Source: an optimization exercise on an open RTL-to-GDS flow (aim: small area). Production flows keep margins and buffers that such runs may drop. Where RTL was checked, it was by simulation tests only, not by an equivalence proof against the original. Some runs may be left out. An edit can pass the tests and still lose a function that they never use. Only the layout flow was run in runs 2 to 6; the RTL was not checked for function there.

<file path="config.mk">
export PLATFORM = sky130hd
export DESIGN_NAME = alu_top
export DESIGN_NICKNAME = alu_top
export VERILOG_FILES = /design/flow/design.v
export SDC_FILE = /design/flow/constraint.sdc
export NUM_CORES = 4
export LEC_CHECK = 0
export ABC_AREA = 1
export CAP_MARGIN = 20
export CORE_MARGIN = 2
export CORE_UTILIZATION = 60
export SLEW_MARGIN = 20
</file>
<file path="constraint.sdc">
create_clock -name core_clock -period 45.0 [get_ports {clk}]
set_input_delay 9.0000 -clock core_clock [delete_from_list [all_inputs] [get_ports {clk}]]
set_output_delay 9.0000 -clock core_clock [all_outputs]
set_load 0.01 [all_outputs]
</file>
<file path="design.v">
module alu_top (
    input             clk,
    input      [15:0] a,
    input      [15:0] b,
    input      [2:0]  opcode,
    input             mode,
    output reg [15:0] result,
    output reg        za,
    output reg        zb,
    output reg        eq,
    output reg        gt,
    output reg        lt
);
    reg [15:0] a_q, b_q;
    reg [2:0]  opcode_q;
    reg        mode_q;
    wire [15:0] alu_out;
    wire        za_w, zb_w, eq_w, gt_w, lt_w;
    ALU u_alu (.a(a_q), .b(b_q), .opcode(opcode_q), .mode(mode_q),
               .outALU(alu_out), .za(za_w), .zb(zb_w), .eq(eq_w), .gt(gt_w), .lt(lt_w));
    always @(posedge clk) begin
        a_q      <= a;
        b_q      <= b;
        opcode_q <= opcode;
        mode_q   <= mode;
        result   <= alu_out;
        za       <= za_w;
        zb       <= zb_w;
        eq       <= eq_w;
        gt       <= gt_w;
        lt       <= lt_w;
    end
endmodule

module arith(a, b, opcode, gt, divz, outau);
input [15:0] a;
input [15:0] b;
input [2:0] opcode;
input gt;              
input divz;            
output [15:0] outau;
wire mult = opcode[0] & ~opcode[1];
wire div  = opcode[0] & opcode[1];
wire sub  = opcode[1];
wire divok = div & ~divz;
localparam FAST = 1;
wire [15:0] L = gt ? a : b;       
wire [15:0] S = gt ? b : a;       
wire [15:0] Y = S ^ {16{sub}};
wire [15:0] hz;
assign hz[0] = divok;
genvar i, j;
generate
for (j = 1; j < 16; j = j + 1) begin : hzc
    assign hz[j] = hz[j-1] & Y[16-j];
end
endgenerate
wire [15:0] X [0:16];
wire [15:0] sel;
assign X[16] = L & {16{~mult}};
generate
for (j = 15; j >= 0; j = j - 1) begin : row
    wire [16:j] c;
    wire [15:j] xn;
    assign c[j] = sub;
    for (i = j; i < 16; i = i + 1) begin : bc
        wire x = X[j+1][i];
        wire y = Y[i-j];
        if ((i - j) % FAST == FAST - 1) begin : f
            wire d = y ^ c[i];
            wire h = x ^ y;
            assign c[i+1] = h ? c[i] : x;
            assign xn[i] = x ^ (sel[j] & d);
        end else begin : s
            wire t = x ^ y ^ c[i];
            assign c[i+1] = (x & y) | (x & c[i]) | (y & c[i]);
            assign xn[i] = sel[j] ? t : x;
        end
    end
    if (j == 0) begin : s0
        assign sel[j] = (mult & L[j]) | (hz[j] & c[16]) | ~opcode[0];
    end else begin : sj
        assign sel[j] = (mult & L[j]) | (hz[j] & c[16]);
    end
    assign X[j][15:j] = xn;
    if (j > 0) begin : keep
        assign X[j][j-1:0] = X[j+1][j-1:0];
    end
end
endgenerate
assign outau = opcode[2] ? 16'h0000 : (div ? sel : X[0]);
endmodule
module logic_unit(a, b, opcode, outlu, za, zb, eq, gt, lt);
input [15:0] a;
input [15:0] b;
input [2:0] opcode;
output [15:0] outlu;
output za, zb, eq, gt, lt;
reg [3:0] t;
always @(*)
begin
	case(opcode)
	3'b000: t = 4'b1000;	 
	3'b001: t = 4'b1110;	 
	3'b010: t = 4'b0001;	 
	3'b011: t = 4'b0111;	 
	3'b100: t = 4'b0011;	 
	3'b101: t = 4'b0101;	 
	3'b110: t = 4'b0110;	 
	default: t = 4'b1001;	 
	endcase
end
genvar i;
generate
for (i = 0; i < 16; i = i + 1) begin : lu
    assign outlu[i] = a[i] ? (b[i] ? t[3] : t[2]) : (b[i] ? t[1] : t[0]);
end
endgenerate
wire [16:0] g, l;
assign g[0] = 1'b0;
assign l[0] = 1'b0;
generate
for (i = 0; i < 16; i = i + 1) begin : cmp
    assign g[i+1] = b[i] ? (a[i] & g[i]) : (a[i] | g[i]);
    assign l[i+1] = a[i] ? (b[i] & l[i]) : (b[i] | l[i]);
end
endgenerate
assign gt = g[16];
assign lt = l[16];
assign eq = ~(gt | lt);
assign za = ~|a;
assign zb = ~|b;
endmodule
module ALU( a, b, opcode, mode, outALU, za, zb, eq, gt, lt);
input [15:0] a;
input [15:0] b;
input [2:0] opcode;
input mode;
output [15:0] outALU;
output za, zb, eq, gt, lt;
wire [15:0] outau;
wire [15:0] outlu;
arith a1 (.a(a), .b(b), .opcode(opcode), .gt(gt), .divz(za | zb), .outau(outau));
logic_unit l1 (.a(a), .b(b), .opcode(opcode), .outlu(outlu), .za(za), .zb(zb), .eq(eq), .gt(gt), .lt(lt));
assign outALU = mode ? outlu : outau;
endmodule
</file>
<file path="run.sh">
#!/bin/bash
# synth_recipe.tcl (not shown) runs the flow's synth.tcl, then flattens the netlist and writes it again
# the make line also repeats each setting of config.mk as NAME=value (left out here)
make -C /OpenROAD-flow-scripts/flow DESIGN_CONFIG=/design/flow/config.mk WORK_HOME=/design/flow/orfs CLKGATE_MAP_FILE= SYNTH_SCRIPT=/design/flow/synth_recipe.tcl finish
</file>
==> out/summary.txt, run 1 <==
GRT overflow - 0
Antenna-violating nets left - 0
Avg WL per Cell - 14.6 um
Crit Reg-Reg Startpoint - b_q[1]$_DFF_P_
Multi-input logic area - 0.00851 sq mm
Slew HR - 37.6%
Signal buffers share of area - 5.62%
HP Start - a_q[12]$_DFF_P_
Clkbuf count - 10
Critical path capture point type - flip-flop
Routed met2 length - 14.4 mm
Routability Congestion - 0.938
Boundary Pins - 58
Critical path peak fanout - 58
Largest net degree at the start of global routing - 59
Multi-input logic cell count - 1474
Die area - 0.0205 sq mm
Final count of negative-setup-slack endpoints - 0
#FFs+latches synth - 57
Final nets - 1959
Post-CTS Hold Fix Bufs - 0
Final Non-Filler Cells - 2184
Clk_skew - 0.00459 ns
Crit share post-route - 56.1%
Post_cts resized - 0
Clock buffer depth - 2
DR vias - 11700
Initial antenna violation count - 0
Max-slew violation count - 0
Most common cell after layout, fill and taps aside - nand2_1
Number of flops mapped to enable cells by yosys - 0
Sequential-to-total area share from yosys stat - 9.80%
Chip width - 143 um
Max-cap violations - 0
Gr busiest metal - met2
Core region area - 0.0189 sq mm
Syn_nets - 1939
Die Ht - 143 um
CP endpoint - result[6]$_DFF_P_
Outcome - finished clean
Min setup slack post-route - 19.75 ns
Worst slew pin tran - 0.934 ns
Root Driver - clkbuf_16
Final design area excluding fillers - 0.0122 sq mm
Crit Path Class - flip-flop to flip-flop
Setup Fix Bufs, Post-CTS - 0
CTS buffer count - 9
Synthesis-to-layout area growth - 4.41%
Buffers and inverters on the worst path - 8
## run 1: cells by family (layout without fill, tap and decap cells)
logic type	Yosys count	in the layout	synth area share, %
AND/OR/NAND/NOR	1195	1195	53.0
adder cells (fa/ha/maj)	1	1	0.107
buffers and inverters	370	393	17.3
flip-flops	57	57	9.80
XOR/XNOR	137	137	12.8
AO/OA/AOI/OAI	141	141	7.07
## run 1: state kept, by name, summed over array words and instances, names as in the netlist
signal,count
za,1
gt,1
a_q,16
result,16
b_q,16
eq,1
lt,1
mode_q,1
opcode_q,3
zb,1
## run 1: cells in the mapped netlist (7+ instances only)
master,count,area share (%)
o21ai_1,12,0.52
nand3_4,18,2.7
xor2_2,23,3.2
or2_2,14,0.75
nand2_4,20,1.9
buf_6,9,0.87
nand3_2,80,6.9
nor2_1,77,2.5
clkbuf_8,31,3.7
clkbuf_1,8,0.26
a21oi_1,27,1.2
o22ai_1,23,1.2
inv_2,37,1.2
nor4_1,9,0.48
nand4_1,11,0.59
xnor2_1,11,0.83
inv_1,236,7.6
xor2_1,94,7.1
clkinv_1,19,0.61
nand3_1,226,9.7
nand2_1,613,20
dfxtp_1,57,9.8
clkinv_2,7,0.30
nand2_2,102,5.5
o21ai_0,62,2.7
Figure 1. Close-up of the layout (run 1).
Region (23, 23) to (48, 48) um. Cells in gray, sequential cells in the stronger gray; small squares are vias.
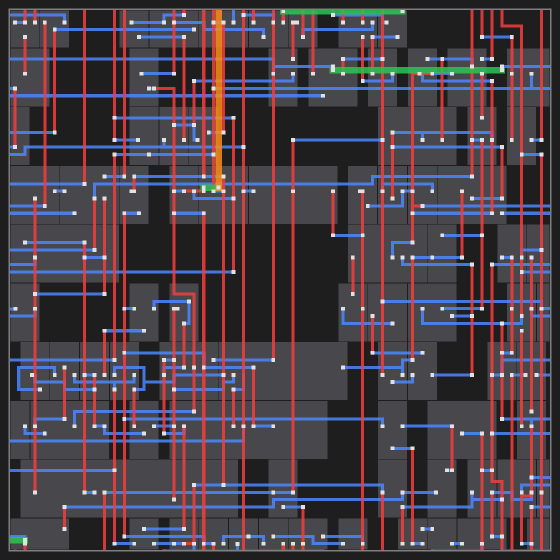
orange -> metal 4
blue -> metal 1
red -> metal 2
green -> metal 3
most frequent = nand2_1 (29), inv_1 (14), nand2_2 (5)
sequential cells in the window = 0
cells with their middle in the window = 78

Figure 2. Wire density map (run 1).
Bar = 50 um. 29 x 29 tiles, from dark purple (low) to yellow (high), scaled to the fullest tile. Values are wire area over tile area, all layers added.
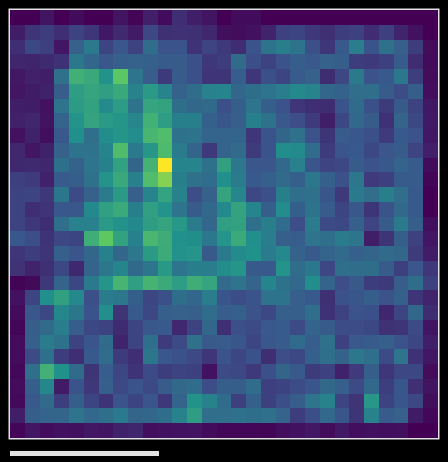
tiles over half the peak = 9.3%
densest ninth of the die = middle
nearly empty tiles = 3.8%
Post-Route WL: 31.8 mm
Tot GR Track Use: 31.6%

Figure 3. Where the registers sit (run 1).
Other sequential cells in the stronger gray, the rest of the logic in the fainter gray.
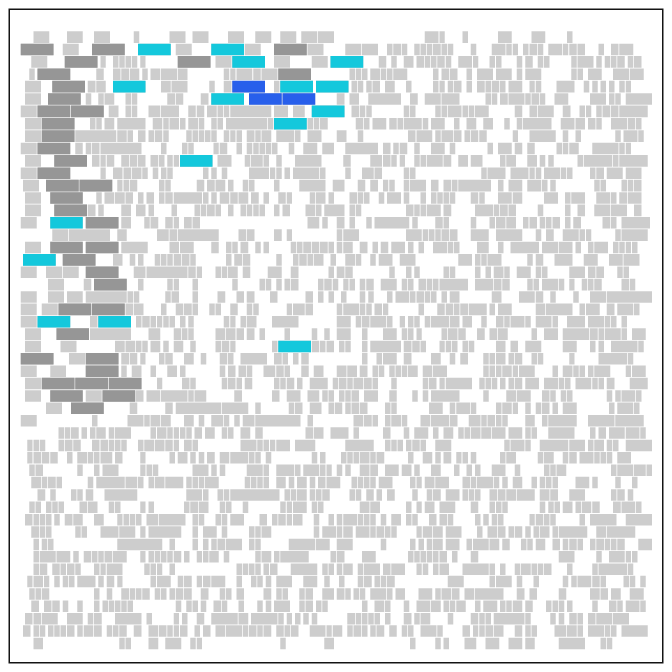
blue -> opcode_q  # placed flops 3
cyan -> result  # placed flops 16
not colored = 38
Seq/total area: 9.38%
Final Core Density: 64.4%
Reg area: 0.00114 sq mm

==> run 1 -> run 2 <==
--- a/design.v
+++ b/design.v
@@ -44,5 +44,5 @@
 wire sub  = opcode[1];
 wire divok = div & ~divz;
-localparam FAST = 1;
+localparam [15:0] FASTROWS = 16'b0001010101010111;
 wire [15:0] L = gt ? a : b;       
 wire [15:0] S = gt ? b : a;       
@@ -67,5 +67,5 @@
         wire x = X[j+1][i];
         wire y = Y[i-j];
-        if ((i - j) % FAST == FAST - 1) begin : f
+        if (FASTROWS[j]) begin : f
             wire d = y ^ c[i];
             wire h = x ^ y;
Figure 4. Where the registers sit (run 2).
Other sequential cells in the stronger gray, the rest of the logic in the fainter gray.
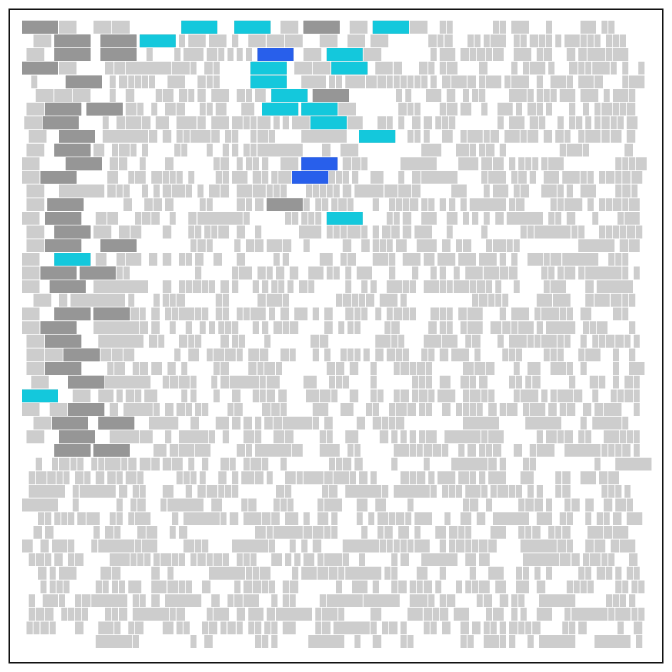
blue -> opcode_q  # placed flops 3
cyan -> result  # placed flops 16
not colored = 38

Figure 5. Close-up of the layout (run 2).
Region (20, 20) to (45, 45) um. Cells in gray, sequential cells in the stronger gray; small squares are vias.
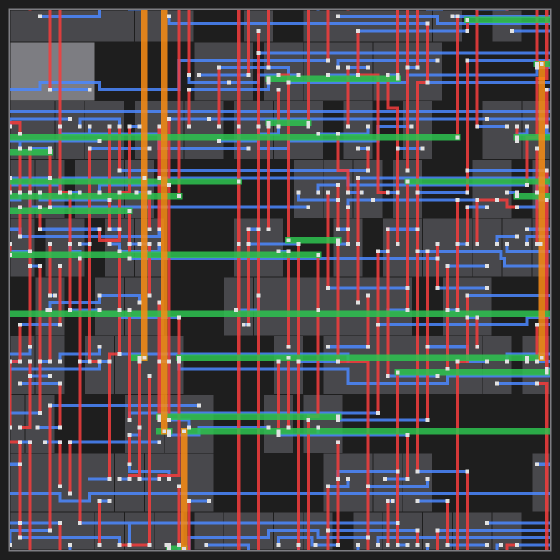
green -> metal 3
blue -> metal 1
red -> metal 2
orange -> metal 4
netlist names of flops here include = a_q (1)
cells with their middle in the window = 80
most frequent = nand2_1 (20), inv_1 (14), nand3_1 (9)
sequential cells in the window = 1

==> out/summary.txt, run 2 <==
Outcome - finished clean
Synth top area cells - nand2_1 21%, dfxtp_1 12%, nand3_1 9.6%, fa_1 9.0%, inv_1 8.5%
Critical path capture point type - flip-flop
Setup Fix Bufs, Post-CTS - 0 (unchanged)
Gr busiest metal - met2
Post-Route WL - 29.3 mm (-8.0%)
Synth Area in Compound Gates - 10.2% (+3.1 points)
Die Ht - 130 um (-9.4%)
Synth top cells by count - 521 x nand2_1, 216 x inv_1, 182 x nand3_1, 74 x xor2_1, 72 x o21ai_0
Die area - 0.0169 sq mm (-18%)
Min setup slack post-route - 4.40 ns (-15.35 ns)
Core region area - 0.0157 sq mm (-17%)
Mux cell area share after synthesis - 0% (unchanged)
#FFs+latches synth - 57 (unchanged)
Routability Congestion - 0.979 (+4.3%)
Root Driver - clkbuf_16
Combinational family with the most area after synthesis - simple AND/OR/NAND/NOR gates
Largest net degree at the start of global routing - 64 (+8.5%)
Most common cell in the synthesized netlist - nand2_1
Antenna-violating nets left - 0 (unchanged)
Final count of negative-setup-slack endpoints - 0 (unchanged)
Syn_nets - 1673 (-14%)
Cell taking the most area after synthesis - nand2_1
Synthesis-to-layout area growth - 9.34%
CTS buffer count - 9 (unchanged)
Top cell type's share of synthesized area - 20.6% (+0.80 points)
Sequential-to-total area share from yosys stat - 12.0% (+2.2 points)
Tot GR Track Use - 35.3% (+3.7 points)
Final design area excluding fillers - 0.0104 sq mm (-14%)
-- run 2: cell count changes after synthesis, moves of 11 or more --
cell / change
nor2_1: -14
clkbuf_8: -22
inv_2: -13
fa_1: +43
nand3_1: -44
xor2_1: -20
nand2_4: -11
nand3_2: -42
nand2_1: -92
nand2_2: -50
xor2_2: -19
inv_1: -20
nand3_4: -18
-- run 2: final timing paths --
kind | slack [ns] | from | endpoint
min | 0.62 | opcode_q[2]$_DFF_P_ | result[0]$_DFF_P_
max | 4.40 | a_q[0]$_DFF_P_ | result[5]$_DFF_P_
max reg2reg | 4.40 | a_q[0]$_DFF_P_ | result[5]$_DFF_P_
min reg2reg | 0.62 | opcode_q[2]$_DFF_P_ | result[0]$_DFF_P_
-- run 2: area by class of cell --
type	instances	area [sq um]
repair buffers	73	691
clock inverters	5	78.8
well taps	216	270
flip-flops and latches	57	1140
multi-input cells	1230	7010
clock buffers	11	243
inverters	257	965
fillers	1545	5310
-- run 2: critical path: cells and delay by family, from the launching register on --
kind            cells  cell delay (ns)
xor+xnor            3             1.19
fa+ha+maj          43            16.29
buf+inv            23             2.95
compound gates     11             1.75
simple gates      183            17.73
flops               1             0.43
==> run 2 -> run 3 <==
--- a/design.v
+++ b/design.v
@@ -44,5 +44,5 @@
 wire sub  = opcode[1];
 wire divok = div & ~divz;
-localparam [15:0] FASTROWS = 16'b0001010101010111;
+localparam [15:0] FASTROWS = 16'b0000010101010111;
 wire [15:0] L = gt ? a : b;       
 wire [15:0] S = gt ? b : a;       
Figure 6. Metal 2 (run 3).
Bar = 50 um.
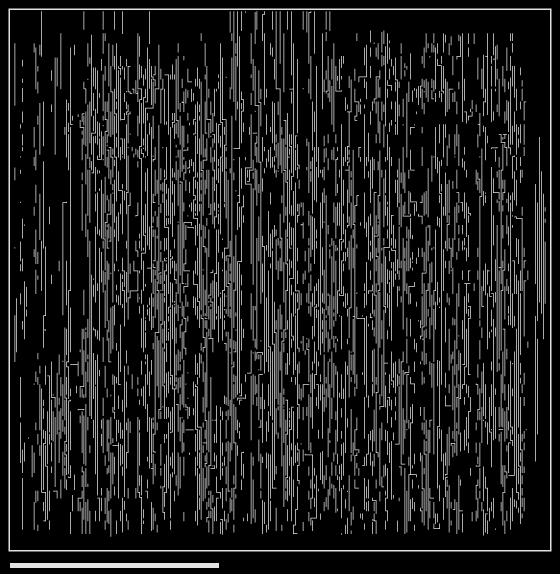
longest straight run = 59.5 um
nets with wire on the layer = 1345
met2 usage: 55.8%
Post-Route WL: 28.8 mm

Figure 7. Clock routing (run 3).
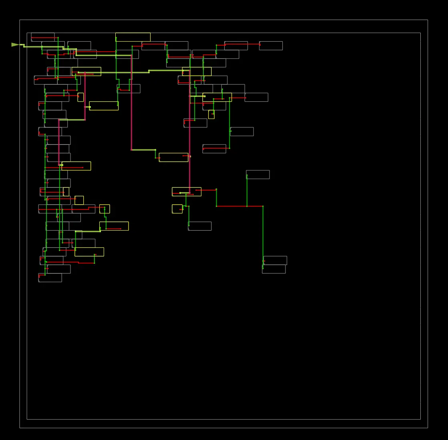
clk_skew: 0.00617 ns

==> out/summary.txt, run 3 <==
Root Driver - clkbuf_16
CP endpoint - result[4]$_DFF_P_
Final count of negative-setup-slack endpoints - 0 (unchanged)
R2R Path End - result[4]$_DFF_P_
Worst Hold End - result[0]$_DFF_P_
Die area - 0.0167 sq mm (-1.0%)
Core region area - 0.0153 sq mm (-2.9%)
Combinational family with the most area after synthesis - simple AND/OR/NAND/NOR gates
R2R Setup Slk - 4.71 ns (+0.31 ns)
Crit. Startpoint - a_q[2]$_DFF_P_
Crit Reg-Reg Startpoint - a_q[2]$_DFF_P_
Setup Fix Bufs, Post-CTS - 0 (unchanged)
Largest net degree at the start of global routing - 61 (-4.7%)
Max Clock Freq - 0.0248 GHz
Critical path's top delay family - adder cells
Min setup slack post-route - 4.71 ns (+0.311 ns)
Top cell type's share of synthesized area - 21.9% (+1.4 points)
Synth top cells by count - 550 x nand2_1, 207 x inv_1, 189 x nand3_1, 72 x xor2_1, 60 x o21ai_0
Cell taking the most area after synthesis - nand2_1
Synthesized cell area - 0.00941 sq mm
Unrepaired setup endpoints after global routing - false
Synth Area in Compound Gates - 9.25% (-0.92 points)
CTS buffer count - 9 (unchanged)
Synthesis-to-layout area growth - 10.4%
Synth top area cells - nand2_1 22%, dfxtp_1 12%, nand3_1 10%, fa_1 9.8%, inv_1 8.3%
Antenna-violating nets left - 0 (unchanged)
Sequential-to-total area share from yosys stat - 12.1% (+0.13 points)
Outcome - finished clean
Syn_nets - 1676 (+0.18%)
Buffers and inverters on the worst path - 22 (-4.3%)
Most common cell in the synthesized netlist - nand2_1
Critical path capture point type - flip-flop
Mux cell area share after synthesis - 0% (unchanged)
Critical Path Stages - 258 (-1.9%)
Die Ht - 129 um (-0.51%)
Routability Congestion - 0.982 (+0.28%)
Tot GR Track Use - 35.4% (+0.11 points)
Final design area excluding fillers - 0.0104 sq mm (-0.13%)
==> run 3: cell count changes in the layout (fill, tap and decap cells not counted), sizes merged, moves of 3 or more <==
| cell | delta |
|---|---|
| a21oi | -9 |
| and2 | +3 |
| fa | +3 |
| inv | -12 |
| nand2 | +32 |
| nand3 | +5 |
| nand3b | -3 |
| nor2 | -12 |
| o21ai | -10 |
==> run 3: cells by family (layout without fill, tap and decap cells) <==
group,count (synthesis),in the layout
and+or+nand+nor,948,948
buffers and inverters,295,333
AOI/OAI and AO/OA,155,155
xor gates and xnor gates,90,90
DFF,57,57
adders and majority gates,47,47
==> run 3: final cells by class <==
cell class                 instances  area [sq um]
multi-input combinational       1240          7080
timing repair buffer              73           688
inverter                         244           916
clock inverter                     7          70.1
tap                              211           264
sequential                        57          1140
fill                            1457          4870
clock buffer                       9           225
==> run 3: per-layer routing <==
layer / wire (um) / vias up / GRT usage (%)
met5: 0 / - / 0
met4: 1360 / 0 / 16.1
met3: 2340 / 91 / 4.54
met2: 12600 / 461 / 55.8
met1: 12500 / 4588 / 48.5
li1: - / 5065 / -
==> run 3 -> run 4 <==
--- a/design.v
+++ b/design.v
@@ -44,5 +44,5 @@
 wire sub  = opcode[1];
 wire divok = div & ~divz;
-localparam [15:0] FASTROWS = 16'b0000010101010111;
+localparam [15:0] FASTROWS = 16'b0000000101010111;
 wire [15:0] L = gt ? a : b;       
 wire [15:0] S = gt ? b : a;       
--- a/config.mk
+++ b/config.mk
@@ -9,4 +9,5 @@
 export CAP_MARGIN = 20
 export CORE_MARGIN = 2
-export CORE_UTILIZATION = 60
+export CORE_UTILIZATION = 70
+export CTS_BUF_LIST = sky130_fd_sc_hd__clkbuf_2 sky130_fd_sc_hd__clkbuf_4
 export SLEW_MARGIN = 20
Figure 8. Clock routing (run 4).
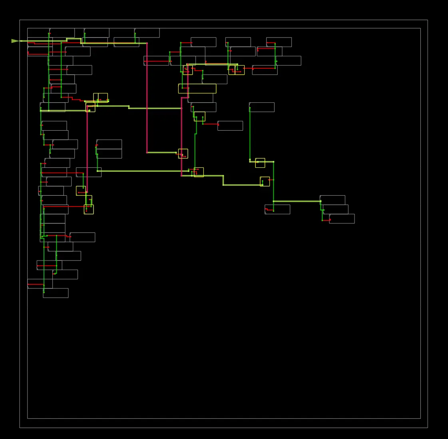
seq_cells: 57
clkbuf count: 9

Figure 9. Wire density map (run 4).
Bar = 20 um. 24 x 24 tiles, from dark purple (low) to yellow (high), scaled to the fullest tile. Values are wire area over tile area, all layers added.
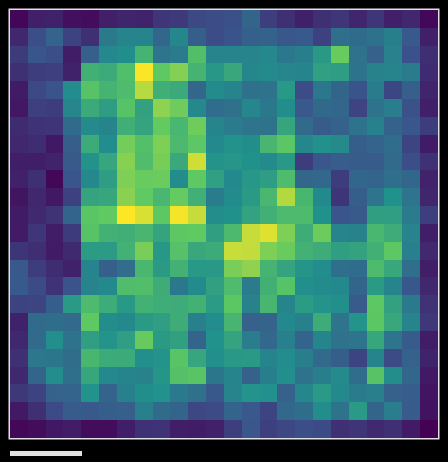
mean over tiles = 0.37
tiles over half the peak = 33%
emptiest ninth of the die = top right
densest ninth of the die = middle
DR vias: 10700
Tot GR Track Use: 41.9%

==> out/summary.txt, run 4 <==
Mux cell area share after synthesis - 0% (unchanged)
Root Driver - clkbuf_4
Buffers and inverters on the worst path - 21 (-4.5%)
Invs w/o clock - 229 (-6.1%)
Final count of negative-setup-slack endpoints - 0 (unchanged)
Syn_nets - 1653 (-1.4%)
Post-Route WL - 29.5 mm (+2.6%)
Clk_skew - 0.0133 ns (+0.00715 ns)
Fillers - 1100 (-25%)
Multi-input logic area - 0.00713 sq mm (+0.62%)
Die area - 0.0143 sq mm (-15%)
Synth Area in Compound Gates - 8.82% (-0.43 points)
Synthesized cell area - 0.00932 sq mm (-0.98%)
R2R Setup Slk - 2.89 ns (-1.82 ns)
Outcome - finished clean
Met3 usage - 4.69% (+0.15 points)
Multi-input logic cell count - 1229 (-0.89%)
Crit Reg-Reg Startpoint - a_q[1]$_DFF_P_
Met2 usage - 66.5% (+11 points)
Dominant class by area - multi-input combinational cells
Synthesis-to-layout area growth - 9.84%
[run 4: changes by cell type in the layout (fill, tap and decap cells not counted), sizes merged, moves of 4 or more]
| cell | before | now |
|---|---|---|
| nor2 | 52 | 45 |
| inv | 228 | 204 |
| clkinv | 21 | 25 |
| fa | 46 | 51 |
| o21ai | 91 | 83 |
| clkinvlp | 1 | 5 |
| nand2 | 616 | 602 |
| nand3 | 225 | 236 |
| buf | 16 | 23 |
[run 4: worst min-delay path by stage]
stage	from	end	slack [ns]	depth (start not counted)
global placement	opcode_q[2]$_DFF_P_	result[0]$_DFF_P_	0.60	3
finish	opcode_q[2]$_DFF_P_	result[0]$_DFF_P_	0.63	3
CTS	opcode_q[2]$_DFF_P_	result[0]$_DFF_P_	0.61	3
global route	opcode_q[2]$_DFF_P_	result[0]$_DFF_P_	0.66	3
floorplan	mode_q$_DFF_P_	result[12]$_DFF_P_	0.50	2
detailed placement	opcode_q[2]$_DFF_P_	result[0]$_DFF_P_	0.60	3
==> run 4 -> run 5 <==
--- a/design.v
+++ b/design.v
@@ -44,5 +44,4 @@
 wire sub  = opcode[1];
 wire divok = div & ~divz;
-localparam [15:0] FASTROWS = 16'b0000000101010111;
 wire [15:0] L = gt ? a : b;       
 wire [15:0] S = gt ? b : a;       
@@ -62,19 +61,11 @@
 for (j = 15; j >= 0; j = j - 1) begin : row
     wire [16:j] c;
-    wire [15:j] xn;
+    wire [15:j] t;
     assign c[j] = sub;
     for (i = j; i < 16; i = i + 1) begin : bc
         wire x = X[j+1][i];
         wire y = Y[i-j];
-        if (FASTROWS[j]) begin : f
-            wire d = y ^ c[i];
-            wire h = x ^ y;
-            assign c[i+1] = h ? c[i] : x;
-            assign xn[i] = x ^ (sel[j] & d);
-        end else begin : s
-            wire t = x ^ y ^ c[i];
-            assign c[i+1] = (x & y) | (x & c[i]) | (y & c[i]);
-            assign xn[i] = sel[j] ? t : x;
-        end
+        assign t[i] = x ^ y ^ c[i];
+        assign c[i+1] = (x & y) | (x & c[i]) | (y & c[i]);
     end
     if (j == 0) begin : s0
@@ -83,5 +74,5 @@
         assign sel[j] = (mult & L[j]) | (hz[j] & c[16]);
     end
-    assign X[j][15:j] = xn;
+    assign X[j][15:j] = sel[j] ? t : X[j+1][15:j];
     if (j > 0) begin : keep
         assign X[j][j-1:0] = X[j+1][j-1:0];
@@ -95,33 +86,27 @@
 input [15:0] b;
 input [2:0] opcode;
-output [15:0] outlu;
+output reg [15:0] outlu;
 output za, zb, eq, gt, lt;
-reg [3:0] t;
 always @(*)
 begin
 	case(opcode)
-	3'b000: t = 4'b1000;	 
-	3'b001: t = 4'b1110;	 
-	3'b010: t = 4'b0001;	 
-	3'b011: t = 4'b0111;	 
-	3'b100: t = 4'b0011;	 
-	3'b101: t = 4'b0101;	 
-	3'b110: t = 4'b0110;	 
-	default: t = 4'b1001;	 
+	3'b000: outlu = (a & b);
+	3'b001: outlu = (a | b);
+	3'b010: outlu = (~(a | b));
+	3'b011: outlu = (~(a & b));
+	3'b100: outlu = (~ a);
+	3'b101: outlu = (~ b);
+	3'b110: outlu = (a ^ b);
+	default: outlu = (~(a ^ b));
 	endcase
 end
-genvar i;
-generate
-for (i = 0; i < 16; i = i + 1) begin : lu
-    assign outlu[i] = a[i] ? (b[i] ? t[3] : t[2]) : (b[i] ? t[1] : t[0]);
-end
-endgenerate
 wire [16:0] g, l;
 assign g[0] = 1'b0;
 assign l[0] = 1'b0;
+genvar i;
 generate
 for (i = 0; i < 16; i = i + 1) begin : cmp
-    assign g[i+1] = b[i] ? (a[i] & g[i]) : (a[i] | g[i]);
-    assign l[i+1] = a[i] ? (b[i] & l[i]) : (b[i] | l[i]);
+    assign g[i+1] = (a[i] & ~b[i]) | (~(a[i] ^ b[i]) & g[i]);
+    assign l[i+1] = (~a[i] & b[i]) | (~(a[i] ^ b[i]) & l[i]);
 end
 endgenerate
==> config.mk (replaced) <==
export PLATFORM = sky130hd
export DESIGN_NAME = alu_top
export DESIGN_NICKNAME = alu_top
export VERILOG_FILES = /design/flow/design.v
export SDC_FILE = /design/flow/constraint.sdc
export NUM_CORES = 4
export LEC_CHECK = 0
export CAP_MARGIN = 20
export CORE_MARGIN = 2
export CORE_UTILIZATION = 40
export SLEW_MARGIN = 20
Figure 10. Metal 2 (run 5).
Bar = 50 um.
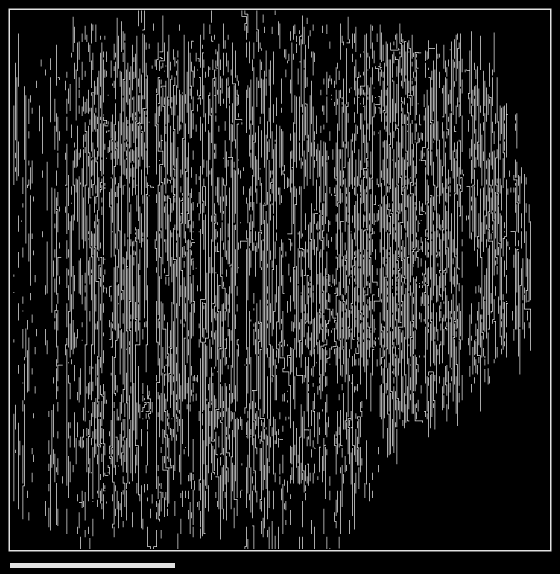
share of all routed wire = 44%
main direction = vertical
wire length on this layer = 20.2 mm

Figure 11. Top view of the die (run 5).
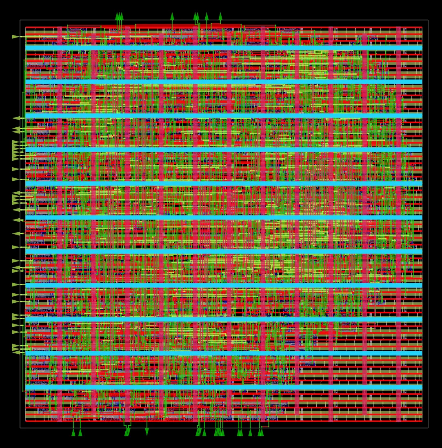
Die Ht: 163 um
Boundary Pins: 58
row cnt: 58

==> out/summary.txt, run 5 <==
Violated checks - negative setup slack
Dominant class by area - multi-input combinational cells
Clk_skew - 0.00962 ns (-0.00370 ns)
Post-Route WL - 45.5 mm (+54%)
Synth Area in Compound Gates - 25.4% (+17 points)
Invs w/o clock - 70 (-69%)
Worst hold stages - 3 (unchanged)
Seq_cells - 57 (unchanged)
Outcome - complete, but fails checks
Detailed placer's ending HPWL - 32.6 mm
Most common cell in the synthesized netlist - nand2_1
R2R Setup Slk - -7.33 ns (-10.22 ns)
HP Start - b_q[15]$_DFF_P_
Met2 usage - 54.7% (-12 points)
Post-CTS Hold Fix Bufs - 0
Fillers - 2031 (+85%)
# placed instances - 1879
Mux cell area share after synthesis - 6.55% (+6.5 points)
Multi-input logic cell count - 1036 (-16%)
Synthesized cell area - 0.0102 sq mm (+9.1%)
Final count of negative-setup-slack endpoints - 16 (+16)
Synth cell types - 93
Syn_nets - 1458 (-12%)
Tot GR Track Use - 35.1% (-6.8 points)
Root Driver - clkbuf_16
Met3 usage - 9.09% (+4.4 points)
Multi-input logic area - 0.00957 sq mm (+34%)
Clkbuf count - 9 (unchanged)
Min setup slack post-route - -7.33 ns
Die area - 0.0267 sq mm (+87%)
==> run 5: cell types whose count changed after synthesis, moves of 65 or more <==
cell,previous run,this run
inv_1,184,67
nor2_1,42,109
nand3_1,215,29
fa_1,51,120
a21oi_1,30,99
nand2_1,527,125
xor2_1,71,6
==> run 5: cell families after synthesis <==
kind of cell             after synthesis
AO/OA/AOI/OAI                        390
AND/OR/NAND/NOR                      378
adder cells (fa/ha/maj)              185
buffers and inverters                143
multiplexers                          58
flip-flops                            57
XOR/XNOR                              25
==> run 5: critical path, delay by kind of cell, from the launching register on <==
family,cells,cell delay (ns)
adders and majority gates,109,36.15
muxes,4,1.31
and+or+nand+nor,21,4.14
AOI/OAI and AO/OA,26,4.36
buffers and inverters,46,5.24
xor gates and xnor gates,4,0.61
DFF,1,0.32
==> run 5: what timing repair did <==
action	4_1_cts	5_1_grt
pin swaps	86	40
setup endpoints to repair	16	16
gates resized for setup	116	40
buffers inserted	124	22
==> run 5 -> run 6 <==
==> design.v (replaced) <==
module alu_top (
    input             clk,
    input      [15:0] a,
    input      [15:0] b,
    input      [2:0]  opcode,
    input             mode,
    output reg [15:0] result,
    output reg        za,
    output reg        zb,
    output reg        eq,
    output reg        gt,
    output reg        lt
);
    reg [15:0] a_q, b_q;
    reg [2:0]  opcode_q;
    reg        mode_q;
    wire [15:0] alu_out;
    wire        za_w, zb_w, eq_w, gt_w, lt_w;
    ALU u_alu (.a(a_q), .b(b_q), .opcode(opcode_q), .mode(mode_q),
               .outALU(alu_out), .za(za_w), .zb(zb_w), .eq(eq_w), .gt(gt_w), .lt(lt_w));
    always @(posedge clk) begin
        a_q      <= a;
        b_q      <= b;
        opcode_q <= opcode;
        mode_q   <= mode;
        result   <= alu_out;
        za       <= za_w;
        zb       <= zb_w;
        eq       <= eq_w;
        gt       <= gt_w;
        lt       <= lt_w;
    end
endmodule

module arith(a,b,opcode,outau);
input [15:0] a;
input [15:0] b;
input [2:0] opcode;
output [15:0] outau;
reg [15:0] outau;
always@(*)
begin
	case(opcode)
	3'b000: outau = a+b;
	3'b001: outau = a * b;
	3'b010: if (a > b) begin
		outau = a - b;
		end
		else begin
		outau = b - a;
		end
	3'b011: if (a > b) begin
		outau = (b == 16'h0000) ? 16'h0000 : a / b;
		end
		else begin
		outau = (a == 16'h0000) ? 16'h0000 : b / a;
		end
	default outau = 16'h0000;
	endcase
end
endmodule
module logic_unit(a,b,opcode,outlu,za,zb,eq,gt,lt);
input [15:0] a;
input [15:0] b;
input [2:0] opcode;
output [15:0] outlu;
output za, zb,eq,gt,lt;
reg [15:0] outlu;
reg za,zb,eq,gt,lt;
always@(*)
begin
	case(opcode)
	3'b000: outlu = (a & b);
	3'b001: outlu = (a | b);
	3'b010: outlu = (~(a | b));
	3'b011: outlu = (~(a & b));
	3'b100: outlu = (~ a);
	3'b101: outlu = (~ b);
	3'b110: outlu = (a ^ b);
	3'b111: outlu = (~(a ^ b));
	endcase
end
always@(*)
begin
	if( a == b) begin
	eq = 1;
	end
	else begin
	eq = 0;
	end
	if ( a > b) begin
	gt = 1;
	end
	else begin
	gt = 0;
	end
	if ( a < b) begin
	lt = 1;
	end
	else begin
	lt = 0;
	end
	if( a == 16'h0000) begin
	za = 1;
	end
	else begin
	za = 0;
	end
	if (b == 16'h0000) begin
	zb = 1;
	end
	else begin
	zb = 0;
	end
end
endmodule
module ALU( a, b, opcode, mode, outALU, za, zb, eq, gt, lt);
input [15:0] a;
input [15:0] b;
input [2:0] opcode;
input mode;
output [15:0] outALU;
output za, zb, eq, gt, lt;
reg [15:0] outALU;
reg za, zb, eq, gt, lt;
wire [15:0] outau;
wire [15:0] outlu;
wire tza, tzb, teq, tgt, tlt;
arith a1 (.a(a), .b(b), .opcode(opcode), .outau(outau));
logic_unit l1 (.a(a), .b(b), .opcode(opcode), .outlu(outlu), .za(tza), .zb(tzb), .eq(teq), .gt(tgt), .lt(tlt));
always@(*)
begin
	if(mode == 0) begin
	outALU = outau;
	end
	else if (mode == 1) begin
	outALU = outlu;
	end
	else begin
	outALU = 16'h0000;
	end
	za = tza;
	zb = tzb;
	eq = teq;
	gt = tgt;
	lt = tlt;
end
endmodule
Figure 12. Where the registers sit (run 6).
Other sequential cells in the stronger gray, the rest of the logic in the fainter gray.
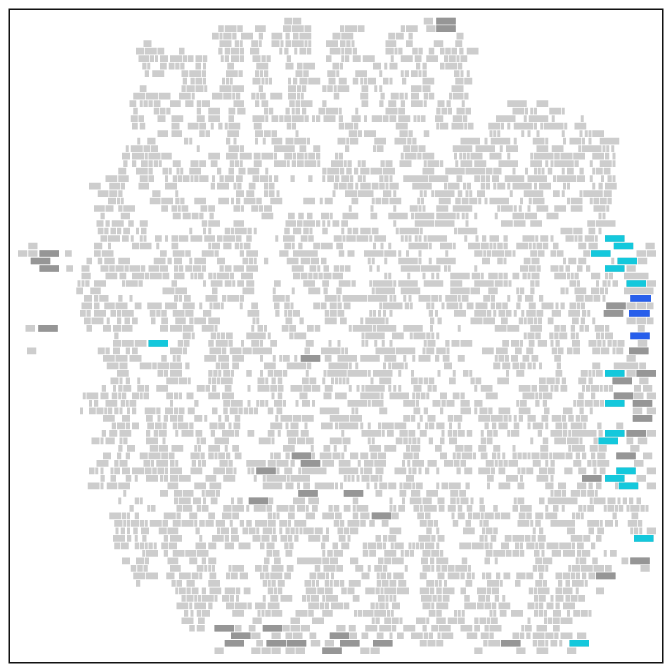
blue -> opcode_q  # placed flops 3
cyan -> result  # placed flops 16

Figure 13. Close-up of the layout (run 6).
Region (47, 47) to (72, 72) um. Cells in gray, sequential cells in the stronger gray; small squares are vias.
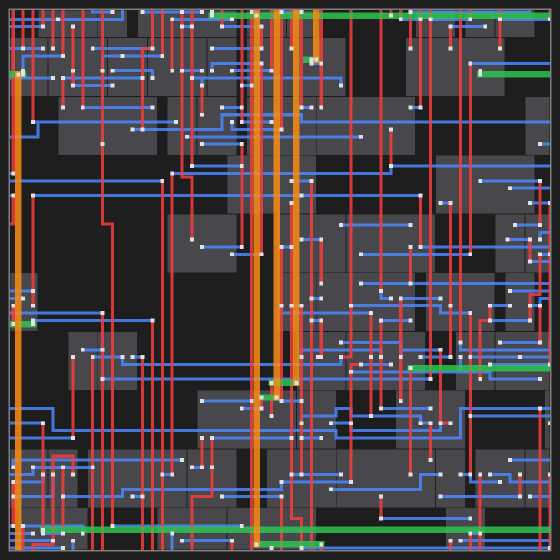
blue -> metal 1
orange -> metal 4
green -> metal 3
red -> metal 2
most frequent = ha_1 (9), xnor2_1 (5)
cells with their middle in the window = 43
sequential cells in the window = 0

==> out/summary.txt, run 6 <==
CP Launch Type - flip-flop
Starting Density - 40.3%
Final count of negative-setup-slack endpoints - 0 (-16)
CP most frequent cell - o21ai_0
HP Start - opcode_q[2]$_DFF_P_
IO Port Bufs - 57
Die Ht - 237 um (+45%)
First-pass GRT wire length - 128 mm
Worst hold stages - 2 (-1)
R2R Path End - result[0]$_DFF_P_
Buffers and inverters on the worst path - 10 (-78%)
Crit. Startpoint - b_q[14]$_DFF_P_
Post_cts resized - 0 (-100%)
R2R Setup Slk - 9.22 ns (+16.55 ns)
Most common cell after layout, fill and taps aside - ha_1
Synth top cells by count - 390 x ha_1, 269 x nand2_1, 257 x nor2_1, 213 x a21oi_1, 208 x inv_1
Met2 usage - 47.6% (-7.1 points)
# placed instances - 3623 (+93%)
Min setup slack post-route - 9.22 ns (+16.55 ns)
Sequential-to-total area share from yosys stat - 5.27%
Top_reg_cell synth - dfxtp_1
Post-CTS Hold Fix Bufs - 0 (unchanged)
Initial antenna violation count - 2
Setup Fix Bufs, Post-CTS - 0 (-100%)
Chip width - 237 um
Met3 usage - 4.70% (-4.4 points)
Worst slew pin tran - 1.13 ns
Fillers - 5317 (+160%)
Unrepaired setup endpoints after global routing - false
Final Non-Filler Cells - 3640
Final Core Density - 43.8%
Critical path's top delay family - compound AO/OA/AOI/OAI gates
Gr busiest metal - met2
Most common cell in the synthesized netlist - ha_1
Synth cell types - 92 (-1.1%)
Layout cell share with drive strength beyond 1 - 7.41%
Root Driver - clkbuf_16
DR vias - 22600
Post-Route WL - 82.9 mm (+82%)
Outcome - finished clean
Crit Reg-Reg Startpoint - b_q[14]$_DFF_P_
Worst Hold End - result[5]$_DFF_P_
Die area - 0.0560 sq mm (+110%)
Row cnt - 85 (+47%)
WP data required - 45.27 ns
Detailed placer's ending HPWL - 62.6 mm (+92%)
Final nets - 3448
R2r worst-path depth - 127
Commonest cells after routing, fill and taps aside - 390 x ha_1, 269 x nand2_1, 256 x nor2_1
Syn_nets - 3434 (+140%)
Critical Path Stages - 127 (-40%)
Max-slew violation count - 0
Share of flip-flops with an asynchronous set or reset - 0%
Clk_skew - 0.0181 ns (+0.00848 ns)
Boundary Pins - 58 (unchanged)
Synthesized cell area - 0.0216 sq mm (+110%)
Tot GR Track Use - 29.2% (-5.9 points)
[run 6: changes by cell type after synthesis, sizes merged, moves of 58 or more]
cell,previous run,this run
a21oi,99,214
clkbuf,55,113
ha,65,390
inv,69,209
nand2,127,269
nor2,110,257
o21a,7,71
o21ai,103,173
xnor2,19,123
[run 6: cell families after synthesis]
family	share of synthesized area [%]
AO/OA/AOI/OAI	25.9
XOR/XNOR	7.53
adder cells (fa/ha/maj)	30.2
buffers and inverters	5.95
flip-flops	5.27
multiplexers	5.22
AND/OR/NAND/NOR	19.9
[run 6: area by class of cell]
cell class	instances	area [sq um]	area share [%]
multi-input combinational	2526	19300	81.9
sequential	57	1140	4.86
timing repair buffer	130	1120	4.74
tap	696	871	3.70
inverter	214	803	3.41
clock buffer	10	239	1.02
clock inverter	6	90.1	0.383
antenna	1	2.50	0.0106
[run 6: worst min-delay path: stages (launching register included)]
cell and delay, ns:
dfxtp_1 0.29, buf_4 0.25, o22ai_1 0.16
--- run 7 (changed files replaced; the others as in run 6) ---
removed: run.sh
==> design.v <==
module alu_top (
    input             clk,
    input      [15:0] a,
    input      [15:0] b,
    input      [2:0]  opcode,
    input             mode,
    output reg [15:0] result,
    output reg        za,
    output reg        zb,
    output reg        eq,
    output reg        gt,
    output reg        lt
);
    reg [15:0] a_q, b_q;
    reg [2:0]  opcode_q;
    reg        mode_q;
    wire [15:0] alu_out;
    wire        za_w, zb_w, eq_w, gt_w, lt_w;
    ALU u_alu (.a(a_q), .b(b_q), .opcode(opcode_q), .mode(mode_q),
               .outALU(alu_out), .za(za_w), .zb(zb_w), .eq(eq_w), .gt(gt_w), .lt(lt_w));
    always @(posedge clk) begin
        a_q      <= a;
        b_q      <= b;
        opcode_q <= opcode;
        mode_q   <= mode;
        result   <= alu_out;
        za       <= za_w;
        zb       <= zb_w;
        eq       <= eq_w;
        gt       <= gt_w;
        lt       <= lt_w;
    end
endmodule

module arith(a, b, opcode, mode, divz, gt, lt, xo, q);
input [15:0] a;
input [15:0] b;
input [2:0] opcode;
input mode;
input divz;              
output gt, lt;           
output [15:0] xo;        
output [15:0] q;         
genvar i, j;
wire [16:0] g, l;
assign g[0] = 1'b0;
assign l[0] = 1'b0;
generate
for (i = 0; i < 16; i = i + 1) begin : cmp
    assign g[i+1] = (a[i] & ~b[i]) | ((a[i] | ~b[i]) & g[i]);
    assign l[i+1] = (~a[i] & b[i]) | ((~a[i] | b[i]) & l[i]);
end
endgenerate
assign gt = g[16];
assign lt = l[16];
wire m0    = ~mode & ~opcode[2];
wire mult  = m0 & ~opcode[1] & opcode[0];
wire div   = m0 & opcode[1] & opcode[0];
wire as    = m0 & ~opcode[0];               
wire keepx = m0 & (~opcode[0] | opcode[1]);
wire sub   = opcode[1];
wire divok = div & ~divz;
wire sw    = gt | mult;
wire [15:0] L = sw ? a : b;
wire [15:0] S = sw ? b : a;
wire [15:0] Y = S ^ {16{sub}};
wire [15:0] hz;
assign hz[0] = divok;
generate
for (j = 1; j < 16; j = j + 1) begin : hzc
    assign hz[j] = divok & ~|S[15:16-j];
end
endgenerate
wire [15:0] X [0:16];
wire [15:0] sel;
assign X[16] = L & {16{keepx}};
generate
for (j = 15; j >= 0; j = j - 1) begin : row
    wire [16:j] c;
    wire [15:j] t;
    assign c[j] = sub;
    for (i = j; i < 16; i = i + 1) begin : bc
        wire x = X[j+1][i];
        wire y = Y[i-j];
        assign t[i] = x ^ y ^ c[i];
        assign c[i+1] = (x & y) | (x & c[i]) | (y & c[i]);
    end
    if (j == 0) begin : s0
        assign sel[j] = (mult & a[j]) | (hz[j] & c[16]) | as;
    end else begin : sj
        assign sel[j] = (mult & a[j]) | (hz[j] & c[16]);
    end
    assign X[j][15:j] = sel[j] ? t : X[j+1][15:j];
    if (j > 0) begin : keep
        assign X[j][j-1:0] = X[j+1][j-1:0];
    end
end
endgenerate
assign xo = X[0];
assign q  = sel;
endmodule
module logic_unit(a, b, opcode, outlu, za, zb);
input [15:0] a;
input [15:0] b;
input [2:0] opcode;
output [15:0] outlu;
output za, zb;
reg [3:0] t;
always @(*)
begin
	case(opcode)
	3'b000: t = 4'b1000;	 
	3'b001: t = 4'b1110;	 
	3'b010: t = 4'b0001;	 
	3'b011: t = 4'b0111;	 
	3'b100: t = 4'b0011;	 
	3'b101: t = 4'b0101;	 
	3'b110: t = 4'b0110;	 
	default: t = 4'b1001;	 
	endcase
end
genvar i;
generate
for (i = 0; i < 16; i = i + 1) begin : lu
    assign outlu[i] = a[i] ? (b[i] ? t[3] : t[2]) : (b[i] ? t[1] : t[0]);
end
endgenerate
assign za = ~|a;
assign zb = ~|b;
endmodule
module ALU( a, b, opcode, mode, outALU, za, zb, eq, gt, lt);
input [15:0] a;
input [15:0] b;
input [2:0] opcode;
input mode;
output [15:0] outALU;
output za, zb, eq, gt, lt;
wire [15:0] xo, q;
wire [15:0] outlu;
arith a1 (.a(a), .b(b), .opcode(opcode), .mode(mode), .divz(za | zb),
          .gt(gt), .lt(lt), .xo(xo), .q(q));
logic_unit l1 (.a(a), .b(b), .opcode(opcode), .outlu(outlu), .za(za), .zb(zb));
wire div = ~opcode[2] & opcode[1] & opcode[0];
assign eq = ~(gt | lt);
assign outALU = mode ? outlu : (div ? q : xo);
endmodule
==> flow/run.sh <==
#!/bin/bash
# Layout flow: the standard flow (standard.sh), with module arith of the
# design replaced by a cell-level netlist of the same function written by
# flow/gen_core.py, and the ports buffered with buf_1 cells.
set -euo pipefail
python3 flow/gen_core.py design.v design_core.v > gen_core.log 2>&1
bash standard.sh VERILOG_FILES="$PWD/design_core.v" \
    "BUFFER_PORTS_ARGS=-buffer_cell sky130_fd_sc_hd__buf_1" finish > standard.log 2>&1
==> flow/gen_core.py <==
#!/usr/bin/env python3
"""Write a cell-level (sky130hd) netlist of module arith, equivalent to the
module arith in rtl/ArithUnit.v, and put it in place of that module.

usage: gen_core.py design.v out.v      (replace module arith in design.v)
       gen_core.py - out.v             (write module arith alone)

The array rows use full adders (fa_1) except in the columns listed in FAST,
where the carry goes through a mux2i: it inverts, so the rows' carry chains
alternate between the full adder's slow falling and fast rising edge.
Signals are tracked with their polarity so that the restoring multiplexers
are mux2i cells and few inverters are needed.
"""
import re
import sys

FAST = {2, 5, 8, 11, 14}     # columns (bit positions) with a mux2i carry


class Netlist:
    def __init__(self):
        self.insts = []
        self.wires = []
        self.n = 0
        self.invcache = {}

    def wire(self):
        self.n += 1
        w = "n%d" % self.n
        self.wires.append(w)
        return w

    def cell(self, typ, out, **pins):
        """Add a cell; out is the output pin name (or a tuple); returns net(s)."""
        outs = out if isinstance(out, tuple) else (out,)
        nets = {o: self.wire() for o in outs}
        conn = dict(pins)
        conn.update(nets)
        self.n += 1
        self.insts.append((typ, "g%d" % self.n, conn))
        r = tuple(nets[o] for o in outs)
        return r if isinstance(out, tuple) else r[0]

    def inv(self, net):
        if net not in self.invcache:
            y = self.cell("inv_1", "Y", A=net)
            self.invcache[net] = y
            self.invcache[y] = net
        return self.invcache[net]

    def pol(self, lit, inv):
        """net carrying lit (net, inverted) with the polarity inv."""
        net, i = lit
        return net if i == inv else self.inv(net)

    def verilog(self, name, ports):
        out = ["module %s(%s);" % (name, ", ".join(p for p, _, _ in ports))]
        for p, d, w in ports:
            out.append("  %s %s%s;" % (d, "[%d:0] " % (w - 1) if w > 1 else "", p))
        for w in self.wires:
            out.append("  wire %s;" % w)
        for typ, nm, conn in self.insts:
            c = ", ".join(".%s(%s)" % (k, v) for k, v in conn.items())
            out.append("  sky130_fd_sc_hd__%s %s (%s);" % (typ, nm, c))
        return out


def build():
    N = Netlist()
    a = ["a[%d]" % i for i in range(16)]
    b = ["b[%d]" % i for i in range(16)]
    op = ["opcode[%d]" % i for i in range(3)]
    assigns = []

    # --- comparators: g, l chains alternating polarity -------------------
    an = [N.inv(x) for x in a]
    bn = [N.inv(x) for x in b]
    g = ("", False)
    l = ("", False)
    for i in range(16):
        if i == 0:
            g = (N.cell("nor2_1", "Y", A=an[0], B=b[0]), False)      # a0 & ~b0
            l = (N.cell("nand2_1", "Y", A=an[0], B=b[0]), True)      # ~(~a0 & b0)
        elif i % 2 == 1:
            # g true, l inverted in; p = a|~b, q = a&~b
            p = N.cell("nand2_1", "Y", A=an[i], B=b[i])
            q = N.cell("nor2_1", "Y", A=an[i], B=b[i])
            gn = N.cell("a21oi_1", "Y", A1=N.pol(g, False), A2=p, B1=q)
            lt = N.cell("o21ai_0", "Y", A1=q, A2=N.pol(l, True), B1=p)
            g, l = (gn, True), (lt, False)
        else:
            # g inverted, l true in; pn = ~a&b, qn = ~a|b
            pn = N.cell("nor2_1", "Y", A=a[i], B=bn[i])
            qn = N.cell("nand2_1", "Y", A=a[i], B=bn[i])
            gt = N.cell("o21ai_0", "Y", A1=pn, A2=N.pol(g, True), B1=qn)
            ln = N.cell("a21oi_1", "Y", A1=qn, A2=N.pol(l, False), B1=pn)
            g, l = (gt, False), (ln, True)
    assigns.append("  assign gt = %s;" % N.pol(g, False))
    assigns.append("  assign lt = %s;" % N.pol(l, False))

    # --- decode -----------------------------------------------------------
    m0 = N.cell("nor2_1", "Y", A="mode", B=op[2])
    op1n = N.inv(op[1])
    multn = N.cell("nand3_1", "Y", A=m0, B=op[0], C=op1n)
    mult = N.inv(multn)
    divzn = N.inv("divz")
    divokn = N.cell("nand4_1", "Y", A=m0, B=op[0], C=op[1], D=divzn)
    divok = N.inv(divokn)
    t = N.cell("nand2_1", "Y", A=op[0], B=op1n)                   # ~op0 | op1
    keepxn = N.cell("nand2_1", "Y", A=m0, B=t)
    sub = (op[1], False)
    sw = N.cell("nand2_1", "Y", A=N.pol(g, True), B=multn)       # gt | mult

    # --- operand order ------------------------------------------------------
    Sn = [N.cell("mux2i_1", "Y", A0=a[i], A1=b[i], S=sw) for i in range(16)]
    Y = [N.cell("xnor2_1", "Y", A=Sn[i], B=op[1]) for i in range(16)]  # S ^ sub

    def xinit(k, inv):
        """X[16][k] = keepx & L[k], with polarity inv."""
        if not inv:
            Ln = N.cell("mux2i_1", "Y", A0=b[k], A1=a[k], S=sw)
            return N.cell("nor2_1", "Y", A=Ln, B=keepxn)
        L = N.cell("mux2_1", "X", A0=b[k], A1=a[k], S=sw)
        return N.cell("nand2_1", "Y", A=L, B=N.inv(keepxn))

    # --- hz: divok & S[15:16-j] == 0 -------------------------------------
    P = {}
    P[1] = Sn[15]
    for j in range(2, 13):
        P[j] = N.cell("and2_1", "X", A=P[j - 1], B=Sn[16 - j])
    A4 = N.cell("nand4_1", "Y", A=Sn[15], B=Sn[14], C=Sn[13], D=Sn[12])
    B4 = N.cell("nand4_1", "Y", A=Sn[11], B=Sn[10], C=Sn[9], D=Sn[8])
    C4 = N.cell("nand4_1", "Y", A=Sn[7], B=Sn[6], C=Sn[5], D=Sn[4])
    P[13] = N.cell("nor4_1", "Y", A=A4, B=B4, C=C4, D=N.inv(Sn[3]))
    P[14] = N.cell("nor4_1", "Y", A=A4, B=B4, C=C4,
                   D=N.cell("nand2_1", "Y", A=Sn[3], B=Sn[2]))
    P[15] = N.cell("nor4_1", "Y", A=A4, B=B4, C=C4,
                   D=N.cell("nand3_1", "Y", A=Sn[3], B=Sn[2], C=Sn[1]))

    # --- the array ----------------------------------------------------------
    # polarity of the carry into row j (True: inverted); chosen so that the
    # restoring muxes all invert (mux2i)
    pc = {15: False}
    for j in range(15, 0, -1):
        pc[j - 1] = (not pc[j]) ^ (j in FAST)

    xrow = {}            # xrow[k] = (net, inverted): running X bit k
    sel = [None] * 16
    qs = [None] * 16
    for j in range(15, -1, -1):
        c = (N.pol(sub, pc[j]), pc[j])
        xrow[j] = (xinit(j, pc[j]), pc[j])
        T = {}
        for k in range(j, 16):
            x = xrow[k]
            d = c[1]
            assert x[1] == d, (j, k)
            if k in FAST and k != j:
                y = (Y[k - j], False)
                h = N.cell("xor2_1", "X", A=x[0], B=y[0])
                hi = x[1] ^ y[1]                  # h net = h ^ hi
                if not hi:
                    co = N.cell("mux2i_1", "Y", A0=x[0], A1=c[0], S=h)
                else:
                    co = N.cell("mux2i_1", "Y", A0=c[0], A1=x[0], S=h)
                # T net with polarity d: h_net ^ c_net ^ hi ^ d
                if hi:
                    tn = N.cell("xnor2_1", "Y", A=h, B=c[0])
                else:
                    tn = N.cell("xor2_1", "X", A=h, B=c[0])
                T[k] = (tn, d)
                c = (co, not d)
            else:
                co, s = N.cell("fa_1", ("COUT", "SUM"), A=x[0],
                               B=N.pol((Y[k - j], False), d), CIN=c[0])
                T[k] = (s, d)
                c = (co, d)
        # quotient / select bit
        if j == 0:
            if c[1]:
                man = N.cell("a21oi_1", "Y", A1=mult, A2=a[0],
                             B1=N.cell("nor2_1", "Y", A=N.inv(m0), B=op[0]))
                s_ = (N.cell("o21ai_0", "Y", A1=divokn, A2=c[0], B1=man), False)
            else:
                ma = N.cell("a21o_1", "X", A1=mult, A2=a[0],
                            B1=N.cell("nor2_1", "Y", A=N.inv(m0), B=op[0]))
                s_ = (N.cell("a21oi_1", "Y", A1=divok, A2=c[0], B1=ma), True)
        else:
            if c[1]:
                man = N.cell("nand2_1", "Y", A=mult, B=a[j])
                s_ = (N.cell("o31ai_1", "Y", A1=divokn, A2=N.inv(P[j]),
                             A3=c[0], B1=man), False)
            else:
                ma = N.cell("nor2_1", "Y", A=multn, B=an[j])
                s_ = (N.cell("a31oi_1", "Y", A1=divok, A2=P[j], A3=c[0],
                             B1=ma), True)
        sel[j] = s_
        qs[j] = N.pol(s_, False)
        # restoring muxes
        for k in range(j, 16):
            x = xrow[k]
            tk = T[k]
            if s_[1]:
                A0, A1 = tk[0], x[0]
            else:
                A0, A1 = x[0], tk[0]
            want = pc[j - 1] if j > 0 else False
            if j > 0:
                # polarity needed by row j-1 at bit k
                dn = pc[j - 1] ^ (sum(1 for m in range(j, k) if m in FAST) % 2 == 1)
                want = dn
            if want != x[1]:
                xrow[k] = (N.cell("mux2i_1", "Y", A0=A0, A1=A1, S=s_[0]), want)
            else:
                xrow[k] = (N.cell("mux2_1", "X", A0=A0, A1=A1, S=s_[0]), want)
    for k in range(16):
        assigns.append("  assign xo[%d] = %s;" % (k, N.pol(xrow[k], False)))
        assigns.append("  assign q[%d] = %s;" % (k, qs[k]))

    ports = [("a", "input", 16), ("b", "input", 16), ("opcode", "input", 3),
             ("mode", "input", 1), ("divz", "input", 1), ("gt", "output", 1),
             ("lt", "output", 1), ("xo", "output", 16), ("q", "output", 16)]
    lines = N.verilog("arith", ports) + assigns + ["endmodule"]
    return "\n".join(lines) + "\n", N


def main():
    src, dst = sys.argv[1], sys.argv[2]
    mod, N = build()
    if src == "-":
        text = mod
    else:
        text = open(src).read()
        m = re.search(r"^\s*module\s+arith\s*\(.*?^\s*endmodule\b", text, re.S | re.M)
        assert m, "module arith not found"
        text = text[:m.start()] + "\n" + mod + text[m.end():]
    open(dst, "w").write(text)
    cnt = {}
    for typ, _, _ in N.insts:
        cnt[typ] = cnt.get(typ, 0) + 1
    print("arith: %d cells" % len(N.insts), sorted(cnt.items()))


if __name__ == "__main__":
    main()
==> standard.sh <==
#!/bin/bash
# synth_recipe.tcl (not shown) runs the flow's synth.tcl, then flattens the netlist and writes it again
# the make line also repeats each setting of config.mk as NAME=value (left out here)
make -C /OpenROAD-flow-scripts/flow DESIGN_CONFIG=/design/flow/config.mk WORK_HOME=/design/flow/orfs CLKGATE_MAP_FILE= SYNTH_SCRIPT=/design/flow/synth_recipe.tcl "${@:-finish}"
==> config.mk <==
export PLATFORM = sky130hd
export DESIGN_NAME = alu_top
export DESIGN_NICKNAME = alu_top
export VERILOG_FILES = /design/flow/design.v
export SDC_FILE = /design/flow/constraint.sdc
export NUM_CORES = 4
export LEC_CHECK = 0
export ABC_AREA = 1
export CAP_MARGIN = 20
export CORE_MARGIN = 2
export CORE_UTILIZATION = 70
export CTS_BUF_LIST = sky130_fd_sc_hd__clkbuf_4 sky130_fd_sc_hd__clkbuf_8
export SLEW_MARGIN = 20
==> out/summary.txt, run 7 <==
Outcome - stopped before the end
Halt Stage - global routing
First Err - [ERROR GRT-0232] Routing congestion too high. Check the congestion heatmap in the GUI.
Worst-path endpoint category - sequential cell input
Syn_nets - 1020 (-70%)
Routability Congestion - 0.987
Mapped Cells - 887
Row cnt - 39 (-54%)
Chip width - 111 um (-53%)
H-tree Lvls - 3
Most common cell in the synthesized netlist - mux2i_1
#FFs+latches synth - 57
Synth top cells by count - 184 x mux2i_1, 96 x fa_1, 92 x nand2_1, 72 x inv_1, 71 x nor2_1
Number of flops mapped to enable cells by yosys - 0
Sequential-to-total area share from yosys stat - 14.2% (+8.9 points)
Worst EP post-GRT repair - result[8]$_DFF_P_/D
Share of flip-flops with an asynchronous set or reset - 0% (unchanged)
Largest net degree at the start of global routing - 34
Die Ht - 111 um (-53%)
Tot GR Track Use - 107%
Detailed placer's ending HPWL - 20.7 mm (-67%)
Num Clock Sinks - 57
Synth top area cells - fa_1 24%, mux2i_1 23%, dfxtp_1 14%, xor2_1 6.4%, nand2_1 4.3%
GRT overflow - 1380
Starting Density - 71.2% (+31 points)
Top_reg_cell synth - dfxtp_1
Post-CTS Hold Fix Bufs - 0 (unchanged)
IO Port Bufs - 57 (unchanged)
Synthesized cell area - 0.00806 sq mm (-63%)
# placed instances - 1132 (-69%)
Root Driver - clkbuf_8
Synth cell types - 28 (-70%)
Top cell type's share of synthesized area - 23.9%
Boundary Pins - 58 (unchanged)
## run 7: timing repair
item | in CTS
pin swaps | 23
gates resized for setup | 61
setup buffers | 33
gates cloned | 2
endpoints found under the setup margin | 16
## run 7: cells by family after synthesis
group           share of synthesized area, %
compound gates                          5.25
mux                                     26.2
fa+ha+maj                               23.9
simple gates                            15.2
buf+inv                                 4.84
flops                                   14.2
xor+xnor                                10.4
## run 7: how the worst min path moves through the flow
stage / startpoint / to / cells after the start
2_1_floorplan: a_q[7]$_DFF_P_ / result[7]$_DFF_P_ / 3
3_3_place_gp: a_q[0]$_DFF_P_ / result[0]$_DFF_P_ / 3
3_5_place_dp: a_q[0]$_DFF_P_ / result[0]$_DFF_P_ / 3
4_1_cts: a_q[7]$_DFF_P_ / result[7]$_DFF_P_ / 3
## run 7: metal layers
| layer | GRT usage [%] | GRT overflow |
|---|---|---|
| met1 | 94.5 | 20 |
| met2 | 139 | 1003 |
| met3 | 81.4 | 20 |
| met4 | 120 | 337 |
| met5 | 59.6 | 0 |
==> run 7 -> run 8 <==
--- a/flow/gen_core.py
+++ b/flow/gen_core.py
@@ -12,8 +12,11 @@
 are mux2i cells and few inverters are needed.
 """
+import os
 import re
 import sys
 
-FAST = {2, 5, 8, 11, 14}     # columns (bit positions) with a mux2i carry
+FAST = {1, 3, 5, 7, 9, 11, 13, 15}   # columns (bit positions) with a mux2i carry
+if os.environ.get("GEN_FAST"):
+    FAST = {int(v) for v in os.environ["GEN_FAST"].split(",")}
 
 
@@ -42,7 +45,7 @@
         return r if isinstance(out, tuple) else r[0]
 
-    def inv(self, net):
+    def inv(self, net, typ="inv_1"):
         if net not in self.invcache:
-            y = self.cell("inv_1", "Y", A=net)
+            y = self.cell(typ, "Y", A=net)
             self.invcache[net] = y
             self.invcache[y] = net
@@ -74,6 +77,12 @@
 
     # --- comparators: g, l chains alternating polarity -------------------
-    an = [N.inv(x) for x in a]
-    bn = [N.inv(x) for x in b]
+    class Lazy:
+        def __init__(self, nets):
+            self.nets = nets
+
+        def __getitem__(self, i):
+            return N.inv(self.nets[i])
+    an = Lazy(a)
+    bn = Lazy(b)
     g = ("", False)
     l = ("", False)
@@ -113,5 +122,7 @@
 
     # --- operand order ------------------------------------------------------
-    Sn = [N.cell("mux2i_1", "Y", A0=a[i], A1=b[i], S=sw) for i in range(16)]
+    swn = [N.cell("inv_2", "Y", A=sw) for _ in range(4)]   # ~sw, 8 loads each
+    # ~S = ~(sw ? b : a)
+    Sn = [N.cell("mux2i_1", "Y", A0=b[i], A1=a[i], S=swn[i // 4]) for i in range(16)]
     Y = [N.cell("xnor2_1", "Y", A=Sn[i], B=op[1]) for i in range(16)]  # S ^ sub
 
@@ -119,7 +130,8 @@
         """X[16][k] = keepx & L[k], with polarity inv."""
         if not inv:
-            Ln = N.cell("mux2i_1", "Y", A0=b[k], A1=a[k], S=sw)
+            # ~L = ~(sw ? a : b)
+            Ln = N.cell("mux2i_1", "Y", A0=a[k], A1=b[k], S=swn[k // 4])
             return N.cell("nor2_1", "Y", A=Ln, B=keepxn)
-        L = N.cell("mux2_1", "X", A0=b[k], A1=a[k], S=sw)
+        L = N.cell("mux2i_1", "Y", A0=an[k], A1=bn[k], S=swn[k // 4])
         return N.cell("nand2_1", "Y", A=L, B=N.inv(keepxn))
 
@@ -139,9 +151,36 @@
 
     # --- the array ----------------------------------------------------------
-    # polarity of the carry into row j (True: inverted); chosen so that the
-    # restoring muxes all invert (mux2i)
+    def is_m(j, k):
+        return k in FAST and k != j
+
+    def carry_pols(j, p0):
+        """polarity of the carry into each cell of row j, from p0 at bit j."""
+        cp = {j: p0}
+        for k in range(j, 16):
+            cp[k + 1] = cp[k] ^ is_m(j, k)
+        return cp
+
+    def x_need(j, p0):
+        """polarity row j needs for x at each bit (None: any)."""
+        cp = carry_pols(j, p0)
+        return {k: (None if is_m(j, k) else cp[k]) for k in range(j, 16)}
+
+    # carry polarity at the low end of each row (True: inverted); chosen so
+    # that few restoring muxes keep the polarity (mux2 instead of mux2i)
     pc = {15: False}
     for j in range(15, 0, -1):
-        pc[j - 1] = (not pc[j]) ^ (j in FAST)
+        pj = carry_pols(j, pc[j])
+        xpol = {k: pj[k] if not is_m(j, k) else None for k in range(j, 16)}
+        best = None
+        for p0 in (False, True):
+            need = x_need(j - 1, p0)
+            # a mux at bit k keeps polarity when need == polarity of x there;
+            # x polarity at an M cell is chosen later, count it as free
+            cost = sum(1 for k in range(j, 16)
+                       if need[k] is not None and xpol[k] is not None
+                       and need[k] == xpol[k])
+            if best is None or cost < best[0]:
+                best = (cost, p0)
+        pc[j - 1] = best[1]
 
     xrow = {}            # xrow[k] = (net, inverted): running X bit k
@@ -155,24 +194,21 @@
             x = xrow[k]
             d = c[1]
-            assert x[1] == d, (j, k)
-            if k in FAST and k != j:
-                y = (Y[k - j], False)
-                h = N.cell("xor2_1", "X", A=x[0], B=y[0])
-                hi = x[1] ^ y[1]                  # h net = h ^ hi
+            yn = Y[k - j] if not d else N.inv(Y[k - j], "inv_2")   # y with polarity d
+            if is_m(j, k):
+                # h = x ^ y; carry = h ? c : y (y == x when h == 0)
+                h = N.cell("xor2_1", "X", A=x[0], B=yn)
+                hi = x[1] ^ d                     # h net = h ^ hi
                 if not hi:
-                    co = N.cell("mux2i_1", "Y", A0=x[0], A1=c[0], S=h)
+                    co = N.cell("mux2i_1", "Y", A0=yn, A1=c[0], S=h)
                 else:
-                    co = N.cell("mux2i_1", "Y", A0=c[0], A1=x[0], S=h)
-                # T net with polarity d: h_net ^ c_net ^ hi ^ d
-                if hi:
-                    tn = N.cell("xnor2_1", "Y", A=h, B=c[0])
-                else:
-                    tn = N.cell("xor2_1", "X", A=h, B=c[0])
-                T[k] = (tn, d)
+                    co = N.cell("mux2i_1", "Y", A0=c[0], A1=yn, S=h)
+                # h_net ^ c_net = h ^ c ^ x[1]: T with the polarity of x
+                tn = N.cell("xor2_1", "X", A=h, B=c[0])
+                T[k] = (tn, x[1])
                 c = (co, not d)
             else:
-                co, s = N.cell("fa_1", ("COUT", "SUM"), A=x[0],
-                               B=N.pol((Y[k - j], False), d), CIN=c[0])
-                T[k] = (s, d)
+                assert x[1] == d, (j, k)
+                co, s_sum = N.cell("fa_1", ("COUT", "SUM"), A=x[0], B=yn, CIN=c[0])
+                T[k] = (s_sum, d)
                 c = (co, d)
         # quotient / select bit
@@ -195,23 +231,24 @@
                 s_ = (N.cell("a31oi_1", "Y", A1=divok, A2=P[j], A3=c[0],
                              B1=ma), True)
+        if 16 - j > 4:
+            s_ = (N.cell("inv_4" if 16 - j > 8 else "inv_2", "Y", A=s_[0]),
+                  not s_[1])
         sel[j] = s_
         qs[j] = N.pol(s_, False)
         # restoring muxes
+        need = x_need(j - 1, pc[j - 1]) if j > 0 else {k: False for k in range(16)}
         for k in range(j, 16):
             x = xrow[k]
             tk = T[k]
+            assert tk[1] == x[1]
             if s_[1]:
                 A0, A1 = tk[0], x[0]
             else:
                 A0, A1 = x[0], tk[0]
-            want = pc[j - 1] if j > 0 else False
-            if j > 0:
-                # polarity needed by row j-1 at bit k
-                dn = pc[j - 1] ^ (sum(1 for m in range(j, k) if m in FAST) % 2 == 1)
-                want = dn
-            if want != x[1]:
-                xrow[k] = (N.cell("mux2i_1", "Y", A0=A0, A1=A1, S=s_[0]), want)
-            else:
-                xrow[k] = (N.cell("mux2_1", "X", A0=A0, A1=A1, S=s_[0]), want)
+            want = need[k]
+            if want is None or want != x[1]:
+                xrow[k] = (N.cell("mux2i_1", "Y", A0=A0, A1=A1, S=s_[0]), not x[1])
+            else:
+                xrow[k] = (N.cell("mux2_1", "X", A0=A0, A1=A1, S=s_[0]), x[1])
     for k in range(16):
         assigns.append("  assign xo[%d] = %s;" % (k, N.pol(xrow[k], False)))
--- a/config.mk
+++ b/config.mk
@@ -9,5 +9,5 @@
 export CAP_MARGIN = 20
 export CORE_MARGIN = 2
-export CORE_UTILIZATION = 70
+export CORE_UTILIZATION = 55
 export CTS_BUF_LIST = sky130_fd_sc_hd__clkbuf_4 sky130_fd_sc_hd__clkbuf_8
 export SLEW_MARGIN = 20
Figure 14. Clock routing (run 8).
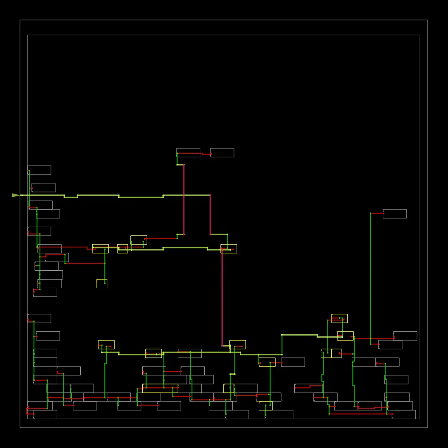
clk_skew: 0.0165 ns
Num Clock Sinks: 57
Clk Latency, worst-skew pair: 0.36 ns
CTS buffer count: 9

Figure 15. Wire density map (run 8).
Bar = 50 um. 25 x 25 tiles, from dark purple (low) to yellow (high), scaled to the fullest tile. Values are wire area over tile area, all layers added.
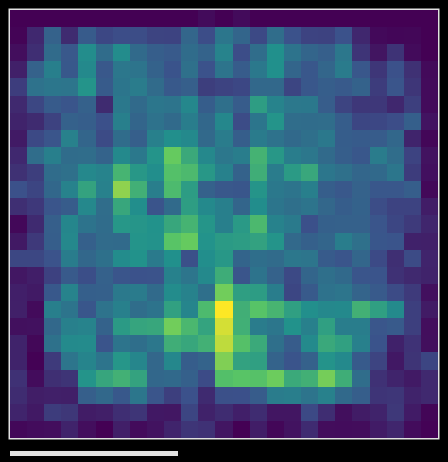
densest ninth of the die = middle
emptiest ninth of the die = top right
fullest tile = 0.88
mean over tiles = 0.27

==> out/summary.txt, run 8 <==
Mapped Cells - 959 (+8.1%)
Die Ht - 127 um (+14%)
Met2 usage - 48.8%
Starting Density - 56.9% (-14 points)
#FFs+latches synth - 57 (unchanged)
Post-CTS Hold Fix Bufs - 0 (unchanged)
Number of flops mapped to enable cells by yosys - 0 (unchanged)
Largest net degree at the start of global routing - 34
Met1 Resource Use GR - 44.3%
Outcome - finished clean
Chip width - 127 um (+14%)
Synth cell types - 29 (+3.6%)
Syn_nets - 1068 (+4.7%)
Sequential-to-total area share from yosys stat - 13.7% (-0.46 points)
Post-Synth Adder-Cell Area - 17.3% (-6.5 points)
H-tree Lvls - 3 (unchanged)
Row cnt - 44 (+13%)
Post-Synth Simple-Gate Area - 14.8% (-0.49 points)
Combinational family with the most area after synthesis - multiplexers
Top cell type's share of synthesized area - 26.9% (+3.1 points)
Synthesized cell area - 0.00833 sq mm (+3.4%)
Root Driver - clkbuf_8
Post-Synth XOR/XNOR Area - 15.1% (+4.7 points)
Synth top area cells - mux2i_1 27%, fa_1 17%, dfxtp_1 14%, xor2_1 13%, nand2_1 4.1%
Mux cell area share after synthesis - 28.0% (+1.8 points)
Detailed placer's ending HPWL - 18.9 mm (-8.7%)
Tot GR Track Use - 30.7%
run 8: cell type report:
type / instances / area share, %
multi-input combinational: 790 / 69.9
clock inverter: 7 / 0.767
sequential: 57 / 10.4
clock buffer: 9 / 1.12
inverter: 100 / 4.63
timing repair buffer: 189 / 11.0
tap: 184 / 2.08
timing repair inverter: 2 / 0.102
run 8: how the worst max path moves through the flow:
stage | startpoint | endpoint | slack, ns
final | a_q[1]$_DFF_P_ | result[8]$_DFF_P_ | 1.10
after global placement | a_q[1]$_DFF_P_ | result[9]$_DFF_P_ | 0.29
after detailed placement | a_q[1]$_DFF_P_ | result[10]$_DFF_P_ | -0.21
after CTS | a_q[1]$_DFF_P_ | result[10]$_DFF_P_ | 0.0001
after floorplan | opcode_q[1]$_DFF_P_ | result[10]$_DFF_P_ | 2.31
after global routing | a_q[1]$_DFF_P_ | result[7]$_DFF_P_ | -0.87
run 8: what timing repair did:
action / CTS / global route
endpoints found under the setup margin: 14 / 16
resized for setup: 6 / 273
pin swaps: 1 / 105
endpoints found under the hold margin: 0 / 0
cloned: 0 / 2
setup buffers: 0 / 89
==> run 8 -> run 9 <==
--- a/flow/gen_core.py
+++ b/flow/gen_core.py
@@ -96,5 +96,5 @@
             q = N.cell("nor2_1", "Y", A=an[i], B=b[i])
             gn = N.cell("a21oi_1", "Y", A1=N.pol(g, False), A2=p, B1=q)
-            lt = N.cell("o21ai_0", "Y", A1=q, A2=N.pol(l, True), B1=p)
+            lt = N.cell("o21ai_1", "Y", A1=q, A2=N.pol(l, True), B1=p)
             g, l = (gn, True), (lt, False)
         else:
@@ -102,5 +102,5 @@
             pn = N.cell("nor2_1", "Y", A=a[i], B=bn[i])
             qn = N.cell("nand2_1", "Y", A=a[i], B=bn[i])
-            gt = N.cell("o21ai_0", "Y", A1=pn, A2=N.pol(g, True), B1=qn)
+            gt = N.cell("o21ai_1", "Y", A1=pn, A2=N.pol(g, True), B1=qn)
             ln = N.cell("a21oi_1", "Y", A1=qn, A2=N.pol(l, False), B1=pn)
             g, l = (gt, False), (ln, True)
@@ -136,17 +136,31 @@
         return N.cell("nand2_1", "Y", A=L, B=N.inv(keepxn))
 
-    # --- hz: divok & S[15:16-j] == 0 -------------------------------------
-    P = {}
-    P[1] = Sn[15]
-    for j in range(2, 13):
-        P[j] = N.cell("and2_1", "X", A=P[j - 1], B=Sn[16 - j])
+    # --- H[j] = divok & S[15:16-j] == 0 -----------------------------------
+    H = {0: divok}
+    for j in range(1, 13):
+        H[j] = N.cell("and2_1", "X", A=H[j - 1], B=Sn[16 - j])
     A4 = N.cell("nand4_1", "Y", A=Sn[15], B=Sn[14], C=Sn[13], D=Sn[12])
     B4 = N.cell("nand4_1", "Y", A=Sn[11], B=Sn[10], C=Sn[9], D=Sn[8])
     C4 = N.cell("nand4_1", "Y", A=Sn[7], B=Sn[6], C=Sn[5], D=Sn[4])
-    P[13] = N.cell("nor4_1", "Y", A=A4, B=B4, C=C4, D=N.inv(Sn[3]))
-    P[14] = N.cell("nor4_1", "Y", A=A4, B=B4, C=C4,
-                   D=N.cell("nand2_1", "Y", A=Sn[3], B=Sn[2]))
-    P[15] = N.cell("nor4_1", "Y", A=A4, B=B4, C=C4,
-                   D=N.cell("nand3_1", "Y", A=Sn[3], B=Sn[2], C=Sn[1]))
+    H[13] = N.cell("nor4_1", "Y", A=A4, B=B4, C=C4,
+                   D=N.cell("nand2_1", "Y", A=Sn[3], B=divok))
+    H[14] = N.cell("nor4_1", "Y", A=A4, B=B4, C=C4,
+                   D=N.cell("nand3_1", "Y", A=Sn[3], B=Sn[2], C=divok))
+    H[15] = N.cell("nor4_1", "Y", A=A4, B=B4, C=C4,
+                   D=N.cell("nand4_1", "Y", A=Sn[3], B=Sn[2], C=Sn[1], D=divok))
+
+    # Y with buffered copies of both polarities for the wide columns
+    Yl = {}
+    for m in range(16):
+        if 16 - m > 6:
+            yn = N.cell("inv_2", "Y", A=Y[m])
+            Yl[m] = {False: N.cell("inv_2", "Y", A=yn), True: yn}
+        else:
+            Yl[m] = {False: Y[m], True: None}
+
+    def ylit(m, p):
+        if Yl[m][p] is None:
+            Yl[m][p] = N.inv(Y[m], "inv_2")
+        return Yl[m][p]
 
     # --- the array ----------------------------------------------------------
@@ -155,8 +169,13 @@
 
     def carry_pols(j, p0):
-        """polarity of the carry into each cell of row j, from p0 at bit j."""
+        """polarity of the carry into each cell of row j, from p0 at bit j.
+        Rows below 15 select the carry out of bit j+1 with a mux2i between
+        two precomputed candidates (for both values of sel[j+1])."""
         cp = {j: p0}
         for k in range(j, 16):
-            cp[k + 1] = cp[k] ^ is_m(j, k)
+            if k == j + 1:
+                cp[k + 1] = not pc[j + 1]
+            else:
+                cp[k + 1] = cp[k] ^ is_m(j, k)
         return cp
 
@@ -169,4 +188,6 @@
     # that few restoring muxes keep the polarity (mux2 instead of mux2i)
     pc = {15: False}
+    xin = {}             # xin[j] = (net, inverted): X[16][j]
+    lsum = {}            # lsum[j] = (net, inverted): sum of row j's low bit
     for j in range(15, 0, -1):
         pj = carry_pols(j, pc[j])
@@ -186,13 +207,39 @@
     xrow = {}            # xrow[k] = (net, inverted): running X bit k
     sel = [None] * 16
+    selraw = [None] * 16
     qs = [None] * 16
     for j in range(15, -1, -1):
         c = (N.pol(sub, pc[j]), pc[j])
         xrow[j] = (xinit(j, pc[j]), pc[j])
+        xin[j] = xrow[j]
         T = {}
         for k in range(j, 16):
             x = xrow[k]
             d = c[1]
-            yn = Y[k - j] if not d else N.inv(Y[k - j], "inv_2")   # y with polarity d
+            yn = ylit(k - j, d)                   # y with polarity d
+            if k == j + 1:
+                # carry out = maj(x, y, c) for x = X[16][k] (sel[k] = 0) or
+                # x = low-bit sum of row k (sel[k] = 1), chosen by sel[k]
+                q = pc[k]
+                cq = N.pol(c, q)
+                yq = ylit(1, q)
+                w0 = N.cell("maj3_1", "X", A=xin[k][0], B=yq, C=cq)
+                w1 = N.cell("maj3_1", "X", A=lsum[k][0], B=yq, C=cq)
+                sr = selraw[k]
+                if sr[1]:
+                    A0, A1 = w1, w0
+                else:
+                    A0, A1 = w0, w1
+                co = N.cell("mux2i_1", "Y", A0=A0, A1=A1, S=sr[0])
+                if is_m(j, k):
+                    h = N.cell("xor2_1", "X", A=x[0], B=yn)
+                    tn = N.cell("xor2_1", "X", A=h, B=c[0])
+                    T[k] = (tn, x[1])
+                else:
+                    assert x[1] == d, (j, k)
+                    _, s_sum = N.cell("fa_1", ("COUT", "SUM"), A=x[0], B=yn, CIN=c[0])
+                    T[k] = (s_sum, d)
+                c = (co, not q)
+                continue
             if is_m(j, k):
                 # h = x ^ y; carry = h ? c : y (y == x when h == 0)
@@ -212,28 +259,29 @@
                 T[k] = (s_sum, d)
                 c = (co, d)
-        # quotient / select bit
+        lsum[j] = T[j]
+        # quotient / select bit: sel = ma | (H & c16), ma = mult & a[j] (| as)
         if j == 0:
+            asb = N.cell("nor2_1", "Y", A=N.inv(m0), B=op[0])
             if c[1]:
-                man = N.cell("a21oi_1", "Y", A1=mult, A2=a[0],
-                             B1=N.cell("nor2_1", "Y", A=N.inv(m0), B=op[0]))
-                s_ = (N.cell("o21ai_0", "Y", A1=divokn, A2=c[0], B1=man), False)
+                man = N.cell("a21oi_1", "Y", A1=mult, A2=a[0], B1=asb)
+                s_ = (N.cell("o21ai_1", "Y", A1=divokn, A2=c[0], B1=man), False)
             else:
-                ma = N.cell("a21o_1", "X", A1=mult, A2=a[0],
-                            B1=N.cell("nor2_1", "Y", A=N.inv(m0), B=op[0]))
+                ma = N.cell("a21o_1", "X", A1=mult, A2=a[0], B1=asb)
                 s_ = (N.cell("a21oi_1", "Y", A1=divok, A2=c[0], B1=ma), True)
         else:
             if c[1]:
                 man = N.cell("nand2_1", "Y", A=mult, B=a[j])
-                s_ = (N.cell("o31ai_1", "Y", A1=divokn, A2=N.inv(P[j]),
-                             A3=c[0], B1=man), False)
+                s_ = (N.cell("o21ai_1", "Y", A1=N.inv(H[j]), A2=c[0], B1=man), False)
             else:
                 ma = N.cell("nor2_1", "Y", A=multn, B=an[j])
-                s_ = (N.cell("a31oi_1", "Y", A1=divok, A2=P[j], A3=c[0],
-                             B1=ma), True)
-        if 16 - j > 4:
-            s_ = (N.cell("inv_4" if 16 - j > 8 else "inv_2", "Y", A=s_[0]),
+                s_ = (N.cell("a21oi_1", "Y", A1=H[j], A2=c[0], B1=ma), True)
+        selraw[j] = s_
+        if 16 - j > 3:
+            sb = (N.cell("inv_4" if 16 - j > 8 else "inv_2", "Y", A=s_[0]),
                   not s_[1])
-        sel[j] = s_
-        qs[j] = N.pol(s_, False)
+        else:
+            sb = s_
+        sel[j] = sb
+        qs[j] = N.pol(s_, False) if not s_[1] else N.pol(sb, False)
         # restoring muxes
         need = x_need(j - 1, pc[j - 1]) if j > 0 else {k: False for k in range(16)}
@@ -242,4 +290,5 @@
             tk = T[k]
             assert tk[1] == x[1]
+            s_ = selraw[j] if k == j + 1 else sel[j]
             if s_[1]:
                 A0, A1 = tk[0], x[0]
Figure 16. Clock routing (run 9).
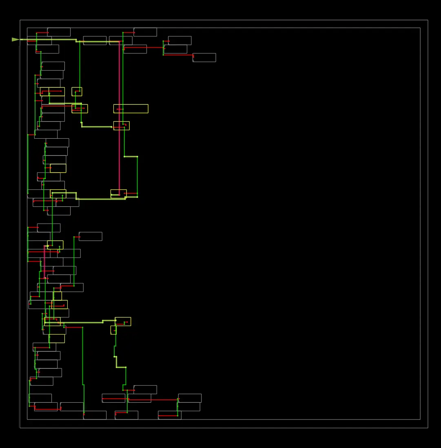
clkbuf count: 12
clk_skew: 0.00989 ns
Clk Latency, worst-skew pair: 0.34 ns

Figure 17. Wire density map (run 9).
Bar = 50 um. 26 x 26 tiles, from dark purple (low) to yellow (high), scaled to the fullest tile. Values are wire area over tile area, all layers added.
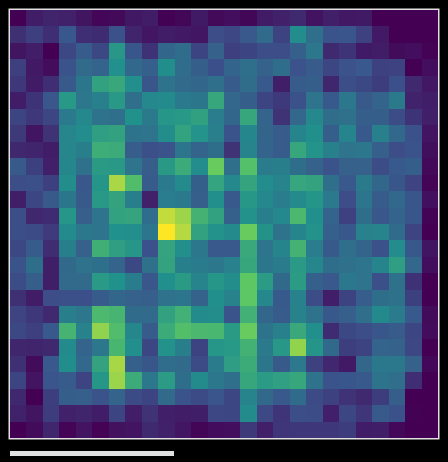
densest ninth of the die = middle
fullest tile = 0.67
nearly empty tiles = 4.9%
DR vias: 7069
Avg WL per Cell: 17.6 um
Tot GR Track Use: 27.9%
Post-Route WL: 22.8 mm

==> out/summary.txt, run 9 <==
Synth Area in Compound Gates - 4.50%
Die Ht - 130 um (+2.6%)
Final design area excluding fillers - 0.00943 sq mm
Setup_tns - 0 ns
Num Clock Sinks - 57 (unchanged)
Setup Fix Bufs, Post-CTS - 0 (unchanged)
Met1 Resource Use GR - 36.8% (-7.5 points)
Starting Density - 55.9% (-1.0 points)
Syn_nets - 1124 (+5.2%)
Chip width - 130 um (+2.6%)
Top_reg_cell synth - dfxtp_1
H-tree Lvls - 3 (unchanged)
CTS buffer count - 9 (unchanged)
Post-CTS Hold Fix Bufs - 0 (unchanged)
Mapped Cells - 1015 (+5.8%)
Cell taking the most area after synthesis - mux2i_1
Number of flops mapped to enable cells by yosys - 0 (unchanged)
Post-Synth Adder-Cell Area - 19.8% (+2.5 points)
Mux cell area share after synthesis - 27.7% (-0.28 points)
Synth cell types - 28 (-3.4%)
Sequential-to-total area share from yosys stat - 13.0% (-0.70 points)
Slowest cell on crit path - fa_1
Outcome - finished clean
Core region area - 0.0157 sq mm
Top cell type's share of synthesized area - 23.5% (-3.4 points)
Met2 usage - 48.7% (-0.076 points)
Synthesized cell area - 0.00878 sq mm (+5.4%)
Max Clock Freq - 0.0238 GHz
Row cnt - 46 (+4.5%)
Root Driver - clkbuf_8
Synth top area cells - mux2i_1 23%, fa_1 16%, dfxtp_1 13%, xor2_1 13%, mux2_1 4.2%
Post-Synth XOR/XNOR Area - 14.4% (-0.78 points)
Post-Synth Simple-Gate Area - 14.1% (-0.61 points)
Largest net degree at the start of global routing - 34 (unchanged)
Combinational family with the most area after synthesis - multiplexers
Post_cts resized - 0 (-6)
Detailed placer's ending HPWL - 18.3 mm (-2.9%)
#FFs+latches synth - 57 (unchanged)
run 9: changes by cell type in the layout (fill, tap and decap cells not counted), moves of 29 or more:
cell / before / now
fa_1: 15 / 72
fa_2: 57 / 0
mux2_1: 4 / 33
mux2i_1: 135 / 206
mux2i_2: 48 / 0
buf_4: 130 / 3
maj3_1: 0 / 30
mux2i_4: 41 / 0
run 9: final timing paths:
check / start / to / slack (ns) / cells past startpoint
hold reg to reg: a_q[9]$_DFF_P_ / result[9]$_DFF_P_ / 0.61 / 3
setup reg to reg: a_q[1]$_DFF_P_ / result[10]$_DFF_P_ / 3.04 / 180
setup / recovery: a_q[1]$_DFF_P_ / result[10]$_DFF_P_ / 3.04 / 180
hold / removal: a_q[9]$_DFF_P_ / result[9]$_DFF_P_ / 0.61 / 3
run 9: area by class of cell:
type	count	area (sq um)	share of cell area, %
flip-flops and latches	57	1140	12.1
multi-input cells	829	7110	75.4
repair buffers	60	236	2.51
well taps	216	270	2.87
inverters	117	459	4.87
clock inverters	4	51.3	0.544
clock buffers	12	159	1.69
==> run 9 -> run 10 <==
--- a/flow/gen_core.py
+++ b/flow/gen_core.py
@@ -168,5 +168,5 @@
         return k in FAST and k != j
 
-    def carry_pols(j, p0):
+    def carry_pols(j, p0, ci=True):
         """polarity of the carry into each cell of row j, from p0 at bit j.
         Rows below 15 select the carry out of bit j+1 with a mux2i between
@@ -175,12 +175,12 @@
         for k in range(j, 16):
             if k == j + 1:
-                cp[k + 1] = not pc[j + 1]
+                cp[k + 1] = (not pc[j + 1]) if ci else pc[j + 1]
             else:
                 cp[k + 1] = cp[k] ^ is_m(j, k)
         return cp
 
-    def x_need(j, p0):
+    def x_need(j, p0, ci=True):
         """polarity row j needs for x at each bit (None: any)."""
-        cp = carry_pols(j, p0)
+        cp = carry_pols(j, p0, ci)
         return {k: (None if is_m(j, k) else cp[k]) for k in range(j, 16)}
 
@@ -188,20 +188,21 @@
     # that few restoring muxes keep the polarity (mux2 instead of mux2i)
     pc = {15: False}
+    csinv = {15: True}   # carry select of row j by a mux2i (else mux2)
     xin = {}             # xin[j] = (net, inverted): X[16][j]
     lsum = {}            # lsum[j] = (net, inverted): sum of row j's low bit
-    for j in range(15, 0, -1):
-        pj = carry_pols(j, pc[j])
-        xpol = {k: pj[k] if not is_m(j, k) else None for k in range(j, 16)}
+
+    def choose_pc(j):
+        """carry polarity at the low end of row j-1: the one that lets the
+        most restoring muxes of row j invert (mux2i rather than mux2)."""
         best = None
         for p0 in (False, True):
-            need = x_need(j - 1, p0)
-            # a mux at bit k keeps polarity when need == polarity of x there;
-            # x polarity at an M cell is chosen later, count it as free
-            cost = sum(1 for k in range(j, 16)
-                       if need[k] is not None and xpol[k] is not None
-                       and need[k] == xpol[k])
-            if best is None or cost < best[0]:
-                best = (cost, p0)
-        pc[j - 1] = best[1]
+            for ci in (True, False):
+                need = x_need(j - 1, p0, ci)
+                cost = sum(1 for k in range(j, 16)
+                           if need[k] is not None and need[k] == xrow[k][1])
+                cost += 0 if ci or j - 1 > 14 else 1
+                if best is None or cost < best[0]:
+                    best = (cost, p0, ci)
+        return best[1], best[2]
 
     xrow = {}            # xrow[k] = (net, inverted): running X bit k
@@ -231,5 +232,8 @@
                 else:
                     A0, A1 = w0, w1
-                co = N.cell("mux2i_1", "Y", A0=A0, A1=A1, S=sr[0])
+                if csinv[j]:
+                    co = N.cell("mux2i_1", "Y", A0=A0, A1=A1, S=sr[0])
+                else:
+                    co = N.cell("mux2_1", "X", A0=A0, A1=A1, S=sr[0])
                 if is_m(j, k):
                     h = N.cell("xor2_1", "X", A=x[0], B=yn)
@@ -240,5 +244,5 @@
                     _, s_sum = N.cell("fa_1", ("COUT", "SUM"), A=x[0], B=yn, CIN=c[0])
                     T[k] = (s_sum, d)
-                c = (co, not q)
+                c = (co, (not q) if csinv[j] else q)
                 continue
             if is_m(j, k):
@@ -285,5 +289,7 @@
         qs[j] = N.pol(s_, False) if not s_[1] else N.pol(sb, False)
         # restoring muxes
-        need = x_need(j - 1, pc[j - 1]) if j > 0 else {k: False for k in range(16)}
+        if j > 0:
+            pc[j - 1], csinv[j - 1] = choose_pc(j)
+        need = x_need(j - 1, pc[j - 1], csinv[j - 1]) if j > 0 else {k: False for k in range(16)}
         for k in range(j, 16):
             x = xrow[k]
@@ -299,4 +305,6 @@
                 xrow[k] = (N.cell("mux2i_1", "Y", A0=A0, A1=A1, S=s_[0]), not x[1])
             else:
+                if os.environ.get("GEN_DEBUG"):
+                    print("mux2", j, k, want, x[1], is_m(j - 1, k) if j > 0 else None)
                 xrow[k] = (N.cell("mux2_1", "X", A0=A0, A1=A1, S=s_[0]), x[1])
     for k in range(16):
Figure 18. Close-up of the layout (run 10).
Region (20, 20) to (45, 45) um. Cells in gray, sequential cells in the stronger gray; small squares are vias.
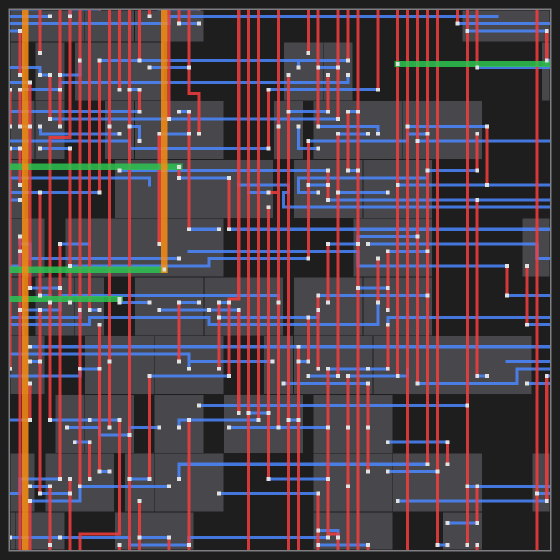
red -> metal 2
blue -> metal 1
orange -> metal 4
green -> metal 3
most frequent = nor2_1 (7), mux2i_1 (7), xor2_1 (7)
cells with their middle in the window = 47
sequential cells in the window = 0

Figure 19. Where the registers sit (run 10).
Other sequential cells in the stronger gray, the rest of the logic in the fainter gray.
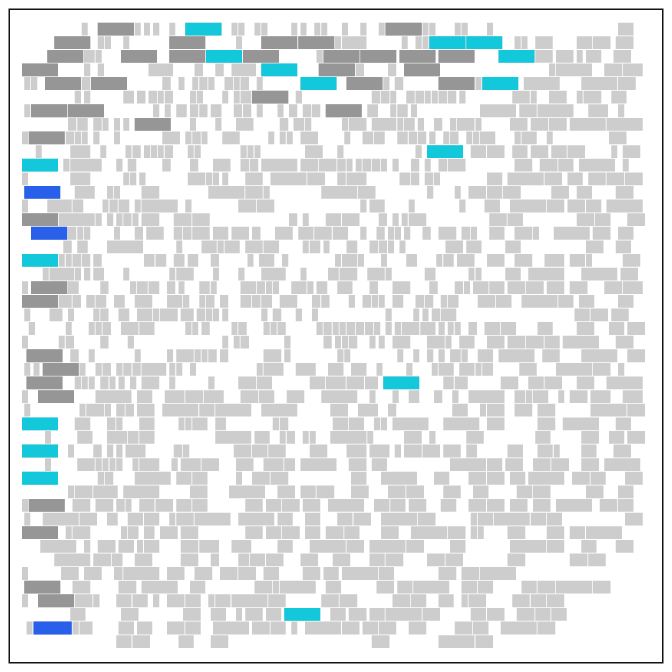
blue -> opcode_q  # placed flops 3
cyan -> result  # placed flops 16, where widely spread
not colored = 38

==> out/summary.txt, run 10 <==
Outcome - finished clean
Synth top area cells - mux2i_1 25%, fa_1 16%, dfxtp_1 13%, xor2_1 13%, nand2_1 3.9%
Setup_tns - 0 ns (unchanged)
Crit Reg-Reg Startpoint - b_q[2]$_DFF_P_
Core region area - 0.0157 sq mm (unchanged)
Met2 usage - 51.6% (+2.8 points)
Avg WL per Cell - 19.7 um (+12%)
Number of flops mapped to enable cells by yosys - 0 (unchanged)
Clk Latency, worst-skew pair - 0.36 ns (+0.02 ns)
Critical Path Stages - 177 (-1.7%)
R2r worst-path depth - 177 (-1.7%)
Clk_skew - 0.0142 ns (+0.00433 ns)
Worst hold stages - 3 (unchanged)
Post-Route WL - 25.6 mm (+12%)
Cell taking the most area after synthesis - mux2i_1
Top cell type's share of synthesized area - 24.8% (+1.3 points)
CP endpoint - result[6]$_DFF_P_
Num Clock Sinks - 57 (unchanged)
H-tree Lvls - 3 (unchanged)
Syn_nets - 1126 (+0.18%)
Setup Fix Bufs, Post-CTS - 0 (unchanged)
Post-CTS Hold Fix Bufs - 0 (unchanged)
#FFs+latches synth - 57 (unchanged)
Worst Hold End - result[13]$_DFF_P_
CTS buffer count - 9 (unchanged)
HP Start - a_q[13]$_DFF_P_
Synthesized cell area - 0.00877 sq mm (about the same)
Detailed placer's ending HPWL - 19.8 mm (+8.1%)
Post_cts resized - 0 (unchanged)
Largest net degree at the start of global routing - 34 (unchanged)
-- run 10: changes by cell type after synthesis --
cell / change
a21oi_1: -1
nand2_1: +1
inv_1: -1
o21ai_1: +1
nor2_1: -1
inv_2: +3
mux2_1: -11
mux2i_1: +11
-- run 10: cell families after synthesis --
group / Yosys count / synth area share [%]
DFF: 57 / 13.0
muxes: 239 / 27.6
AOI/OAI and AO/OA: 79 / 4.51
and+or+nand+nor: 265 / 14.1
xor gates and xnor gates: 144 / 14.4
buffers and inverters: 131 / 6.52
adders and majority gates: 102 / 19.9
-- run 10: layout make-up --
type	count	area [sq um]	area share (%)
clock inverter	6	36.3	0.387
sequential	57	1140	12.2
clock buffer	9	124	1.32
tap	216	270	2.88
multi-input combinational	829	7100	75.6
inverter	119	467	4.97
timing repair buffer	62	251	2.68
==> run 10 -> run 11 <==
--- a/design.v
+++ b/design.v
@@ -33,5 +33,5 @@
 endmodule
 
-module arith(a, b, opcode, mode, divz, gt, lt, xo, q);
+module arith(a, b, opcode, mode, divz, tn, gt, lt, result);
 input [15:0] a;
 input [15:0] b;
@@ -39,7 +39,7 @@
 input mode;
 input divz;              
+input [3:0] tn;          
 output gt, lt;           
-output [15:0] xo;        
-output [15:0] q;         
+output [15:0] result;
 genvar i, j;
 wire [16:0] g, l;
@@ -57,5 +57,4 @@
 wire mult  = m0 & ~opcode[1] & opcode[0];
 wire div   = m0 & opcode[1] & opcode[0];
-wire as    = m0 & ~opcode[0];               
 wire keepx = m0 & (~opcode[0] | opcode[1]);
 wire sub   = opcode[1];
@@ -72,4 +71,5 @@
 end
 endgenerate
+wire g0 = keepx | (mult & a[0]);
 wire [15:0] X [0:16];
 wire [15:0] sel;
@@ -79,30 +79,34 @@
     wire [16:j] c;
     wire [15:j] t;
-    assign c[j] = sub;
+    assign c[j] = (j == 0) ? (sub & g0) : sub;
     for (i = j; i < 16; i = i + 1) begin : bc
         wire x = X[j+1][i];
-        wire y = Y[i-j];
+        wire y = (j == 0) ? (Y[i] & g0) : Y[i-j];
         assign t[i] = x ^ y ^ c[i];
         assign c[i+1] = (x & y) | (x & c[i]) | (y & c[i]);
     end
     if (j == 0) begin : s0
-        assign sel[j] = (mult & a[j]) | (hz[j] & c[16]) | as;
+        assign sel[j] = hz[j] & c[16];
+        assign X[j] = t;
     end else begin : sj
         assign sel[j] = (mult & a[j]) | (hz[j] & c[16]);
-    end
-    assign X[j][15:j] = sel[j] ? t : X[j+1][15:j];
-    if (j > 0) begin : keep
+        assign X[j][15:j] = sel[j] ? t : X[j+1][15:j];
         assign X[j][j-1:0] = X[j+1][j-1:0];
     end
 end
 endgenerate
-assign xo = X[0];
-assign q  = sel;
+wire divsel = ~opcode[2] & opcode[1] & opcode[0];
+generate
+for (i = 0; i < 16; i = i + 1) begin : res
+    wire lu = ~tn[{a[i], b[i]}];
+    assign result[i] = mode ? lu : (divsel ? sel[i] : X[0][i]);
+end
+endgenerate
 endmodule
-module logic_unit(a, b, opcode, outlu, za, zb);
+module logic_unit(a, b, opcode, tn, za, zb);
 input [15:0] a;
 input [15:0] b;
 input [2:0] opcode;
-output [15:0] outlu;
+output [3:0] tn;         
 output za, zb;
 reg [3:0] t;
@@ -120,10 +124,5 @@
 	endcase
 end
-genvar i;
-generate
-for (i = 0; i < 16; i = i + 1) begin : lu
-    assign outlu[i] = a[i] ? (b[i] ? t[3] : t[2]) : (b[i] ? t[1] : t[0]);
-end
-endgenerate
+assign tn = ~t;
 assign za = ~|a;
 assign zb = ~|b;
@@ -136,11 +135,8 @@
 output [15:0] outALU;
 output za, zb, eq, gt, lt;
-wire [15:0] xo, q;
-wire [15:0] outlu;
-arith a1 (.a(a), .b(b), .opcode(opcode), .mode(mode), .divz(za | zb),
-          .gt(gt), .lt(lt), .xo(xo), .q(q));
-logic_unit l1 (.a(a), .b(b), .opcode(opcode), .outlu(outlu), .za(za), .zb(zb));
-wire div = ~opcode[2] & opcode[1] & opcode[0];
+wire [3:0] tn;
+logic_unit l1 (.a(a), .b(b), .opcode(opcode), .tn(tn), .za(za), .zb(zb));
+arith a1 (.a(a), .b(b), .opcode(opcode), .mode(mode), .divz(za | zb), .tn(tn),
+          .gt(gt), .lt(lt), .result(outALU));
 assign eq = ~(gt | lt);
-assign outALU = mode ? outlu : (div ? q : xo);
 endmodule
--- a/flow/gen_core.py
+++ b/flow/gen_core.py
@@ -164,4 +164,22 @@
         return Yl[m][p]
 
+    # row 0 takes its operand only when g0 = keepx | (mult & a[0])
+    keepx = N.inv(keepxn)
+    g0n = N.cell("a21oi_1", "Y", A1=mult, A2=a[0], B1=keepx)
+    Yg = {}
+
+    def ylit0(m, p):
+        if (m, p) not in Yg:
+            if not p:
+                Yg[(m, p)] = N.cell("nor2_1", "Y", A=ylit(m, True), B=g0n)
+            else:
+                Yg[(m, p)] = N.cell("nand2_1", "Y", A=ylit(m, False), B=N.inv(g0n))
+        return Yg[(m, p)]
+
+    def cin0(p):
+        if not p:
+            return N.cell("nor2_1", "Y", A=N.inv(op[1]), B=g0n)
+        return N.cell("nand2_1", "Y", A=op[1], B=N.inv(g0n))
+
     # --- the array ----------------------------------------------------------
     def is_m(j, k):
@@ -209,7 +227,10 @@
     sel = [None] * 16
     selraw = [None] * 16
-    qs = [None] * 16
+    qlit = [None] * 16
     for j in range(15, -1, -1):
-        c = (N.pol(sub, pc[j]), pc[j])
+        if j == 0:
+            c = (cin0(pc[0]), pc[0])
+        else:
+            c = (N.pol(sub, pc[j]), pc[j])
         xrow[j] = (xinit(j, pc[j]), pc[j])
         xin[j] = xrow[j]
@@ -218,5 +239,5 @@
             x = xrow[k]
             d = c[1]
-            yn = ylit(k - j, d)                   # y with polarity d
+            yn = ylit(k - j, d) if j else ylit0(k, d)   # y with polarity d
             if k == j + 1:
                 # carry out = maj(x, y, c) for x = X[16][k] (sel[k] = 0) or
@@ -224,5 +245,5 @@
                 q = pc[k]
                 cq = N.pol(c, q)
-                yq = ylit(1, q)
+                yq = ylit(1, q) if j else ylit0(1, q)
                 w0 = N.cell("maj3_1", "X", A=xin[k][0], B=yq, C=cq)
                 w1 = N.cell("maj3_1", "X", A=lsum[k][0], B=yq, C=cq)
@@ -264,14 +285,15 @@
                 c = (co, d)
         lsum[j] = T[j]
-        # quotient / select bit: sel = ma | (H & c16), ma = mult & a[j] (| as)
+        # quotient / select bit: sel = ma | (H & c16), ma = mult & a[j]
         if j == 0:
-            asb = N.cell("nor2_1", "Y", A=N.inv(m0), B=op[0])
+            # quotient bit 0; row 0's sum is the final X
             if c[1]:
-                man = N.cell("a21oi_1", "Y", A1=mult, A2=a[0], B1=asb)
-                s_ = (N.cell("o21ai_1", "Y", A1=divokn, A2=c[0], B1=man), False)
+                qlit[0] = (N.cell("nor2_1", "Y", A=divokn, B=c[0]), False)
             else:
-                ma = N.cell("a21o_1", "X", A1=mult, A2=a[0], B1=asb)
-                s_ = (N.cell("a21oi_1", "Y", A1=divok, A2=c[0], B1=ma), True)
-        else:
+                qlit[0] = (N.cell("nand2_1", "Y", A=divok, B=c[0]), True)
+            for k in range(16):
+                xrow[k] = T[k]
+            break
+        if True:
             if c[1]:
                 man = N.cell("nand2_1", "Y", A=mult, B=a[j])
@@ -287,9 +309,9 @@
             sb = s_
         sel[j] = sb
-        qs[j] = N.pol(s_, False) if not s_[1] else N.pol(sb, False)
+        qlit[j] = s_ if not s_[1] else sb
         # restoring muxes
         if j > 0:
             pc[j - 1], csinv[j - 1] = choose_pc(j)
-        need = x_need(j - 1, pc[j - 1], csinv[j - 1]) if j > 0 else {k: False for k in range(16)}
+        need = x_need(j - 1, pc[j - 1], csinv[j - 1]) if j > 0 else {k: None for k in range(16)}
         for k in range(j, 16):
             x = xrow[k]
@@ -308,11 +330,27 @@
                     print("mux2", j, k, want, x[1], is_m(j - 1, k) if j > 0 else None)
                 xrow[k] = (N.cell("mux2_1", "X", A0=A0, A1=A1, S=s_[0]), x[1])
+    # --- result: mode ? ~tn[{a,b}] : (divsel ? q : X) --------------------
+    dsn = N.cell("nand3_1", "Y", A=N.inv(op[2]), B=op[1], C=op[0])   # ~divsel
+    dsb = [N.cell("inv_2", "Y", A=dsn) for _ in range(2)]             # divsel
+    mb = [N.cell("inv_2", "Y", A=N.cell("inv_2", "Y", A="mode")) for _ in range(2)]
+    t = ["tn[%d]" % i for i in range(4)]
     for k in range(16):
-        assigns.append("  assign xo[%d] = %s;" % (k, N.pol(xrow[k], False)))
-        assigns.append("  assign q[%d] = %s;" % (k, qs[k]))
+        # ARn = ~(divsel ? q : X)
+        xk = xrow[k]
+        qk = qlit[k]
+        if xk[1] and qk[1]:
+            arn = N.cell("mux2_1", "X", A0=xk[0], A1=qk[0], S=dsb[k // 8])
+        else:
+            arn = N.cell("mux2i_1", "Y", A0=N.pol(xk, False), A1=N.pol(qk, False),
+                         S=dsb[k // 8])
+        # LUn = ~lu = tn[{a,b}]
+        lun = N.cell("mux4_1", "X", A0=t[0], A1=t[1], A2=t[2], A3=t[3],
+                     S0=b[k], S1=a[k])
+        r = N.cell("mux2i_1", "Y", A0=arn, A1=lun, S=mb[k // 8])
+        assigns.append("  assign result[%d] = %s;" % (k, r))
 
     ports = [("a", "input", 16), ("b", "input", 16), ("opcode", "input", 3),
-             ("mode", "input", 1), ("divz", "input", 1), ("gt", "output", 1),
-             ("lt", "output", 1), ("xo", "output", 16), ("q", "output", 16)]
+             ("mode", "input", 1), ("divz", "input", 1), ("tn", "input", 4),
+             ("gt", "output", 1), ("lt", "output", 1), ("result", "output", 16)]
     lines = N.verilog("arith", ports) + assigns + ["endmodule"]
     return "\n".join(lines) + "\n", N
--- a/config.mk
+++ b/config.mk
@@ -9,5 +9,5 @@
 export CAP_MARGIN = 20
 export CORE_MARGIN = 2
-export CORE_UTILIZATION = 55
+export CORE_UTILIZATION = 60
 export CTS_BUF_LIST = sky130_fd_sc_hd__clkbuf_4 sky130_fd_sc_hd__clkbuf_8
 export SLEW_MARGIN = 20
Figure 20. Top view of the die (run 11).
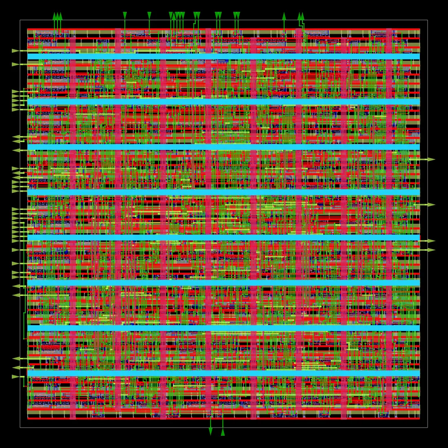
Die Ht: 122 um
Final Core Density: 66.1%
Post-Route WL: 24.0 mm
Final Non-Filler Cells: 1138
die area: 0.0150 sq mm

Figure 21. Clock routing (run 11).
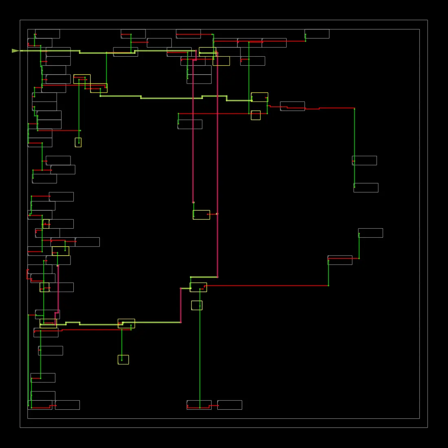
Clk Latency, worst-skew pair: 0.37 ns
clkbuf count: 10

==> out/summary.txt, run 11 <==
Outcome - finished clean
Crit Reg-Reg Startpoint - a_q[1]$_DFF_P_
Syn_nets - 991 (-12%)
HP Start - a_q[13]$_DFF_P_
Signal buffers share of area - 2.60% (-0.081 points)
Multi-input logic area - 0.00689 sq mm (-2.9%)
Multi-input logic cell count - 715 (-14%)
Core region area - 0.0138 sq mm (-12%)
Worst hold stages - 2 (-1)
Top cell type's share of synthesized area - 29.0% (+4.2 points)
Reg area - 0.00114 sq mm (-0.11%)
Synth Area in Compound Gates - 2.87% (-1.6 points)
Avg WL per Cell - 21.1 um (+6.9%)
Detailed placer's ending HPWL - 19.1 mm (-3.7%)
Post-CTS Hold Fix Bufs - 0 (unchanged)
Largest net degree at the start of global routing - 33 (-2.9%)
Post_cts resized - 0 (unchanged)
Dominant class by area - multi-input combinational cells
R2r worst-path depth - 173 (-2.3%)
Clk_skew - 0.0155 ns (+0.00125 ns)
Worst Hold End - result[13]$_DFF_P_
Met2 usage - 56.7% (+5.2 points)
Clock-cell share - 1.98% (+0.27 points)
Well Taps - 180 (-17%)
Setup_tns - 0 ns (unchanged)
Combinational family with the most area after synthesis - multiplexers
Post-Synth Adder-Cell Area - 20.7% (+0.83 points)
CTS buffer count - 9 (unchanged)
Synth top area cells - mux2i_1 29%, fa_1 17%, dfxtp_1 14%, xor2_1 13%, mux4_1 5.0%
Num Clock Sinks - 57 (unchanged)
Bufs w/o clock - 60 (-3.2%)
Post-Synth Simple-Gate Area - 7.35% (-6.8 points)
Setup Fix Bufs, Post-CTS - 0 (unchanged)
Synthesized cell area - 0.00842 sq mm (-4.0%)
Cell taking the most area after synthesis - mux2i_1
H-tree Lvls - 3 (unchanged)
Seq/total area - 12.5% (+0.37 points)
Multi-input logic portion of the cell area - 75.7% (+0.084 points)
## run 11: cell types whose count changed in the layout (fill, tap and decap cells not counted), moves of 11 or more
cell     before  now
nand3_1      50    3
a21oi_1      35   19
nand2_1      90   59
mux2_1       22   11
mux4_1        0   16
mux2i_1     217  244
nand4_1      25    5
inv_1        73   62
## run 11: critical path, delay by kind of cell (launching register included)
family                   cells  cell delay (ns)
adder cells (fa/ha/maj)     45            15.26
multiplexers                73            14.84
AO/OA/AOI/OAI               29             5.60
XOR/XNOR                    16             4.11
buffers and inverters        8             1.63
flip-flops                   1             0.34
AND/OR/NAND/NOR              2             0.27
## run 11: worst max path at each step
stage,slack [ns],endpoint,startpoint
2_1_floorplan,8.16,result[15]$_DFF_P_,opcode_q[1]$_DFF_P_
3_3_place_gp,3.88,result[15]$_DFF_P_,a_q[1]$_DFF_P_
3_5_place_dp,2.38,result[15]$_DFF_P_,a_q[1]$_DFF_P_
4_1_cts,2.09,result[15]$_DFF_P_,a_q[1]$_DFF_P_
5_1_grt,0.005,result[15]$_DFF_P_,a_q[1]$_DFF_P_
6_report,2.76,result[15]$_DFF_P_,a_q[1]$_DFF_P_
==> run 11 -> run 12 <==
--- a/flow/gen_core.py
+++ b/flow/gen_core.py
@@ -17,4 +17,7 @@
 
 FAST = {1, 3, 5, 7, 9, 11, 13, 15}   # columns (bit positions) with a mux2i carry
+CS = set(range(10))          # rows whose carry out of bit j+1 is selected
+if os.environ.get("GEN_CS") is not None:
+    CS = {int(v) for v in os.environ["GEN_CS"].split(",") if v}
 if os.environ.get("GEN_FAST"):
     FAST = {int(v) for v in os.environ["GEN_FAST"].split(",")}
@@ -192,5 +195,5 @@
         cp = {j: p0}
         for k in range(j, 16):
-            if k == j + 1:
+            if k == j + 1 and j in CS:
                 cp[k + 1] = (not pc[j + 1]) if ci else pc[j + 1]
             else:
@@ -219,5 +222,7 @@
                 cost = sum(1 for k in range(j, 16)
                            if need[k] is not None and need[k] == xrow[k][1])
-                cost += 0 if ci or j - 1 > 14 else 1
+                cost += 0 if ci or j - 1 not in CS else 1
+                if j - 1 in CS and p0 != pc[j]:
+                    cost += 3          # inverter on the carry into the select
                 if best is None or cost < best[0]:
                     best = (cost, p0, ci)
@@ -240,5 +245,5 @@
             d = c[1]
             yn = ylit(k - j, d) if j else ylit0(k, d)   # y with polarity d
-            if k == j + 1:
+            if k == j + 1 and j in CS:
                 # carry out = maj(x, y, c) for x = X[16][k] (sel[k] = 0) or
                 # x = low-bit sum of row k (sel[k] = 1), chosen by sel[k]
--- a/config.mk
+++ b/config.mk
@@ -9,5 +9,5 @@
 export CAP_MARGIN = 20
 export CORE_MARGIN = 2
-export CORE_UTILIZATION = 60
+export CORE_UTILIZATION = 68
 export CTS_BUF_LIST = sky130_fd_sc_hd__clkbuf_4 sky130_fd_sc_hd__clkbuf_8
 export SLEW_MARGIN = 20
Figure 22. Close-up of the layout (run 12).
Region (16, 16) to (41, 41) um. Cells in gray, sequential cells in the stronger gray; small squares are vias.
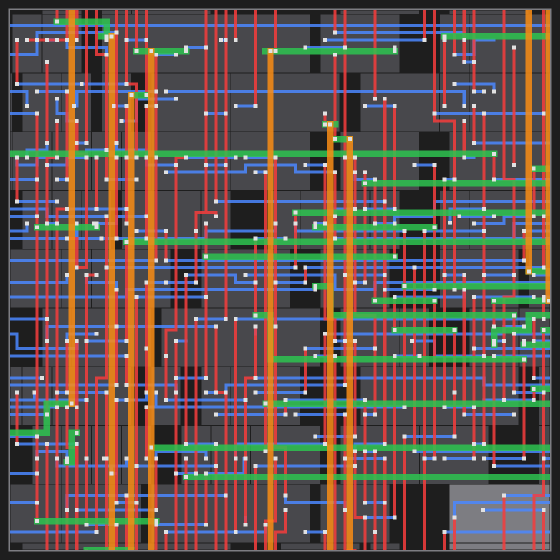
green -> metal 3
orange -> metal 4
blue -> metal 1
red -> metal 2
cells with their middle in the window = 63
most frequent = mux2i_1 (15), nor2_1 (8), nand2_1 (8)
sequential cells in the window = 1
netlist names of flops here include = opcode_q (1)

Figure 23. Wire density map (run 12).
Bar = 20 um. 23 x 23 tiles, from dark purple (low) to yellow (high), scaled to the fullest tile. Values are wire area over tile area, all layers added.
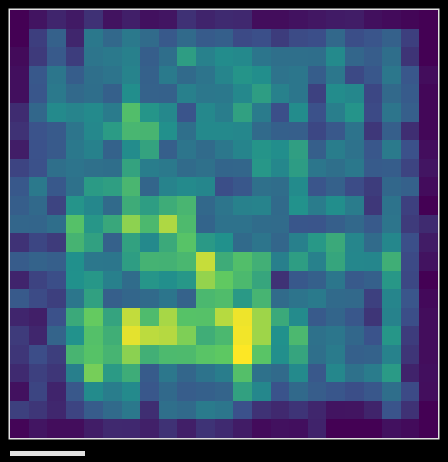
nearly empty tiles = 3.2%
fullest tile = 0.79
mean over tiles = 0.28
DR vias: 6722
Avg WL per Cell: 20.5 um
Post-Route WL: 22.3 mm
Tot GR Track Use: 35.5%

==> out/summary.txt, run 12 <==
Outcome - finished clean
Largest net degree at the start of global routing - 38 (+15%)
H-tree Lvls - 3 (unchanged)
Num Clock Sinks - 57 (unchanged)
Worst hold stages - 2 (unchanged)
Synth top area cells - mux2i_1 29%, fa_1 17%, dfxtp_1 14%, xor2_1 14%, mux4_1 5.1%
Crit. Startpoint - b_q[1]$_DFF_P_
Cell taking the most area after synthesis - mux2i_1
Root Driver - clkbuf_8
CP endpoint - result[15]$_DFF_P_
Synth top cells by count - 239 x mux2i_1, 128 x xor2_1, 72 x fa_1, 70 x nor2_1, 57 x dfxtp_1
CTS buffer count - 9 (unchanged)
Worst Hold End - lt$_DFF_P_
Post_cts resized - 0 (unchanged)
Post-CTS Hold Fix Bufs - 0 (unchanged)
Top cell type's share of synthesized area - 29.0% (-0.039 points)
Setup_tns - 0 ns (unchanged)
Setup Fix Bufs, Post-CTS - 0 (unchanged)
Final count of negative-setup-slack endpoints - 0
Max stage delay on crit path - 0.48 ns
Critical Path Stages - 179 (+3.5%)
Clk Latency, worst-skew pair - 0.36 ns (about the same)
Final Core Density - 75.5% (+9.4 points)
Syn_nets - 967 (-2.4%)
Crit Reg-Reg Startpoint - b_q[1]$_DFF_P_
Met2 usage - 59.8% (+3.1 points)
Clock buffer depth - 2
Clk_skew - 0.0141 ns (-0.00138 ns)
Starting Density - 69.3%
Core region area - 0.0119 sq mm (-14%)
Die Ht - 114 um (-6.7%)
Final Non-Filler Cells - 1087 (-4.5%)
Critical path's top delay family - adder cells
Die area - 0.0130 sq mm (-13%)
Detailed placer's ending HPWL - 17.4 mm (-8.6%)
Buffers and inverters on the worst path - 9 (+1)
Synthesized cell area - 0.00826 sq mm (-1.9%)
## run 12: cell types whose count changed in the layout (fill, tap and decap cells not counted), sizes merged
cell / delta
clkbuf: +1
nand2: -4
nor2: +3
clkinv: -1
mux2i: -5
a21oi: +1
inv: -12
maj3: -10
buf: +7
o21ai: -1
mux2: +3
## run 12: logic make-up (layout without fill, tap and decap cells)
family | after synthesis | in the layout | share of synthesized area (%)
xor gates and xnor gates | 144 | 144 | 15.3
DFF | 57 | 57 | 13.8
buffers and inverters | 99 | 181 | 4.71
adders and majority gates | 92 | 92 | 19.9
and+or+nand+nor | 149 | 149 | 7.45
AOI/OAI and AO/OA | 48 | 48 | 2.92
muxes | 269 | 269 | 36.0
## run 12: cell type report
cell class	instances	area, sq um	area share, %
inverters	99	394	4.38
clock inverters	4	28.8	0.320
repair buffers	67	289	3.21
multi-input cells	702	6800	75.7
flip-flops and latches	57	1140	12.7
clock buffers	11	151	1.68
well taps	147	184	2.05
==> run 12 -> run 13 <==
--- a/flow/gen_core.py
+++ b/flow/gen_core.py
@@ -17,5 +17,5 @@
 
 FAST = {1, 3, 5, 7, 9, 11, 13, 15}   # columns (bit positions) with a mux2i carry
-CS = set(range(10))          # rows whose carry out of bit j+1 is selected
+CS = set(range(15))          # rows whose carry out of bit j+1 is selected
 if os.environ.get("GEN_CS") is not None:
     CS = {int(v) for v in os.environ["GEN_CS"].split(",") if v}
--- a/config.mk
+++ b/config.mk
@@ -9,5 +9,5 @@
 export CAP_MARGIN = 20
 export CORE_MARGIN = 2
-export CORE_UTILIZATION = 68
+export CORE_UTILIZATION = 60
 export CTS_BUF_LIST = sky130_fd_sc_hd__clkbuf_4 sky130_fd_sc_hd__clkbuf_8
 export SLEW_MARGIN = 20
Figure 24. Clock routing (run 13).
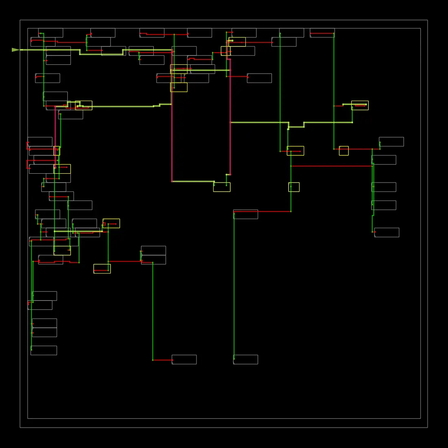
clk_skew: 0.0239 ns
clkbuf count: 11

Figure 25. Close-up of the layout (run 13).
Region (18, 18) to (43, 43) um. Cells in gray, sequential cells in the stronger gray; small squares are vias.
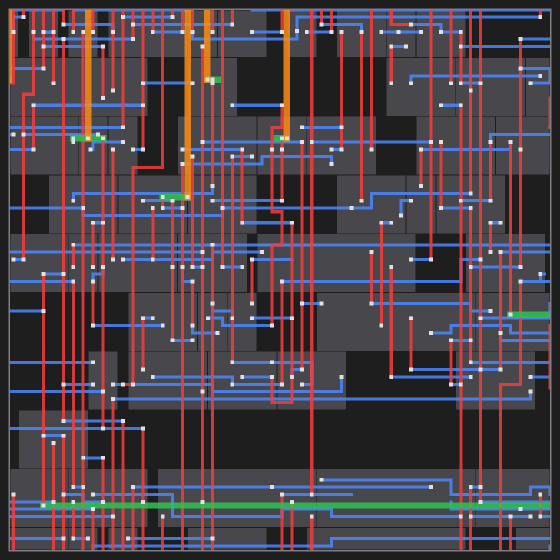
blue -> metal 1
orange -> metal 4
red -> metal 2
green -> metal 3
sequential cells in the window = 0
cells with their middle in the window = 49
most frequent = mux2i_1 (12), xor2_1 (7), fa_1 (5)

==> out/summary.txt, run 13 <==
Outcome - finished clean
H-tree Lvls - 3 (unchanged)
Detailed placer's ending HPWL - 17.5 mm (+0.56%)
Post-CTS Hold Fix Bufs - 0 (unchanged)
Worst Hold End - lt$_DFF_P_
Top cell type's share of synthesized area - 28.3% (-0.65 points)
Final Core Density - 65.8% (-9.7 points)
Clk Latency, worst-skew pair - 0.37 ns (about the same)
Clock buffer depth - 2 (unchanged)
Cell taking the most area after synthesis - mux2i_1
Critical Path Stages - 172 (-3.9%)
Root Driver - clkbuf_8
Synth Area in Compound Gates - 2.88% (-0.041 points)
Num Clock Sinks - 57 (unchanged)
Synthesized cell area - 0.00838 sq mm (+1.4%)
Avg WL per Cell - 19.7 um (-4.3%)
Mux cell area share after synthesis - 35.8% (-0.21 points)
Post-Synth XOR/XNOR Area - 15.1% (-0.21 points)
Post-Synth Adder-Cell Area - 20.8% (+0.92 points)
Final count of negative-setup-slack endpoints - 0 (unchanged)
Met2 usage - 51.4% (-8.4 points)
Crit Reg-Reg Startpoint - b_q[1]$_DFF_P_
Synth top cells by count - 237 x mux2i_1, 128 x xor2_1, 72 x fa_1, 72 x nor2_1, 57 x dfxtp_1
Buffers and inverters on the worst path - 7 (-2)
Tot GR Track Use - 31.3% (-4.3 points)
Post-Route WL - 22.1 mm (-1.1%)
CTS buffer count - 9 (unchanged)
Die Ht - 122 um (+7.0%)
Final Non-Filler Cells - 1123 (+3.3%)
Synth top area cells - mux2i_1 28%, fa_1 17%, dfxtp_1 14%, xor2_1 13%, mux4_1 5.0%
CP endpoint - result[15]$_DFF_P_
Max stage delay on crit path - 0.49 ns (about the same)
Starting Density - 60.8% (-8.5 points)
Combinational family with the most area after synthesis - multiplexers
Crit. Startpoint - b_q[1]$_DFF_P_
Initial antenna violation count - 0
Setup_tns - 0 ns (unchanged)
Worst hold stages - 2 (unchanged)
Syn_nets - 977 (+1.0%)
DR vias - 6332 (-5.8%)
Largest net degree at the start of global routing - 33 (-13%)
Die area - 0.0149 sq mm (+14%)
run 13: changes by cell type after synthesis:
cell | before | now
maj3_1 | 20 | 30
mux2i_1 | 239 | 237
inv_1 | 53 | 51
nor2_1 | 70 | 72
nand2_1 | 55 | 53
mux2_1 | 14 | 18
run 13: repair_timing:
| item | in CTS | in global routing |
|---|---|---|
| gates resized for setup | 0 | 10 |
| endpoints found under the setup margin | 0 | 7 |
| buffers inserted | 0 | 0 |
run 13: final cells by class:
class	count	area, sq um
clock buffer	11	151
clock inverter	4	28.8
fill	1183	4720
inverter	97	384
multi-input combinational	714	6890
sequential	57	1140
tap	180	225
timing repair buffer	60	236
run 13: worst min-delay path: cells and delay by family, from the launching register on:
| family | cells | cell delay (ns) |
|---|---|---|
| simple gates | 1 | 0.10 |
| flops | 1 | 0.36 |
| compound gates | 1 | 0.10 |
run 13: cells by family after synthesis:
kind of cell | after synthesis
xor gates and xnor gates | 144
and+or+nand+nor | 149
AOI/OAI and AO/OA | 48
muxes | 271
DFF | 57
adders and majority gates | 102
buffers and inverters | 97
run 13: layer usage:
layer,part of all wire (%),vias to the layer above
li1,-,3086
met2,47,164
met3,4.6,46
met1,45,3036
met5,0,-
met4,3.3,0

port drivers added, routing unchanged:
In the flow no input, the clock included, has a driving cell. The finished layouts below were timed again as built, in two steps.
Step 1, drivers: a clkbuf_16 drives clk and a buf_2 each remaining input, both assumed.
Step 2 times the ports against the registers' clock, not the clock port: input delays grow and output delays shrink by t, the midpoint of the rising clock arrivals with the driver on.
Slacks: no drivers / after step 1 / after step 2; pairs: no drivers / after step 1.
run | t (ns) | slack for setup (ns) | latest minus earliest clock arrival (ns)
run 1 | 0.355 | 19.753 / 19.753 / 19.753 | 0.005 / 0.004
run 2 | 0.357 | 4.399 / 4.399 / 4.399 | 0.004 / 0.004
run 3 | 0.361 | 4.710 / 4.710 / 4.710 | 0.007 / 0.007
run 4 | 0.430 | 2.888 / 2.888 / 2.888 | 0.014 / 0.013
run 5 | 0.393 | -7.329 / -7.329 / -7.329 | 0.010 / 0.009
run 6 | 0.438 | 9.219 / 9.219 / 9.219 | 0.018 / 0.018
run 8 | 0.389 | 1.102 / 1.102 / 1.102 | 0.017 / 0.017
run 9 | 0.364 | 3.039 / 3.039 / 3.039 | 0.010 / 0.010
run 10 | 0.391 | 2.836 / 2.836 / 2.836 | 0.015 / 0.015
run 11 | 0.400 | 2.759 / 2.759 / 2.759 | 0.015 / 0.015
run 12 | 0.387 | 2.457 / 2.457 / 2.457 | 0.014 / 0.014
run 13 | 0.395 | 3.011 / 3.011 / 3.011 | 0.024 / 0.024
